What follows belongs to an exercise in optimizing a design on an open flow for small area, a short achievable clock period and few clock cycles per item; a production flow would make more cautious choices.
At most, simulation tests tie the RTL to the original design; equivalence was not proved.
Not every run is shown, and edits may drop behaviour that the tests do not exercise.
No functional check of the RTL was part of run 5.

--- flow/design.v: outline only ---
// module des: 143 lines
// module des_f: 27 lines
// module des_sb1: 455 lines
// module des_sb2: 485 lines
// module des_sb3: 385 lines
// module des_sb4: 300 lines
// module des_sb5: 495 lines
// module des_sb6: 445 lines
// module des_sb7: 445 lines
// module des_sb8: 440 lines
module des(ck,rst,keyin,k,datin,p,e,f,ev,rdy);
  // ...
==> flow/flow/run.sh <==
#!/bin/bash
# Own flow: the standard layout (standard.sh), with two changes:
#  - synthesis maps combinational logic for area with ABC "strash; dch; map -a"
#    (flow/abc_own.script) and skips half-adder extraction; registers come out of the
#    standard synthesis steps unchanged;
#  - extra ORFS make variables from flow/make_args.txt (one NAME=value per line), for
#    example the cell used to buffer the ports.
set -euo pipefail
W=$PWD
rm -rf "$W/scripts_own"
cp -r "$FLOW_HOME/scripts" "$W/scripts_own"
cp "$W/flow/abc_own.script" "$W/scripts_own/abc_area.script"
ARGS=()
if [[ -f "$W/flow/make_args.txt" ]]; then
  while IFS= read -r line; do
    [[ -z "$line" || "$line" == \#* ]] && continue
    ARGS+=("$line")
  done < "$W/flow/make_args.txt"
fi
bash standard.sh synth SCRIPTS_DIR="$W/scripts_own" ABC_AREA=1 ADDER_MAP_FILE= "${ARGS[@]}" > "$W/own_synth.log" 2>&1
bash standard.sh finish "${ARGS[@]}" > "$W/own_layout.log" 2>&1
==> flow/flow/abc_own.script <==
strash
dch
map -a
topo
==> flow/flow/make_args.txt <==
BUFFER_PORTS_ARGS=-buffer_cell sky130_fd_sc_hd__buf_2
SETUP_SLACK_MARGIN=47
SYNTH_ARGS=-noabc
==> flow/standard.sh <==
#!/bin/bash
# synth_recipe.tcl (not shown) runs the flow's synth.tcl, then flattens the netlist and writes it again
# the make line also repeats each setting of config.mk as NAME=value (left out here)
make -C /OpenROAD-flow-scripts/flow DESIGN_CONFIG=/design/flow/config.mk WORK_HOME=/design/flow/orfs CLKGATE_MAP_FILE= SYNTH_SCRIPT=/design/flow/synth_recipe.tcl "${@:-finish}"
==> flow/config.mk <==
export PLATFORM = sky130hd
export DESIGN_NAME = des
export DESIGN_NICKNAME = des
export VERILOG_FILES = /design/flow/design.v
export SDC_FILE = /design/flow/constraint.sdc
export NUM_CORES = 8
export LEC_CHECK = 0
export ABC_AREA = 1
export CAP_MARGIN = 20
export CORE_MARGIN = 2
export CORE_UTILIZATION = 65
export CTS_CLUSTER_DIAMETER = 100
export CTS_CLUSTER_SIZE = 24
export SLEW_MARGIN = 20
export SYNTH_HIERARCHICAL = 1
==> flow/constraint.sdc <==
create_clock -name core_clock -period 60.0 [get_ports {ck}]
set_input_delay 12.0000 -clock core_clock [delete_from_list [all_inputs] [get_ports {ck}]]
set_output_delay 12.0000 -clock core_clock [all_outputs]
set_load 0.01 [all_outputs]
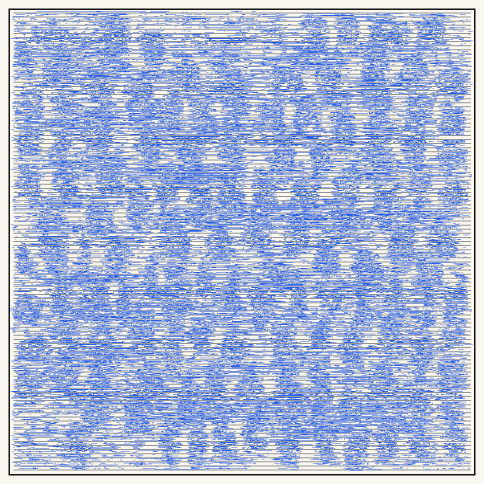
run_1/met1.png
(1.5 px per um) Supply wires on this layer in grey.
longest straight run	72.7 um
nets with wire on the layer	10286
share of all routed wire	30%
main direction	horizontal
wire length on this layer	88.7 mm
met1 track demand over resource in global routing: 62.8%
via count: 82800
wire length after detailed routing: 295000 um

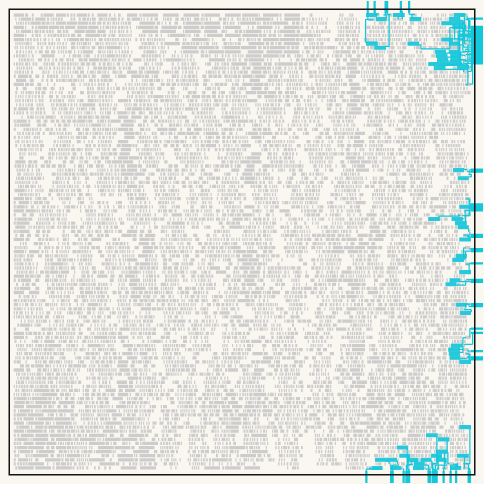
run_1/port_nets.png
(1.5 px per um)
colour	port	bits	direction	edge	end cells	buffers	wire
cyan	e	64	output	40 right, 18 bottom, 6 top	64	64	1100 um
top-level I/O count: 199
count of buffers from port buffering: 189

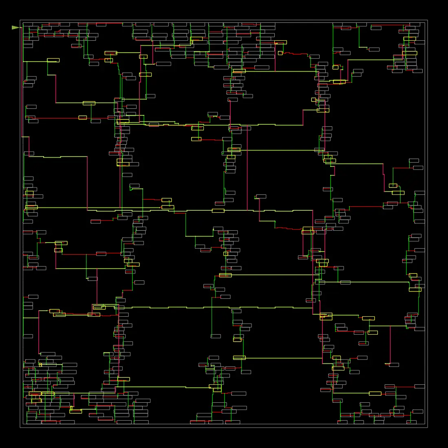
run_1/final_clocks.png
Layout Skew: 40.0 ps
number of buffers created by CTS: 37
later-pin clock latency in the skew report: 710 ps

==> run notes, run 1 <==
Core ar.=92900 um^2; number of violations of the max-capacitance limit=0; # setup viols final=0; number of synthesized flops with an enable pin=112; top cells by instance count after synthesis=sky130_fd_sc_hd__nand2_1, sky130_fd_sc_hd__nor2_1, sky130_fd_sc_hd__xor2_1; number of core rows=112; leading cell type by number of instances after synthesis=sky130_fd_sc_hd__nand2_1; fraction of the cycle the final worst path needs=22.0%; met2 wire length=110000 um; root buffer selected by CTS=sky130_fd_sc_hd__clkbuf_16; Yosys warnings=7; met3 wirelength from detailed routing=53600 um; maximum level of the CTS H-tree=2; kind of cell adding the most delay to the critical path=flip-flops; Chip Height=309 um; Hold Worst Slack=407 ps; number of buffers between clock root and the deepest sink=3; cells traversed along the worst timing path=buf_2; Initial Util=65.2%; worst-margin pin slew=1450 ps; clock tree from TritonCTS=yes; share of cells above drive strength 1=5.23%; growth of design area from synthesis to finish=9.41%; Congestion Overflow GR=0; half-perimeter wire length after placement=208000 um; number of hold violations in the final report=0; post-detailed-route via-to-cell ratio=6.92; gp weighted congestion=1.21; final design utilization=71.4%; wire length the detailed router placed on met1=88700 um; main area contributors after synthesis=sky130_fd_sc_hd__xor2_1, sky130_fd_sc_hd__nand2_1, sky130_fd_sc_hd__nor2_1, sky130_fd_sc_hd__dfxtp_1, sky130_fd_sc_hd__o21ai_0; DR iter-0 viols=16600; net count of the mapped netlist=10400; wire length per cell after detailed routing=24.7 um; DR DRC count=0; result of the run=finished clean; buffer and inverter count on the worst path=1; Top Metal Used=met5; min Tclk post-route=13170 ps; cell count after synthesis=10300; Critical Path RT=48000 ps; Die Area=95700 um^2; clock-pin slew on the worst setup and hold paths=100 ps; RSZ-0062 raised after global routing=yes; cell count along the critical path=1; Yosys cell types=36
Testbench counts for the RTL of run 1, summed over its fixed seeds: cycles 4,256, items 4,096.
run 1: layer usage:
layer	up-vias	GRT usage (%)
li1	35900	-
met1	35700	62.8
met2	8169	81.0
met3	2946	35.6
met4	14	60.6
met5	-	3.54
run 1: layout by cell type, fill, tap and decap left out, types with 208 or more instances in the layout:
cell type / n
sky130_fd_sc_hd__a21oi_1: 943
sky130_fd_sc_hd__clkinv_1: 1028
sky130_fd_sc_hd__dfxtp_1: 298
sky130_fd_sc_hd__xnor2_1: 258
sky130_fd_sc_hd__nand3_1: 208
sky130_fd_sc_hd__o21ai_0: 976
sky130_fd_sc_hd__nand2_1: 2160
sky130_fd_sc_hd__nor3_1: 234
sky130_fd_sc_hd__nor2_1: 1796
sky130_fd_sc_hd__xor2_1: 1101
run 1: per-stage QoR:
step           instances  instance area [um^2]
3_3_place_gp       11800                 64200
4_1_cts            11900                 65700
3_5_place_dp       11800                 64200
2_1_floorplan      10300                 60600
5_1_grt            11900                 66200
6_report           12000                 66300
run 1: cell families after synthesis:
kind of cell | Yosys count | synth area share [%]
XOR/XNOR | 1392 | 20.1
flip-flops | 437 | 16.3
AO/OA/AOI/OAI | 2896 | 28.0
other | 1 | 0.00619
buffers and inverters | 1030 | 6.38
AND/OR/NAND/NOR | 4501 | 29.2
run 1: area by class of cell:
type                    instances  area [um^2]
multi-input cells            8790        47200
fillers                      8150        26600
flip-flops and latches        437         9900
inverters                    1029         3870
repair buffers                335         2230
well taps                    1254         1570
clock buffers                  42          987
clock inverters                26          427
diodes                         39         97.6
run 1: repair_timing:
action / 4_1_cts / 5_1_grt
hold buffers: 0 / 0
endpoints found under the setup margin: 187 / 113
endpoints found under the hold margin: 0 / 0
resized for setup: 27 / 58
==> run 2, diff against run 1 <==
--- a/flow/config.mk
+++ b/flow/config.mk
@@ -10,3 +10,3 @@
 export CORE_MARGIN = 2
-export CORE_UTILIZATION = 65
+export CORE_UTILIZATION = 60
 export CTS_CLUSTER_DIAMETER = 100
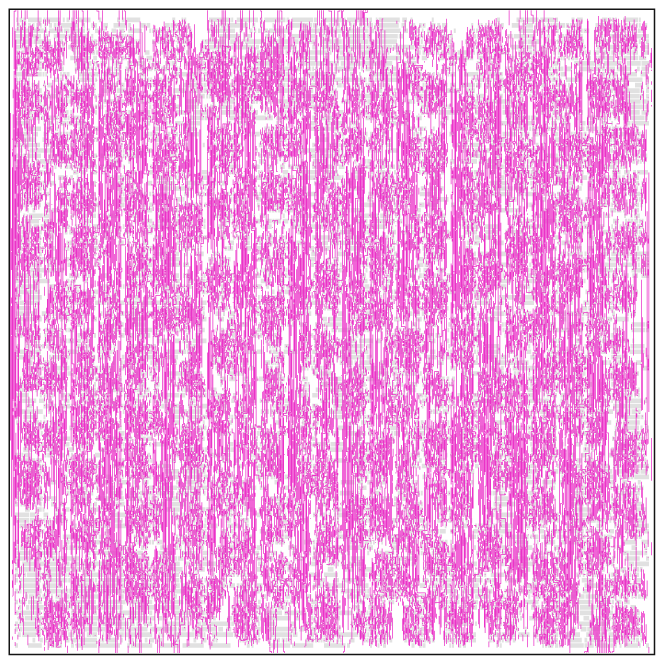
run_2/met2.png
(2 px per um) Cells faint in the background.
main direction	vertical
wire length on this layer	114 mm
via count: 81700
Global Route met2 Usage: 77.7%
wire length after detailed routing: 300000 um

==> run 2 against run 1 <==
Net effect:
- critical endpoint is now e[55]
- die area increased by 8.2%
- still clean
- sequential cell count unchanged
- largest cell class unchanged
- global-route usage decreased by 4.5 points
- synthesized cell count unchanged
- routed wire length increased by 1.4%
- first-iteration DRC count decreased by 16%
- synthesized area unchanged
- design area decreased by 0.30%
- critical path depth unchanged
- maximum frequency increased by 0.19%
==> run notes, run 2 <==
result of the run=finished clean; parity-gate share of the synthesized area counting xor and xnor cells=20.1% (unchanged); arithmetic-cell share of the synthesized area counting full adders, half adders and majority gates=0% (unchanged); leading cell type by number of instances after synthesis=sky130_fd_sc_hd__nand2_1; Final nets=10800; Yosys warnings=7 (unchanged); fraction of the cycle the final worst path needs=21.9% (-0.041 points); Sequential Area=9900 um^2 (about the same); DRT antenna net count=0; most frequent standard cell in the layout excluding fill and tap cells=sky130_fd_sc_hd__nand2_1; gp weighted congestion=1.17 (-3.1%); post-detailed-route via-to-cell ratio=6.82 (-1.5%); # setup viols final=0 (unchanged); number of core rows=116 (+3.6%); number of violations of the max-capacitance limit=0 (unchanged); Cell Count Post-Placement=11900 (+0.37%); CP Data Arrival Time=1150 ps; FMAX=0.0761 GHz; wire length per cell after detailed routing=25.0 um (+1.3%); number of hold violations in the final report=0 (unchanged); fillcell total=9224 (+13%); later-pin clock latency in the skew report=710 ps (about the same); clock-pin slew on the worst setup and hold paths=100 ps (about the same); post-synthesis area per instance=5.91 um^2; count of buffers from port buffering=189 (unchanged); setup_tns=0 ps; mapped cell area=60600 um^2; max-slew violation total from the final report=0; post-route insts no fill=12000 (+0.15%); half-perimeter wire length after placement=215000 um (+3.3%); DR DRC count=0 (unchanged); cell with the largest stage delay on the worst path=sky130_fd_sc_hd__dfxtp_2; Initial Util=60.5% (-4.7 points); Congestion Overflow GR=0 (unchanged); maximum number of pins on one net before global-route repair=59; number of hold buffers added after cts=0 (unchanged); post-synthesis mux area share=0% (unchanged); worst-margin pin slew=1350 ps (-105 ps); number of synthesized flops with an enable pin=112 (unchanged); buffer and inverter count on the worst path=1 (unchanged); RSZ-0062 raised after global routing=yes; Seq cells post-synth=437; net count of the mapped netlist=10400 (unchanged); simple-gate portion of the synthesized area=29.2% (unchanged); remaining max-slew budget at the tightest pin=9.92%; number of buffers between clock root and the deepest sink=3 (unchanged); footprint of the multi-input gates=47200 um^2 (about the same); top cells by instance count after synthesis=sky130_fd_sc_hd__nand2_1, sky130_fd_sc_hd__nor2_1, sky130_fd_sc_hd__xor2_1; most used cells in the layout excluding fill and tap cells=sky130_fd_sc_hd__nand2_1, sky130_fd_sc_hd__nor2_1, sky130_fd_sc_hd__xor2_1; Layout Skew=48.1 ps (+8.12 ps); path class of the lowest-slack min-delay path=reg2reg; share of cells above drive strength 1=5.15% (-0.072 points); cells traversed along the worst timing path=buf_6; number of sinks driven by the clock tree=437; Core ar.=100000 um^2 (+7.8%); worst-case register-to-register setup slack=47200 ps; growth of design area from synthesis to finish=9.08%; maximum level of the CTS H-tree=2 (unchanged); TritonRoute pass-1 iters=17; number of buffers created by CTS=35 (-5.4%); kind of cell adding the most delay to the critical path=flip-flops; global-route wire length before repair=436000 um; DR iter-0 viols=13900 (-16%); Chip Height=322 um (+4.0%); cell count after synthesis=10300 (unchanged); top-level I/O count=199 (unchanged); kind of end point of the critical path=output port; clock tree from TritonCTS=yes; sequential cell area fraction in the yosys report=16.3%; Total Routing Usage GR=55.6%; Yosys cell types=36 (unchanged); main area contributors after synthesis=sky130_fd_sc_hd__xor2_1, sky130_fd_sc_hd__nand2_1, sky130_fd_sc_hd__nor2_1, sky130_fd_sc_hd__dfxtp_1, sky130_fd_sc_hd__o21ai_0; min Tclk post-route=13150 ps (-24.4 ps); Critical Path RT=48000 ps (about the same); root buffer selected by CTS=sky130_fd_sc_hd__clkbuf_16; Die Area=104000 um^2 (+8.2%); number of cells traversed by the worst register-to-register path=56; cell count along the critical path=1 (unchanged); fraction of the mapped netlist area in compound gates=28.0% (unchanged); Worst setup SP type=register; dominant combinational cell family by area after synthesis=simple AND/OR/NAND/NOR gates
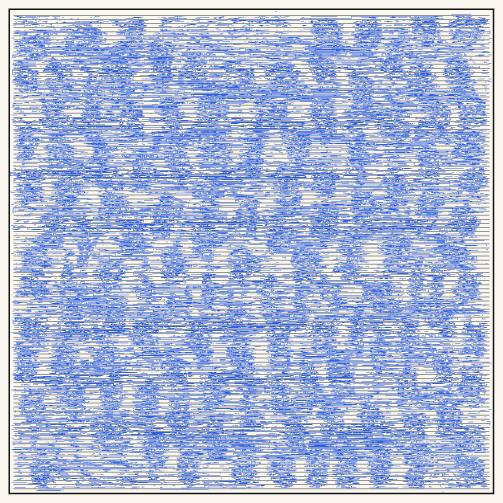
run_2/met1.png
(1.5 px per um) Supply wires on this layer in grey.
met1 track demand over resource in global routing: 60.4%

## run 2: cell counts after synthesis
No cell type changed its count.
## run 2: per-stage QoR
step                util (%)  hold slack, ps  setup WS (ps)  cell area, um^2
floorplan                  -             383          47320            60600
global placement        64.1             390          45850            64200
detailed placement      64.1             395          45770            64200
CTS                     65.5             409          46880            65600
global route            66.0             416          46770            66100
finish                  66.0             406          46850            66100
## run 2: per-layer routing
metal	GRT usage, %	share of wire (%)	up-vias
met5	1.32	0.057	-
met4	57.0	14	14
met3	25.1	17	2422
met2	77.7	38	7758
met1	60.4	31	35600
li1	-	-	35900
## run 2: layout make-up
type	instances	share of cell area, %
clock buffer	40	1.35
antenna	19	0.0719
tap	1298	2.46
clock inverter	24	0.467
inverter	1029	5.86
timing repair buffer	333	3.35
multi-input combinational	8790	71.5
sequential	437	15.0
## run 2: logic make-up (layout without fill, tap and decap cells)
group | after synthesis | after routing
xor gates and xnor gates | 1392 | 1392
AOI/OAI and AO/OA | 2896 | 2896
buffers and inverters | 1030 | 1426
and+or+nand+nor | 4501 | 4501
DFF | 437 | 437
other | 1 | 20
## run 2: tightest hold or removal path, stage by stage, from the launching register on
cell and delay [ps]:
sky130_fd_sc_hd__dfxtp_1 310, sky130_fd_sc_hd__clkinv_1 30, sky130_fd_sc_hd__nor2_1 30
## run 2: repair_timing
action                     4_1_cts  5_1_grt
gates resized for setup         29       66
buffers inserted                 0        1
setup endpoints to repair      177      122
pin swaps                        0        1
==> run 3, diff against run 2 <==
--- a/flow/config.mk
+++ b/flow/config.mk
@@ -11,4 +11,5 @@
 export CORE_UTILIZATION = 60
-export CTS_CLUSTER_DIAMETER = 100
-export CTS_CLUSTER_SIZE = 24
+export CTS_BUF_LIST = sky130_fd_sc_hd__clkbuf_8
+export CTS_CLUSTER_DIAMETER = 80
+export CTS_CLUSTER_SIZE = 16
 export SLEW_MARGIN = 20
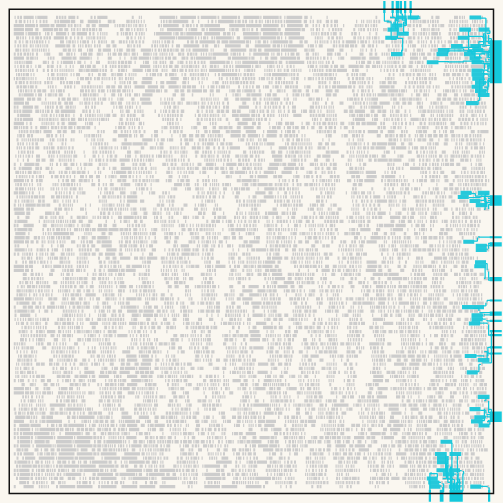
run_3/port_nets.png
(1.5 px per um)
colour	port	bits	direction	edge	end cells	buffers	wire
cyan	e	64	output	44 right, 13 bottom, 7 top	64	64	1070 um

==> run 3 against run 2 <==
Net effect:
- register-to-register slack improved by 130 ps
- via count decreased by 0.18%
- highest routed layer unchanged
- global-route usage decreased by 0.30 points
- synthesized area unchanged
- non-clock buffer count decreased by 2
- largest cell class unchanged
- worst setup slack got worse by 150 ps
- die area unchanged
- critical path type unchanged
==> run notes, run 3 <==
result of the run=finished clean; main area contributors after synthesis=sky130_fd_sc_hd__xor2_1, sky130_fd_sc_hd__nand2_1, sky130_fd_sc_hd__nor2_1, sky130_fd_sc_hd__dfxtp_1, sky130_fd_sc_hd__o21ai_0; clock tree from TritonCTS=yes; later-pin clock latency in the skew report=860 ps (+150 ps); post-route insts no fill=12000 (+0.28%); number of synthesized flops with an enable pin=112 (unchanged); clock-pin slew on the worst setup and hold paths=100 ps (about the same); worst-margin pin slew=1300 ps (-50.2 ps); post-synthesis area per instance=5.91 um^2 (unchanged); cell with the largest stage delay on the worst path=sky130_fd_sc_hd__dfxtp_1; Total Routing Usage GR=55.3% (-0.30 points); most frequent standard cell in the layout excluding fill and tap cells=sky130_fd_sc_hd__nand2_1; fillcell total=9222 (-0.022%); number of buffers created by CTS=48 (+37%); Layout Skew=71.7 ps (+23.6 ps); top cells by instance count after synthesis=sky130_fd_sc_hd__nand2_1, sky130_fd_sc_hd__nor2_1, sky130_fd_sc_hd__xor2_1; Chip Height=322 um (unchanged); kind of cell adding the most delay to the critical path=flip-flops; max-slew violation total from the final report=0 (unchanged); Worst setup SP type=register; growth of design area from synthesis to finish=8.92%; number of hold violations in the final report=0 (unchanged); FMAX=0.0752 GHz (-1.1%); number of setup buffers added after CTS=0 (unchanged); post_cts resized=27 (-6.9%); Yosys warnings=7 (unchanged); leading cell type by number of instances after synthesis=sky130_fd_sc_hd__nand2_1; path class of the lowest-slack min-delay path=reg2reg; RSZ-0062 raised after global routing=yes; Core ar.=100000 um^2 (unchanged); cell count after synthesis=10300 (unchanged); Cell Count Post-Placement=11900 (unchanged); mapped cell area=60600 um^2 (unchanged); number of violations of the max-capacitance limit=0 (unchanged); buffer and inverter count on the worst path=1 (unchanged); Critical Path RT=48000 ps (about the same); # setup viols final=0 (unchanged); Congestion Overflow GR=0 (unchanged); setup_tns=0 ps (unchanged); number of hold buffers added after cts=0 (unchanged); number of sinks driven by the clock tree=437 (unchanged); gp weighted congestion=1.17 (unchanged)
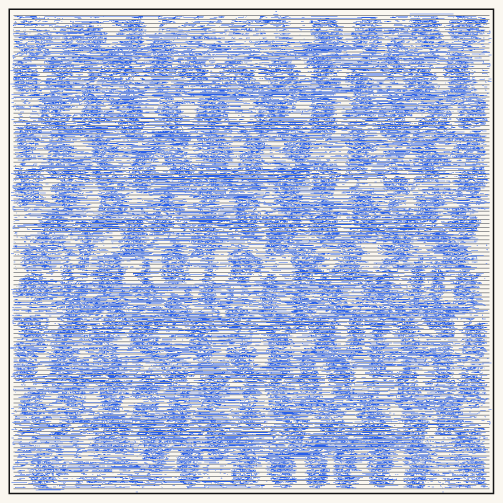
run_3/met1.png
(1.5 px per um) Supply wires on this layer in grey.
longest straight run	73.6 um
share of all routed wire	31%
wire length after detailed routing: 299000 um
met1 track demand over resource in global routing: 60.1%
via count: 81500

[run 3: cell counts after synthesis]
Identical to the previous run, type by type.
[run 3: cells by family after synthesis]
family                 synth area share [%]
AND/OR/NAND/NOR                        29.2
AO/OA/AOI/OAI                          28.0
XOR/XNOR                               20.1
buffers and inverters                  6.38
flip-flops                             16.3
other                               0.00619
[run 3: final cells by class]
type                            instances  area, um^2  share of cell area [%]
Clock inverter                         41         442                   0.669
Tap cell                             1298        1620                    2.46
Antenna cell                           29        72.6                   0.110
Sequential cell                       437        9900                    15.0
Multi-Input combinational cell       8790       47300                    71.6
Timing Repair Buffer                  331        2180                    3.30
Inverter                             1029        3870                    5.86
Clock buffer                           49         674                    1.02
[run 3: through the flow]
stage                     setup slack (ps)  utilization (%)  instance area, um^2  hold slack [ps]
after global placement               45850             64.1                64200              390
final                                46700             65.9                66000              409
after floorplan                      47320                -                60600              383
after detailed placement             45770             64.1                64200              395
after CTS                            46700             65.4                65500              410
after global routing                 46690             65.9                66000              419
[run 3: routing by layer]
metal / wire length, um / GRT usage [%] / part of all wire (%)
met1: 92900 / 60.1 / 31
met2: 115000 / 77.2 / 38
met3: 50300 / 24.6 / 17
met4: 41100 / 57.7 / 14
met5: 156 / 0.284 / 0.052
==> run 4, diff against run 3 <==
--- a/flow/config.mk
+++ b/flow/config.mk
@@ -11,5 +11,4 @@
 export CORE_UTILIZATION = 60
-export CTS_BUF_LIST = sky130_fd_sc_hd__clkbuf_8
-export CTS_CLUSTER_DIAMETER = 80
-export CTS_CLUSTER_SIZE = 16
+export CTS_CLUSTER_DIAMETER = 120
+export CTS_CLUSTER_SIZE = 32
 export SLEW_MARGIN = 20
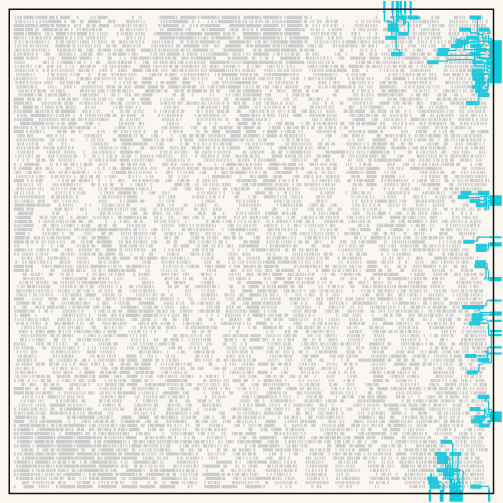
run_4/port_nets.png
(1.5 px per um)

==> run 4 against run 3 <==
Net effect:
- synthesized cell count unchanged
- first-iteration DRC count fell by 0.90%
- via count decreased by 0.20%
- worst setup slack better by 140 ps
- die area unchanged
- sequential cell count unchanged
- worst hold slack worse by 0.87 ps
- maximum frequency is 1.1% higher
- cell count is 0.38% lower
- critical endpoint unchanged
==> run notes, run 4 <==
later-pin clock latency in the skew report=720 ps (-140 ps); most common flop cell mapped by yosys=sky130_fd_sc_hd__dfxtp_1; clock-pin slew on the worst setup and hold paths=110 ps (about the same); most frequent standard cell in the layout excluding fill and tap cells=sky130_fd_sc_hd__nand2_1; Yosys warnings=7 (unchanged); global-route wire length before repair=437000 um; kind of end point of the critical path=output port; setup_tns=0 ps (unchanged); cell with the largest stage delay on the worst path=sky130_fd_sc_hd__dfxtp_1; # setup viols final=0 (unchanged); FMAX=0.0760 GHz (+1.1%); leading cell type by number of instances after synthesis=sky130_fd_sc_hd__nand2_1; number of synthesized flops with an enable pin=112 (unchanged); horizontal die dimension=322 um; maximum single-stage delay on the critical path=320 ps; number of buffers created by CTS=34 (-29%); number of buffers between clock root and the deepest sink=3; main area contributors after synthesis=sky130_fd_sc_hd__xor2_1, sky130_fd_sc_hd__nand2_1, sky130_fd_sc_hd__nor2_1, sky130_fd_sc_hd__dfxtp_1, sky130_fd_sc_hd__o21ai_0; path class of the lowest-slack min-delay path=reg2reg; remaining max-slew budget at the tightest pin=8.14%; Congestion Overflow GR=0 (unchanged); net count of the mapped netlist=10400; Core ar.=100000 um^2 (unchanged); Chip Height=322 um (unchanged); number of sinks driven by the clock tree=437 (unchanged); kind of cell adding the most delay to the critical path=flip-flops; post-synthesis area per instance=5.91 um^2 (unchanged); number of violations of the max-capacitance limit=0 (unchanged); mapped cell area=60600 um^2 (unchanged); max-slew violation total from the final report=0 (unchanged); top cells by instance count after synthesis=sky130_fd_sc_hd__nand2_1, sky130_fd_sc_hd__nor2_1, sky130_fd_sc_hd__xor2_1; post-detailed-route via-to-cell ratio=6.80; final design utilization=66.2% (+0.28 points); Total Routing Usage GR=55.7% (+0.46 points); number of hold buffers added after cts=0 (unchanged); Worst setup SP type=register; gp weighted congestion=1.17 (unchanged); clock tree from TritonCTS=yes; Critical Path RT=48000 ps (about the same); Layout Skew=64.3 ps (-7.43 ps); Yosys cell types=36; number of hold violations in the final report=0 (unchanged); RSZ-0062 raised after global routing=yes; number of core rows=116; cell count after synthesis=10300 (unchanged); buffer and inverter count on the worst path=1 (unchanged); result of the run=finished clean; worst-margin pin slew=1370 ps (+71.0 ps); growth of design area from synthesis to finish=9.39%; highest fanout seen on the critical path=1
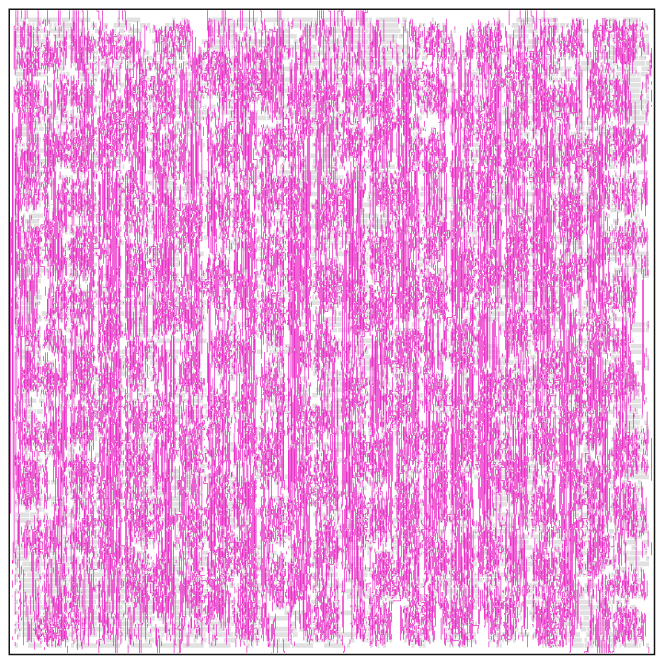
run_4/met2.png
(2 px per um) Cells faint in the background.
nets with wire on the layer	9046
main direction	vertical
share of all routed wire	38%
wire length on this layer	114 mm
longest straight run	180 um
via count: 81300
Global Route met2 Usage: 77.8%
wire length after detailed routing: 300000 um

-- run 4: cell count changes in the layout (fill, tap and decap cells not counted), sizes merged --
cell,before,now
inv,24,14
bufinv,3,0
clkinvlp,3,0
clkbuf,49,39
diode,29,7
clkinv,1040,1039
buf,331,334
-- run 4: through the flow --
stage | worst slack, ps | instances | cell area, um^2 | hold WS (ps)
3_5_place_dp | 45770 | 11900 | 64200 | 395
6_report | 46850 | 12000 | 66300 | 408
4_1_cts | 46870 | 11900 | 65700 | 411
5_1_grt | 46830 | 12000 | 66300 | 418
2_1_floorplan | 47320 | 10300 | 60600 | 383
3_3_place_gp | 45850 | 11900 | 64200 | 390
-- run 4: layer usage --
layer  up-vias  track usage, %  part of all wire, %
li1      35800               -                    -
met3      2458            25.8                   17
met4        22            57.7                   14
met2      7580            77.8                   38
met1     35500            60.2                   31
met5         -           0.189                0.094
-- run 4: worst reg2reg max path, delay by kind of cell (launching register included) --
family / cells / cell delay [ps]
buffers and inverters: 7 / 1230
DFF: 1 / 350
and+or+nand+nor: 22 / 3920
AOI/OAI and AO/OA: 15 / 3230
xor gates and xnor gates: 9 / 3910
-- run 4: cell type report --
type,count,area (um^2)
multi-input combinational,8790,47300
fill,9185,33800
sequential,437,9900
inverter,1029,3870
timing repair buffer,335,2220
tap,1298,1620
clock buffer,38,930
clock inverter,24,420
antenna,7,17.5
-- run 4: cells by family (layout without fill, tap and decap cells) --
kind of cell / Yosys count / in the layout / share of synthesized area, %
buffers and inverters: 1030 / 1426 / 6.38
DFF: 437 / 437 / 16.3
xor gates and xnor gates: 1392 / 1392 / 20.1
other: 1 / 8 / 0.00619
AOI/OAI and AO/OA: 2896 / 2896 / 28.0
and+or+nand+nor: 4501 / 4501 / 29.2
-- run 4: what timing repair did --
action | in CTS | in global routing
pin swaps | 0 | 1
setup endpoints to repair | 177 | 146
buffers inserted | 0 | 2
resized for setup | 29 | 67
==> run 5, diff against run 4 <==
--- a/flow/design.v
+++ b/flow/design.v
@@ -18,32 +18,48 @@
     wire [48:1] kb1 = {nd[32], nd[29], nd[36], nd[50], nd[42], nd[46], nd[53], nd[34], nd[56], nd[39], nd[49], nd[44], nd[48], nd[33], nd[45], nd[51], nd[40], nd[30], nd[55], nd[47], nd[37], nd[31], nd[52], nd[41], nd[2], nd[13], nd[20], nd[27], nd[7], nd[16], nd[8], nd[26], nd[4], nd[12], nd[19], nd[23], nd[10], nd[21], nd[6], nd[15], nd[28], nd[3], nd[5], nd[1], nd[24], nd[11], nd[17], nd[14]};
+    wire [48:1] kr1 = ~(ka1 & kb1);   
     wire [48:1] ka2 = {ne[34], ne[31], ne[38], ne[52], ne[44], ne[48], ne[55], ne[36], ne[30], ne[41], ne[51], ne[46], ne[50], ne[35], ne[47], ne[53], ne[42], ne[32], ne[29], ne[49], ne[39], ne[33], ne[54], ne[43], ne[4], ne[15], ne[22], ne[1], ne[9], ne[18], ne[10], ne[28], ne[6], ne[14], ne[21], ne[25], ne[12], ne[23], ne[8], ne[17], ne[2], ne[5], ne[7], ne[3], ne[26], ne[13], ne[19], ne[16]};
     wire [48:1] kb2 = {nd[31], nd[56], nd[35], nd[49], nd[41], nd[45], nd[52], nd[33], nd[55], nd[38], nd[48], nd[43], nd[47], nd[32], nd[44], nd[50], nd[39], nd[29], nd[54], nd[46], nd[36], nd[30], nd[51], nd[40], nd[1], nd[12], nd[19], nd[26], nd[6], nd[15], nd[7], nd[25], nd[3], nd[11], nd[18], nd[22], nd[9], nd[20], nd[5], nd[14], nd[27], nd[2], nd[4], nd[28], nd[23], nd[10], nd[16], nd[13]};
+    wire [48:1] kr2 = ~(ka2 & kb2);   
     wire [48:1] ka3 = {ne[36], ne[33], ne[40], ne[54], ne[46], ne[50], ne[29], ne[38], ne[32], ne[43], ne[53], ne[48], ne[52], ne[37], ne[49], ne[55], ne[44], ne[34], ne[31], ne[51], ne[41], ne[35], ne[56], ne[45], ne[6], ne[17], ne[24], ne[3], ne[11], ne[20], ne[12], ne[2], ne[8], ne[16], ne[23], ne[27], ne[14], ne[25], ne[10], ne[19], ne[4], ne[7], ne[9], ne[5], ne[28], ne[15], ne[21], ne[18]};
     wire [48:1] kb3 = {nd[29], nd[54], nd[33], nd[47], nd[39], nd[43], nd[50], nd[31], nd[53], nd[36], nd[46], nd[41], nd[45], nd[30], nd[42], nd[48], nd[37], nd[55], nd[52], nd[44], nd[34], nd[56], nd[49], nd[38], nd[27], nd[10], nd[17], nd[24], nd[4], nd[13], nd[5], nd[23], nd[1], nd[9], nd[16], nd[20], nd[7], nd[18], nd[3], nd[12], nd[25], nd[28], nd[2], nd[26], nd[21], nd[8], nd[14], nd[11]};
+    wire [48:1] kr3 = ~(ka3 & kb3);   
     wire [48:1] ka4 = {ne[38], ne[35], ne[42], ne[56], ne[48], ne[52], ne[31], ne[40], ne[34], ne[45], ne[55], ne[50], ne[54], ne[39], ne[51], ne[29], ne[46], ne[36], ne[33], ne[53], ne[43], ne[37], ne[30], ne[47], ne[8], ne[19], ne[26], ne[5], ne[13], ne[22], ne[14], ne[4], ne[10], ne[18], ne[25], ne[1], ne[16], ne[27], ne[12], ne[21], ne[6], ne[9], ne[11], ne[7], ne[2], ne[17], ne[23], ne[20]};
     wire [48:1] kb4 = {nd[55], nd[52], nd[31], nd[45], nd[37], nd[41], nd[48], nd[29], nd[51], nd[34], nd[44], nd[39], nd[43], nd[56], nd[40], nd[46], nd[35], nd[53], nd[50], nd[42], nd[32], nd[54], nd[47], nd[36], nd[25], nd[8], nd[15], nd[22], nd[2], nd[11], nd[3], nd[21], nd[27], nd[7], nd[14], nd[18], nd[5], nd[16], nd[1], nd[10], nd[23], nd[26], nd[28], nd[24], nd[19], nd[6], nd[12], nd[9]};
+    wire [48:1] kr4 = ~(ka4 & kb4);   
     wire [48:1] ka5 = {ne[40], ne[37], ne[44], ne[30], ne[50], ne[54], ne[33], ne[42], ne[36], ne[47], ne[29], ne[52], ne[56], ne[41], ne[53], ne[31], ne[48], ne[38], ne[35], ne[55], ne[45], ne[39], ne[32], ne[49], ne[10], ne[21], ne[28], ne[7], ne[15], ne[24], ne[16], ne[6], ne[12], ne[20], ne[27], ne[3], ne[18], ne[1], ne[14], ne[23], ne[8], ne[11], ne[13], ne[9], ne[4], ne[19], ne[25], ne[22]};
     wire [48:1] kb5 = {nd[53], nd[50], nd[29], nd[43], nd[35], nd[39], nd[46], nd[55], nd[49], nd[32], nd[42], nd[37], nd[41], nd[54], nd[38], nd[44], nd[33], nd[51], nd[48], nd[40], nd[30], nd[52], nd[45], nd[34], nd[23], nd[6], nd[13], nd[20], nd[28], nd[9], nd[1], nd[19], nd[25], nd[5], nd[12], nd[16], nd[3], nd[14], nd[27], nd[8], nd[21], nd[24], nd[26], nd[22], nd[17], nd[4], nd[10], nd[7]};
+    wire [48:1] kr5 = ~(ka5 & kb5);   
     wire [48:1] ka6 = {ne[42], ne[39], ne[46], ne[32], ne[52], ne[56], ne[35], ne[44], ne[38], ne[49], ne[31], ne[54], ne[30], ne[43], ne[55], ne[33], ne[50], ne[40], ne[37], ne[29], ne[47], ne[41], ne[34], ne[51], ne[12], ne[23], ne[2], ne[9], ne[17], ne[26], ne[18], ne[8], ne[14], ne[22], ne[1], ne[5], ne[20], ne[3], ne[16], ne[25], ne[10], ne[13], ne[15], ne[11], ne[6], ne[21], ne[27], ne[24]};
     wire [48:1] kb6 = {nd[51], nd[48], nd[55], nd[41], nd[33], nd[37], nd[44], nd[53], nd[47], nd[30], nd[40], nd[35], nd[39], nd[52], nd[36], nd[42], nd[31], nd[49], nd[46], nd[38], nd[56], nd[50], nd[43], nd[32], nd[21], nd[4], nd[11], nd[18], nd[26], nd[7], nd[27], nd[17], nd[23], nd[3], nd[10], nd[14], nd[1], nd[12], nd[25], nd[6], nd[19], nd[22], nd[24], nd[20], nd[15], nd[2], nd[8], nd[5]};
+    wire [48:1] kr6 = ~(ka6 & kb6);   
     wire [48:1] ka7 = {ne[44], ne[41], ne[48], ne[34], ne[54], ne[30], ne[37], ne[46], ne[40], ne[51], ne[33], ne[56], ne[32], ne[45], ne[29], ne[35], ne[52], ne[42], ne[39], ne[31], ne[49], ne[43], ne[36], ne[53], ne[14], ne[25], ne[4], ne[11], ne[19], ne[28], ne[20], ne[10], ne[16], ne[24], ne[3], ne[7], ne[22], ne[5], ne[18], ne[27], ne[12], ne[15], ne[17], ne[13], ne[8], ne[23], ne[1], ne[26]};
     wire [48:1] kb7 = {nd[49], nd[46], nd[53], nd[39], nd[31], nd[35], nd[42], nd[51], nd[45], nd[56], nd[38], nd[33], nd[37], nd[50], nd[34], nd[40], nd[29], nd[47], nd[44], nd[36], nd[54], nd[48], nd[41], nd[30], nd[19], nd[2], nd[9], nd[16], nd[24], nd[5], nd[25], nd[15], nd[21], nd[1], nd[8], nd[12], nd[27], nd[10], nd[23], nd[4], nd[17], nd[20], nd[22], nd[18], nd[13], nd[28], nd[6], nd[3]};
+    wire [48:1] kr7 = ~(ka7 & kb7);   
     wire [48:1] ka8 = {ne[46], ne[43], ne[50], ne[36], ne[56], ne[32], ne[39], ne[48], ne[42], ne[53], ne[35], ne[30], ne[34], ne[47], ne[31], ne[37], ne[54], ne[44], ne[41], ne[33], ne[51], ne[45], ne[38], ne[55], ne[16], ne[27], ne[6], ne[13], ne[21], ne[2], ne[22], ne[12], ne[18], ne[26], ne[5], ne[9], ne[24], ne[7], ne[20], ne[1], ne[14], ne[17], ne[19], ne[15], ne[10], ne[25], ne[3], ne[28]};
     wire [48:1] kb8 = {nd[47], nd[44], nd[51], nd[37], nd[29], nd[33], nd[40], nd[49], nd[43], nd[54], nd[36], nd[31], nd[35], nd[48], nd[32], nd[38], nd[55], nd[45], nd[42], nd[34], nd[52], nd[46], nd[39], nd[56], nd[17], nd[28], nd[7], nd[14], nd[22], nd[3], nd[23], nd[13], nd[19], nd[27], nd[6], nd[10], nd[25], nd[8], nd[21], nd[2], nd[15], nd[18], nd[20], nd[16], nd[11], nd[26], nd[4], nd[1]};
+    wire [48:1] kr8 = ~(ka8 & kb8);   
     wire [48:1] ka9 = {ne[47], ne[44], ne[51], ne[37], ne[29], ne[33], ne[40], ne[49], ne[43], ne[54], ne[36], ne[31], ne[35], ne[48], ne[32], ne[38], ne[55], ne[45], ne[42], ne[34], ne[52], ne[46], ne[39], ne[56], ne[17], ne[28], ne[7], ne[14], ne[22], ne[3], ne[23], ne[13], ne[19], ne[27], ne[6], ne[10], ne[25], ne[8], ne[21], ne[2], ne[15], ne[18], ne[20], ne[16], ne[11], ne[26], ne[4], ne[1]};
     wire [48:1] kb9 = {nd[46], nd[43], nd[50], nd[36], nd[56], nd[32], nd[39], nd[48], nd[42], nd[53], nd[35], nd[30], nd[34], nd[47], nd[31], nd[37], nd[54], nd[44], nd[41], nd[33], nd[51], nd[45], nd[38], nd[55], nd[16], nd[27], nd[6], nd[13], nd[21], nd[2], nd[22], nd[12], nd[18], nd[26], nd[5], nd[9], nd[24], nd[7], nd[20], nd[1], nd[14], nd[17], nd[19], nd[15], nd[10], nd[25], nd[3], nd[28]};
+    wire [48:1] kr9 = ~(ka9 & kb9);   
     wire [48:1] ka10 = {ne[49], ne[46], ne[53], ne[39], ne[31], ne[35], ne[42], ne[51], ne[45], ne[56], ne[38], ne[33], ne[37], ne[50], ne[34], ne[40], ne[29], ne[47], ne[44], ne[36], ne[54], ne[48], ne[41], ne[30], ne[19], ne[2], ne[9], ne[16], ne[24], ne[5], ne[25], ne[15], ne[21], ne[1], ne[8], ne[12], ne[27], ne[10], ne[23], ne[4], ne[17], ne[20], ne[22], ne[18], ne[13], ne[28], ne[6], ne[3]};
     wire [48:1] kb10 = {nd[44], nd[41], nd[48], nd[34], nd[54], nd[30], nd[37], nd[46], nd[40], nd[51], nd[33], nd[56], nd[32], nd[45], nd[29], nd[35], nd[52], nd[42], nd[39], nd[31], nd[49], nd[43], nd[36], nd[53], nd[14], nd[25], nd[4], nd[11], nd[19], nd[28], nd[20], nd[10], nd[16], nd[24], nd[3], nd[7], nd[22], nd[5], nd[18], nd[27], nd[12], nd[15], nd[17], nd[13], nd[8], nd[23], nd[1], nd[26]};
+    wire [48:1] kr10 = ~(ka10 & kb10);   
     wire [48:1] ka11 = {ne[51], ne[48], ne[55], ne[41], ne[33], ne[37], ne[44], ne[53], ne[47], ne[30], ne[40], ne[35], ne[39], ne[52], ne[36], ne[42], ne[31], ne[49], ne[46], ne[38], ne[56], ne[50], ne[43], ne[32], ne[21], ne[4], ne[11], ne[18], ne[26], ne[7], ne[27], ne[17], ne[23], ne[3], ne[10], ne[14], ne[1], ne[12], ne[25], ne[6], ne[19], ne[22], ne[24], ne[20], ne[15], ne[2], ne[8], ne[5]};
     wire [48:1] kb11 = {nd[42], nd[39], nd[46], nd[32], nd[52], nd[56], nd[35], nd[44], nd[38], nd[49], nd[31], nd[54], nd[30], nd[43], nd[55], nd[33], nd[50], nd[40], nd[37], nd[29], nd[47], nd[41], nd[34], nd[51], nd[12], nd[23], nd[2], nd[9], nd[17], nd[26], nd[18], nd[8], nd[14], nd[22], nd[1], nd[5], nd[20], nd[3], nd[16], nd[25], nd[10], nd[13], nd[15], nd[11], nd[6], nd[21], nd[27], nd[24]};
+    wire [48:1] kr11 = ~(ka11 & kb11);   
     wire [48:1] ka12 = {ne[53], ne[50], ne[29], ne[43], ne[35], ne[39], ne[46], ne[55], ne[49], ne[32], ne[42], ne[37], ne[41], ne[54], ne[38], ne[44], ne[33], ne[51], ne[48], ne[40], ne[30], ne[52], ne[45], ne[34], ne[23], ne[6], ne[13], ne[20], ne[28], ne[9], ne[1], ne[19], ne[25], ne[5], ne[12], ne[16], ne[3], ne[14], ne[27], ne[8], ne[21], ne[24], ne[26], ne[22], ne[17], ne[4], ne[10], ne[7]};
     wire [48:1] kb12 = {nd[40], nd[37], nd[44], nd[30], nd[50], nd[54], nd[33], nd[42], nd[36], nd[47], nd[29], nd[52], nd[56], nd[41], nd[53], nd[31], nd[48], nd[38], nd[35], nd[55], nd[45], nd[39], nd[32], nd[49], nd[10], nd[21], nd[28], nd[7], nd[15], nd[24], nd[16], nd[6], nd[12], nd[20], nd[27], nd[3], nd[18], nd[1], nd[14], nd[23], nd[8], nd[11], nd[13], nd[9], nd[4], nd[19], nd[25], nd[22]};
+    wire [48:1] kr12 = ~(ka12 & kb12);   
     wire [48:1] ka13 = {ne[55], ne[52], ne[31], ne[45], ne[37], ne[41], ne[48], ne[29], ne[51], ne[34], ne[44], ne[39], ne[43], ne[56], ne[40], ne[46], ne[35], ne[53], ne[50], ne[42], ne[32], ne[54], ne[47], ne[36], ne[25], ne[8], ne[15], ne[22], ne[2], ne[11], ne[3], ne[21], ne[27], ne[7], ne[14], ne[18], ne[5], ne[16], ne[1], ne[10], ne[23], ne[26], ne[28], ne[24], ne[19], ne[6], ne[12], ne[9]};
     wire [48:1] kb13 = {nd[38], nd[35], nd[42], nd[56], nd[48], nd[52], nd[31], nd[40], nd[34], nd[45], nd[55], nd[50], nd[54], nd[39], nd[51], nd[29], nd[46], nd[36], nd[33], nd[53], nd[43], nd[37], nd[30], nd[47], nd[8], nd[19], nd[26], nd[5], nd[13], nd[22], nd[14], nd[4], nd[10], nd[18], nd[25], nd[1], nd[16], nd[27], nd[12], nd[21], nd[6], nd[9], nd[11], nd[7], nd[2], nd[17], nd[23], nd[20]};
+    wire [48:1] kr13 = ~(ka13 & kb13);   
     wire [48:1] ka14 = {ne[29], ne[54], ne[33], ne[47], ne[39], ne[43], ne[50], ne[31], ne[53], ne[36], ne[46], ne[41], ne[45], ne[30], ne[42], ne[48], ne[37], ne[55], ne[52], ne[44], ne[34], ne[56], ne[49], ne[38], ne[27], ne[10], ne[17], ne[24], ne[4], ne[13], ne[5], ne[23], ne[1], ne[9], ne[16], ne[20], ne[7], ne[18], ne[3], ne[12], ne[25], ne[28], ne[2], ne[26], ne[21], ne[8], ne[14], ne[11]};
     wire [48:1] kb14 = {nd[36], nd[33], nd[40], nd[54], nd[46], nd[50], nd[29], nd[38], nd[32], nd[43], nd[53], nd[48], nd[52], nd[37], nd[49], nd[55], nd[44], nd[34], nd[31], nd[51], nd[41], nd[35], nd[56], nd[45], nd[6], nd[17], nd[24], nd[3], nd[11], nd[20], nd[12], nd[2], nd[8], nd[16], nd[23], nd[27], nd[14], nd[25], nd[10], nd[19], nd[4], nd[7], nd[9], nd[5], nd[28], nd[15], nd[21], nd[18]};
+    wire [48:1] kr14 = ~(ka14 & kb14);   
     wire [48:1] ka15 = {ne[31], ne[56], ne[35], ne[49], ne[41], ne[45], ne[52], ne[33], ne[55], ne[38], ne[48], ne[43], ne[47], ne[32], ne[44], ne[50], ne[39], ne[29], ne[54], ne[46], ne[36], ne[30], ne[51], ne[40], ne[1], ne[12], ne[19], ne[26], ne[6], ne[15], ne[7], ne[25], ne[3], ne[11], ne[18], ne[22], ne[9], ne[20], ne[5], ne[14], ne[27], ne[2], ne[4], ne[28], ne[23], ne[10], ne[16], ne[13]};
     wire [48:1] kb15 = {nd[34], nd[31], nd[38], nd[52], nd[44], nd[48], nd[55], nd[36], nd[30], nd[41], nd[51], nd[46], nd[50], nd[35], nd[47], nd[53], nd[42], nd[32], nd[29], nd[49], nd[39], nd[33], nd[54], nd[43], nd[4], nd[15], nd[22], nd[1], nd[9], nd[18], nd[10], nd[28], nd[6], nd[14], nd[21], nd[25], nd[12], nd[23], nd[8], nd[17], nd[2], nd[5], nd[7], nd[3], nd[26], nd[13], nd[19], nd[16]};
+    wire [48:1] kr15 = ~(ka15 & kb15);   
     wire [48:1] ka16 = {ne[32], ne[29], ne[36], ne[50], ne[42], ne[46], ne[53], ne[34], ne[56], ne[39], ne[49], ne[44], ne[48], ne[33], ne[45], ne[51], ne[40], ne[30], ne[55], ne[47], ne[37], ne[31], ne[52], ne[41], ne[2], ne[13], ne[20], ne[27], ne[7], ne[16], ne[8], ne[26], ne[4], ne[12], ne[19], ne[23], ne[10], ne[21], ne[6], ne[15], ne[28], ne[3], ne[5], ne[1], ne[24], ne[11], ne[17], ne[14]};
     wire [48:1] kb16 = {nd[33], nd[30], nd[37], nd[51], nd[43], nd[47], nd[54], nd[35], nd[29], nd[40], nd[50], nd[45], nd[49], nd[34], nd[46], nd[52], nd[41], nd[31], nd[56], nd[48], nd[38], nd[32], nd[53], nd[42], nd[3], nd[14], nd[21], nd[28], nd[8], nd[17], nd[9], nd[27], nd[5], nd[13], nd[20], nd[24], nd[11], nd[22], nd[7], nd[16], nd[1], nd[4], nd[6], nd[2], nd[25], nd[12], nd[18], nd[15]};
+    wire [48:1] kr16 = ~(ka16 & kb16);   
     reg [64:1] x0;
@@ -56,3 +72,3 @@
     wire [32:1] fo1;
-    des_f u1(.r(x0[64:33]), .l(x0[32:1]), .ka(ka1), .kb(kb1), .y(fo1));
+    des_f u1(.r(x0[64:33]), .l(x0[32:1]), .k(kr1), .y(fo1));
     assign r1 = {fo1, x0[64:33]};
@@ -60,3 +76,3 @@
     wire [32:1] fo2;
-    des_f u2(.r(r1[64:33]), .l(r1[32:1]), .ka(ka2), .kb(kb2), .y(fo2));
+    des_f u2(.r(r1[64:33]), .l(r1[32:1]), .k(kr2), .y(fo2));
     assign r2 = {fo2, r1[64:33]};
@@ -64,3 +80,3 @@
     wire [32:1] fo3;
-    des_f u3(.r(r2[64:33]), .l(r2[32:1]), .ka(ka3), .kb(kb3), .y(fo3));
+    des_f u3(.r(r2[64:33]), .l(r2[32:1]), .k(kr3), .y(fo3));
     assign r3 = {fo3, r2[64:33]};
@@ -68,3 +84,3 @@
     wire [32:1] fo4;
-    des_f u4(.r(r3[64:33]), .l(r3[32:1]), .ka(ka4), .kb(kb4), .y(fo4));
+    des_f u4(.r(r3[64:33]), .l(r3[32:1]), .k(kr4), .y(fo4));
     assign r4 = {fo4, r3[64:33]};
@@ -78,3 +94,3 @@
     wire [32:1] fo5;
-    des_f u5(.r(x1[64:33]), .l(x1[32:1]), .ka(ka5), .kb(kb5), .y(fo5));
+    des_f u5(.r(x1[64:33]), .l(x1[32:1]), .k(kr5), .y(fo5));
     assign r5 = {fo5, x1[64:33]};
@@ -82,3 +98,3 @@
     wire [32:1] fo6;
-    des_f u6(.r(r5[64:33]), .l(r5[32:1]), .ka(ka6), .kb(kb6), .y(fo6));
+    des_f u6(.r(r5[64:33]), .l(r5[32:1]), .k(kr6), .y(fo6));
     assign r6 = {fo6, r5[64:33]};
@@ -86,3 +102,3 @@
     wire [32:1] fo7;
-    des_f u7(.r(r6[64:33]), .l(r6[32:1]), .ka(ka7), .kb(kb7), .y(fo7));
+    des_f u7(.r(r6[64:33]), .l(r6[32:1]), .k(kr7), .y(fo7));
     assign r7 = {fo7, r6[64:33]};
@@ -90,3 +106,3 @@
     wire [32:1] fo8;
-    des_f u8(.r(r7[64:33]), .l(r7[32:1]), .ka(ka8), .kb(kb8), .y(fo8));
+    des_f u8(.r(r7[64:33]), .l(r7[32:1]), .k(kr8), .y(fo8));
     assign r8 = {fo8, r7[64:33]};
@@ -100,3 +116,3 @@
     wire [32:1] fo9;
-    des_f u9(.r(x2[64:33]), .l(x2[32:1]), .ka(ka9), .kb(kb9), .y(fo9));
+    des_f u9(.r(x2[64:33]), .l(x2[32:1]), .k(kr9), .y(fo9));
     assign r9 = {fo9, x2[64:33]};
@@ -104,3 +120,3 @@
     wire [32:1] fo10;
-    des_f u10(.r(r9[64:33]), .l(r9[32:1]), .ka(ka10), .kb(kb10), .y(fo10));
+    des_f u10(.r(r9[64:33]), .l(r9[32:1]), .k(kr10), .y(fo10));
     assign r10 = {fo10, r9[64:33]};
@@ -108,3 +124,3 @@
     wire [32:1] fo11;
-    des_f u11(.r(r10[64:33]), .l(r10[32:1]), .ka(ka11), .kb(kb11), .y(fo11));
+    des_f u11(.r(r10[64:33]), .l(r10[32:1]), .k(kr11), .y(fo11));
     assign r11 = {fo11, r10[64:33]};
@@ -112,3 +128,3 @@
     wire [32:1] fo12;
-    des_f u12(.r(r11[64:33]), .l(r11[32:1]), .ka(ka12), .kb(kb12), .y(fo12));
+    des_f u12(.r(r11[64:33]), .l(r11[32:1]), .k(kr12), .y(fo12));
     assign r12 = {fo12, r11[64:33]};
@@ -122,3 +138,3 @@
     wire [32:1] fo13;
-    des_f u13(.r(x3[64:33]), .l(x3[32:1]), .ka(ka13), .kb(kb13), .y(fo13));
+    des_f u13(.r(x3[64:33]), .l(x3[32:1]), .k(kr13), .y(fo13));
     assign r13 = {fo13, x3[64:33]};
@@ -126,3 +142,3 @@
     wire [32:1] fo14;
-    des_f u14(.r(r13[64:33]), .l(r13[32:1]), .ka(ka14), .kb(kb14), .y(fo14));
+    des_f u14(.r(r13[64:33]), .l(r13[32:1]), .k(kr14), .y(fo14));
     assign r14 = {fo14, r13[64:33]};
@@ -130,3 +146,3 @@
     wire [32:1] fo15;
-    des_f u15(.r(r14[64:33]), .l(r14[32:1]), .ka(ka15), .kb(kb15), .y(fo15));
+    des_f u15(.r(r14[64:33]), .l(r14[32:1]), .k(kr15), .y(fo15));
     assign r15 = {fo15, r14[64:33]};
@@ -134,3 +150,3 @@
     wire [32:1] fo16;
-    des_f u16(.r(r15[64:33]), .l(r15[32:1]), .ka(ka16), .kb(kb16), .y(fo16));
+    des_f u16(.r(r15[64:33]), .l(r15[32:1]), .k(kr16), .y(fo16));
     assign r16 = {fo16, r15[64:33]};
@@ -143,5 +159,5 @@
 endmodule
-module des_f(input [32:1] r, input [32:1] l, input [48:1] ka, input [48:1] kb, output [32:1] y);
+module des_f(input [32:1] r, input [32:1] l, input [48:1] k, output [32:1] y);
     wire [48:1] ex = {r[1],r[32],r[31],r[30],r[29],r[28],r[29],r[28],r[27],r[26],r[25],r[24],r[25],r[24],r[23],r[22],r[21],r[20],r[21],r[20],r[19],r[18],r[17],r[16],r[17],r[16],r[15],r[14],r[13],r[12],r[13],r[12],r[11],r[10],r[9],r[8],r[9],r[8],r[7],r[6],r[5],r[4],r[5],r[4],r[3],r[2],r[1],r[32]};
-    wire [48:1] rk = ex ^ ~(ka & kb);
+    wire [48:1] rk = ex ^ k;
     wire [32:1] rs;
--- a/flow/config.mk
+++ b/flow/config.mk
@@ -11,4 +11,4 @@
 export CORE_UTILIZATION = 60
-export CTS_CLUSTER_DIAMETER = 120
-export CTS_CLUSTER_SIZE = 32
+export CTS_CLUSTER_DIAMETER = 100
+export CTS_CLUSTER_SIZE = 24
 export SLEW_MARGIN = 20
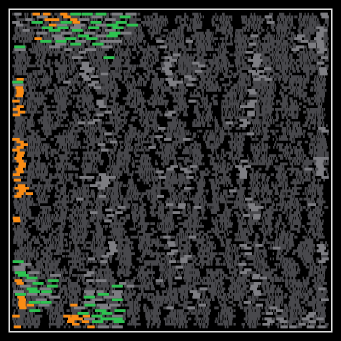
run_5/registers.png
(1 px per um) Other sequential cells in the stronger grey, the rest of the logic in the fainter grey.
colour	netlist name	flops
orange	x0	64
green	nd	56
fraction of area in registers: 15.0%

==> run 5 against run 4 <==
Net effect:
- first-iteration DRC count up 11%
- critical endpoint unchanged
- via count up 0.39%
- count of clock-buffer cells in the layout is 3 higher
- sequential share of layout area about the same
- sequential cell count unchanged
- worst setup slack got worse by 12 ps
- largest cell class unchanged
- worst hold slack got worse by 3.6 ps
- maximum frequency hardly changed
- still clean on timing, DRC and antenna
- synthesized area fell by 0.50%
- global-route usage increased by 0.58 points
- highest routed layer unchanged
==> run notes, run 5 <==
number of sinks driven by the clock tree=437 (unchanged); wire length after detailed routing=300000 um (-0.17%); Total Routing Usage GR=56.3% (+0.58 points); number of synthesized flops with an enable pin=112 (unchanged); met3 Track Usage GR=30.8% (+5.0 points); cell with the largest stage delay on the worst path=sky130_fd_sc_hd__dfxtp_1; Chip Height=321 um (-0.24%); clock-pin slew on the worst setup and hold paths=90 ps (-20 ps); maximum single-stage delay on the critical path=310 ps (about the same); number of core rows=116 (unchanged); number of buffers between clock root and the deepest sink=3 (unchanged); leading cell type by number of instances after synthesis=sky130_fd_sc_hd__nand2_1; Critical Path RT=48000 ps (about the same); FMAX=0.0760 GHz (about the same); GRT Max-Usage Layer=met2; Cell Count Post-Placement=11800 (-0.65%); cell count after synthesis=10200 (-0.78%); clock tree from TritonCTS=yes; number of hold violations in the final report=0 (unchanged); mapped cell area=60300 um^2 (-0.50%); number of violations of the max-capacitance limit=0 (unchanged); net count of the mapped netlist=10300 (-0.77%); most frequent standard cell in the layout excluding fill and tap cells=sky130_fd_sc_hd__nand2_1; kind of end point of the critical path=output port; result of the run=finished clean; met1 track demand over resource in global routing=60.1% (-0.14 points); RSZ-0062 raised after global routing=yes; max-slew violation total from the final report=0 (unchanged); growth of design area from synthesis to finish=9.57%; Layout Cell Area excl Fill=66100 um^2 (-0.33%); worst-margin pin slew=1320 ps (-47.9 ps); most common flop cell mapped by yosys=sky130_fd_sc_hd__dfxtp_1; Congestion Overflow GR=0 (unchanged); number of hold buffers added after cts=0 (unchanged); Worst setup SP type=register; setup_tns=0 ps (unchanged); placed cell areas=64000 um^2 (-0.43%); Yosys warnings=7 (unchanged); remaining max-slew budget at the tightest pin=11.4% (+3.2 points); post-detailed-route via-to-cell ratio=6.85 (+0.75%); horizontal die dimension=321 um (-0.24%); top cells by instance count after synthesis=sky130_fd_sc_hd__nand2_1, sky130_fd_sc_hd__nor2_1, sky130_fd_sc_hd__xor2_1; post-route insts no fill=11900 (-0.36%); number of buffers created by CTS=37 (+8.8%); Yosys cell types=36 (unchanged); highest fanout seen on the critical path=1 (unchanged); main area contributors after synthesis=sky130_fd_sc_hd__xor2_1, sky130_fd_sc_hd__nand2_1, sky130_fd_sc_hd__nor2_1, sky130_fd_sc_hd__dfxtp_1, sky130_fd_sc_hd__o21ai_0
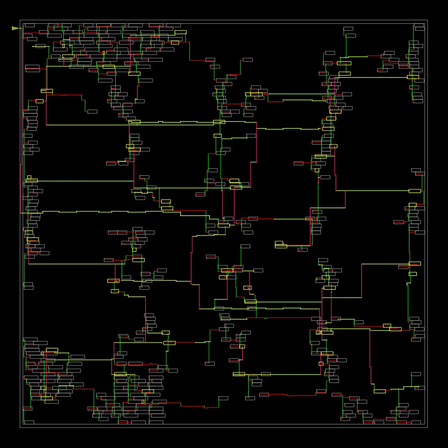
run_5/final_clocks.png
later-pin clock latency in the skew report: 740 ps
sequential cell count: 437
Layout Skew: 72.4 ps
number of clock-tree buffers in the layout: 41

## run 5: cell count changes after synthesis, sizes merged
| cell | before | now |
|---|---|---|
| nand2 | 2160 | 2080 |
## run 5: kinds of logic after synthesis
family | count (synthesis) | synth area share (%)
simple gates | 4421 | 28.8
compound gates | 2896 | 28.1
xor+xnor | 1392 | 20.2
buf+inv | 1030 | 6.42
flops | 437 | 16.4
other cells | 1 | 0.00622
## run 5: repair_timing
action                     CTS  global route
setup buffers                0             2
setup endpoints to repair  125           115
resized for setup           16            56
pin swaps                    0             1
## run 5: metrics by stage
| stage | utilization, % | setup slack [ps] | hold slack, ps |
|---|---|---|---|
| floorplan | - | 47320 | 383 |
| global placement | 64.1 | 46260 | 389 |
| detailed placement | 64.1 | 46200 | 394 |
| CTS | 65.5 | 46850 | 409 |
| global route | 66.1 | 46820 | 406 |
| finish | 66.2 | 46840 | 405 |
## run 5: layout make-up
cell class              count  area [um^2]
repair buffers            341         2210
flip-flops and latches    437         9890
diodes                     32         80.1
multi-input cells        8710        47100
clock buffers              41          941
clock inverters            27          409
fillers                  9173        33800
inverters                1029         3860
well taps                1298         1620
## run 5: metal layers
metal / part of all wire, % / vias to the layer above / routed length (um)
met5: 0.089 / - / 266
met4: 14 / 18 / 41500
met3: 18 / 2537 / 52900
met2: 38 / 7730 / 113000
met1: 31 / 35700 / 92300
li1: - / 35700 / -
## Run 6: large edit since run 5, in outline
flow/design.v: 3636 -> 3576 lines; modules unchanged: 6
  des_sb1: edited, 455 -> 455 lines
  des_sb2: edited, 485 -> 455 lines
  des_sb5: edited, 495 -> 495 lines
  des_sb8: edited, 440 -> 410 lines
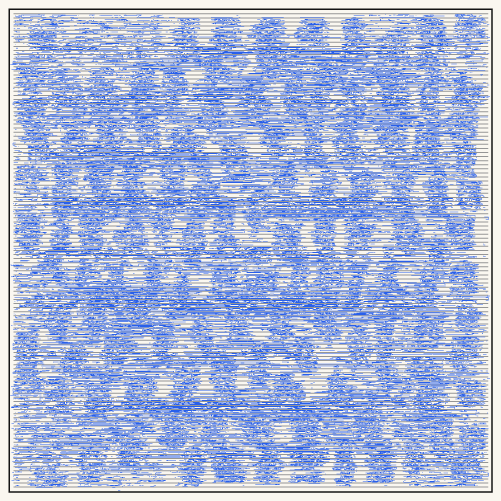
run_6/met1.png
(1.5 px per um) Supply wires on this layer in grey.
share of all routed wire	31%
wire length on this layer	94.4 mm
nets with wire on the layer	10261
main direction	horizontal
longest straight run	86.9 um
met1 track demand over resource in global routing: 62.0%
via count: 81700
wire length after detailed routing: 303000 um

==> run 6 against run 5 <==
Net effect:
- synthesized cell count is 0.63% higher
- die area decreased by 0.16%
- still clean on timing, DRC and antenna
- maximum frequency rose by 0.23%
- worst hold slack got worse by 4.0 ps
- worst setup slack improved by 30 ps
- critical path depth stayed put
- register-to-register slack improved by 20 ps
- cell count rose by 0.44%
- count of clock-buffer cells in the layout grew 1
- global-route usage is 0.52 points higher
- highest routed layer unchanged
- critical endpoint unchanged
- first-iteration DRC count decreased by 7.3%
==> run notes, run 6 <==
cell count after synthesis=10200 (+0.63%); min Tclk post-route=13130 ps; number of hold violations in the final report=0 (unchanged); post-synth top area share=16.3%; number of buffers between clock root and the deepest sink=3 (unchanged); main area contributors after synthesis=sky130_fd_sc_hd__xor2_1, sky130_fd_sc_hd__nand2_1, sky130_fd_sc_hd__nor2_1, sky130_fd_sc_hd__dfxtp_1, sky130_fd_sc_hd__o21ai_0; leading cell type by number of instances after synthesis=sky130_fd_sc_hd__nand2_1; horizontal die dimension=321 um (about the same); TritonRoute pass-1 iters=15; Total Routing Usage GR=56.8% (+0.52 points); worst-margin pin slew=1280 ps (-37.7 ps); most common flop cell mapped by yosys=sky130_fd_sc_hd__dfxtp_1; most frequent standard cell in the layout excluding fill and tap cells=sky130_fd_sc_hd__nand2_1; most used cells in the layout excluding fill and tap cells=sky130_fd_sc_hd__nand2_1, sky130_fd_sc_hd__nor2_1, sky130_fd_sc_hd__o21ai_0; mapped cell area=60200 um^2 (-0.17%); final design utilization=65.9% (-0.29 points); Chip Height=321 um (about the same); number of core rows=116 (unchanged); Critical Path RT=48000 ps (about the same); Seq cells post-synth=437; remaining max-slew budget at the tightest pin=14.3% (+2.9 points); FMAX=0.0761 GHz (+0.23%); Congestion Overflow GR=0 (unchanged); cell with the largest stage delay on the worst path=sky130_fd_sc_hd__dfxtp_1; clock tree from TritonCTS=yes; sequential cell area fraction in the yosys report=16.4%; kind of end point of the critical path=output port; fraction of the cycle the final worst path needs=21.9%; post-synthesis async set-or-reset flop share=0%; path class of the lowest-slack min-delay path=reg2reg; result of the run=finished clean; DR DRC count=0; maximum single-stage delay on the critical path=310 ps (about the same); Yosys cell types=32 (-11%); Yosys warnings=7 (unchanged); Worst setup SP type=register; net count of the mapped netlist=10400 (+0.62%); post-detailed-route via-to-cell ratio=6.83 (-0.36%); fillcell total=9335 (+1.8%); global-route wire length before repair=448000 um; clock-pin slew on the worst setup and hold paths=90 ps (about the same); cell count along the critical path=1; number of synthesized flops with an enable pin=112 (unchanged); RSZ-0062 raised after global routing=yes; gp weighted congestion=1.20; number of violations of the max-capacitance limit=0 (unchanged); later-pin clock latency in the skew report=710 ps (-30 ps); number of cells traversed by the worst register-to-register path=39; max-slew violation total from the final report=0 (unchanged); top cells by instance count after synthesis=sky130_fd_sc_hd__nand2_1, sky130_fd_sc_hd__nor2_1, sky130_fd_sc_hd__o21ai_0; setup_tns=0 ps (unchanged); highest fanout seen on the critical path=1 (unchanged); growth of design area from synthesis to finish=9.27%; half-perimeter wire length after placement=224000 um
Testbench counts for the RTL of run 6, summed over its fixed seeds: cycles 4,256, items 4,096.
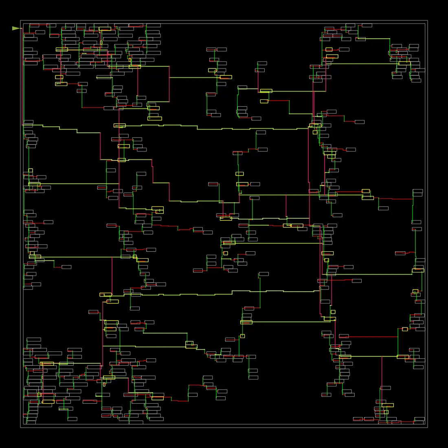
run_6/final_clocks.png
number of sinks driven by the clock tree: 437
number of buffers created by CTS: 36
Layout Skew: 47.7 ps
number of clock-tree buffers in the layout: 42

## run 6: changes by cell type after synthesis, sizes merged, moves of 32 or more
cell and delta:
a211oi +64, a21oi +96, a22oi -48, a32oi +32, clkinv +112, nand2 -176, nand3 +48, nor3 -32
o2111ai -32, o21ai +192, o221ai +32, o22ai -48, o31ai -80
## run 6: routing by layer
| layer | wire length, um | global-route usage, % | vias up |
|---|---|---|---|
| met3 | 52400 | 29.4 | 2473 |
| li1 | - | - | 35700 |
| met2 | 114000 | 79.0 | 7680 |
| met5 | 108 | 1.65 | - |
| met4 | 41800 | 52.7 | 8 |
| met1 | 94400 | 62.0 | 35800 |
## run 6: layout make-up
| class | instances | area [um^2] | share of cell area [%] |
|---|---|---|---|
| Antenna cell | 19 | 47.5 | 0.0723 |
| Clock buffer | 42 | 955 | 1.45 |
| Clock inverter | 24 | 330 | 0.502 |
| Inverter | 1141 | 4280 | 6.51 |
| Multi-Input combinational cell | 8662 | 46300 | 70.4 |
| Sequential cell | 437 | 9910 | 15.1 |
| Tap cell | 1298 | 1620 | 2.47 |
| Timing Repair Buffer | 345 | 2340 | 3.56 |
## run 6: logic make-up after synthesis
family | count (synthesis) | share of synthesized area (%)
compound gates | 3008 | 28.4
xor+xnor | 1392 | 20.2
other cells | 1 | 0.00623
buf+inv | 1142 | 7.13
flops | 437 | 16.4
simple gates | 4261 | 27.9
## run 6: stage by stage
stage	cell area [um^2]	hold WS [ps]	instances	setup slack (ps)
6_report	65800	400	12000	46870
5_1_grt	65800	418	12000	46840
4_1_cts	65300	404	11900	46890
3_5_place_dp	63900	391	11900	46210
3_3_place_gp	63900	387	11900	46300
2_1_floorplan	60200	383	10200	47320
## run 6: timing repair
item                                   in CTS  in global routing
setup endpoints to repair                 121                103
buffers inserted                            0                  4
pin swaps                                   0                  3
resized for setup                          25                 53
endpoints found under the hold margin       0                  0
hold buffers                                0                  0
## run 6: tightest hold or removal path, cell delays in order (launching register included)
cell                       delay (ps)
sky130_fd_sc_hd__dfxtp_1          310
sky130_fd_sc_hd__clkinv_1          30
sky130_fd_sc_hd__nor2_1            30

## what the ideal ports hide
No port has a modelled driver above. Below, the same layouts with a new extraction and two added sets of constraints.
Step 1 (the two cells are an assumption about what drives the block):
set clk [get_ports {ck}]
set_driving_cell -lib_cell sky130_fd_sc_hd__clkbuf_16 $clk
set_driving_cell -lib_cell sky130_fd_sc_hd__buf_2 [delete_from_list [all_inputs] $clk]
Step 2 times the ports against the registers' clock, not the clock port: input delays grow and output delays shrink by t, the midpoint of the rising clock arrivals with the driver on.
Slacks: no drivers / after step 1 / after step 2; pairs: no drivers / after step 1.
run	shift t [ns]	slack for setup (ns)	worst setup path after step 2
run 1	0.768	46.827 / 46.746 / 46.396	input to register
run 2	0.773	46.851 / 46.766 / 46.476	input to register
run 3	0.909	46.704 / 46.623 / 46.353	input to register
run 4	0.766	46.849 / 46.767 / 46.347	input to register
run 5	0.781	46.836 / 46.756 / 46.378	input to register
run 6	0.774	46.866 / 46.782 / 46.417	input to register
After both steps every run listed still meets setup and hold. For run 4, which loses most, drivers alone change the setup slack by -0.082 ns; drivers and shift together by -0.502 ns.
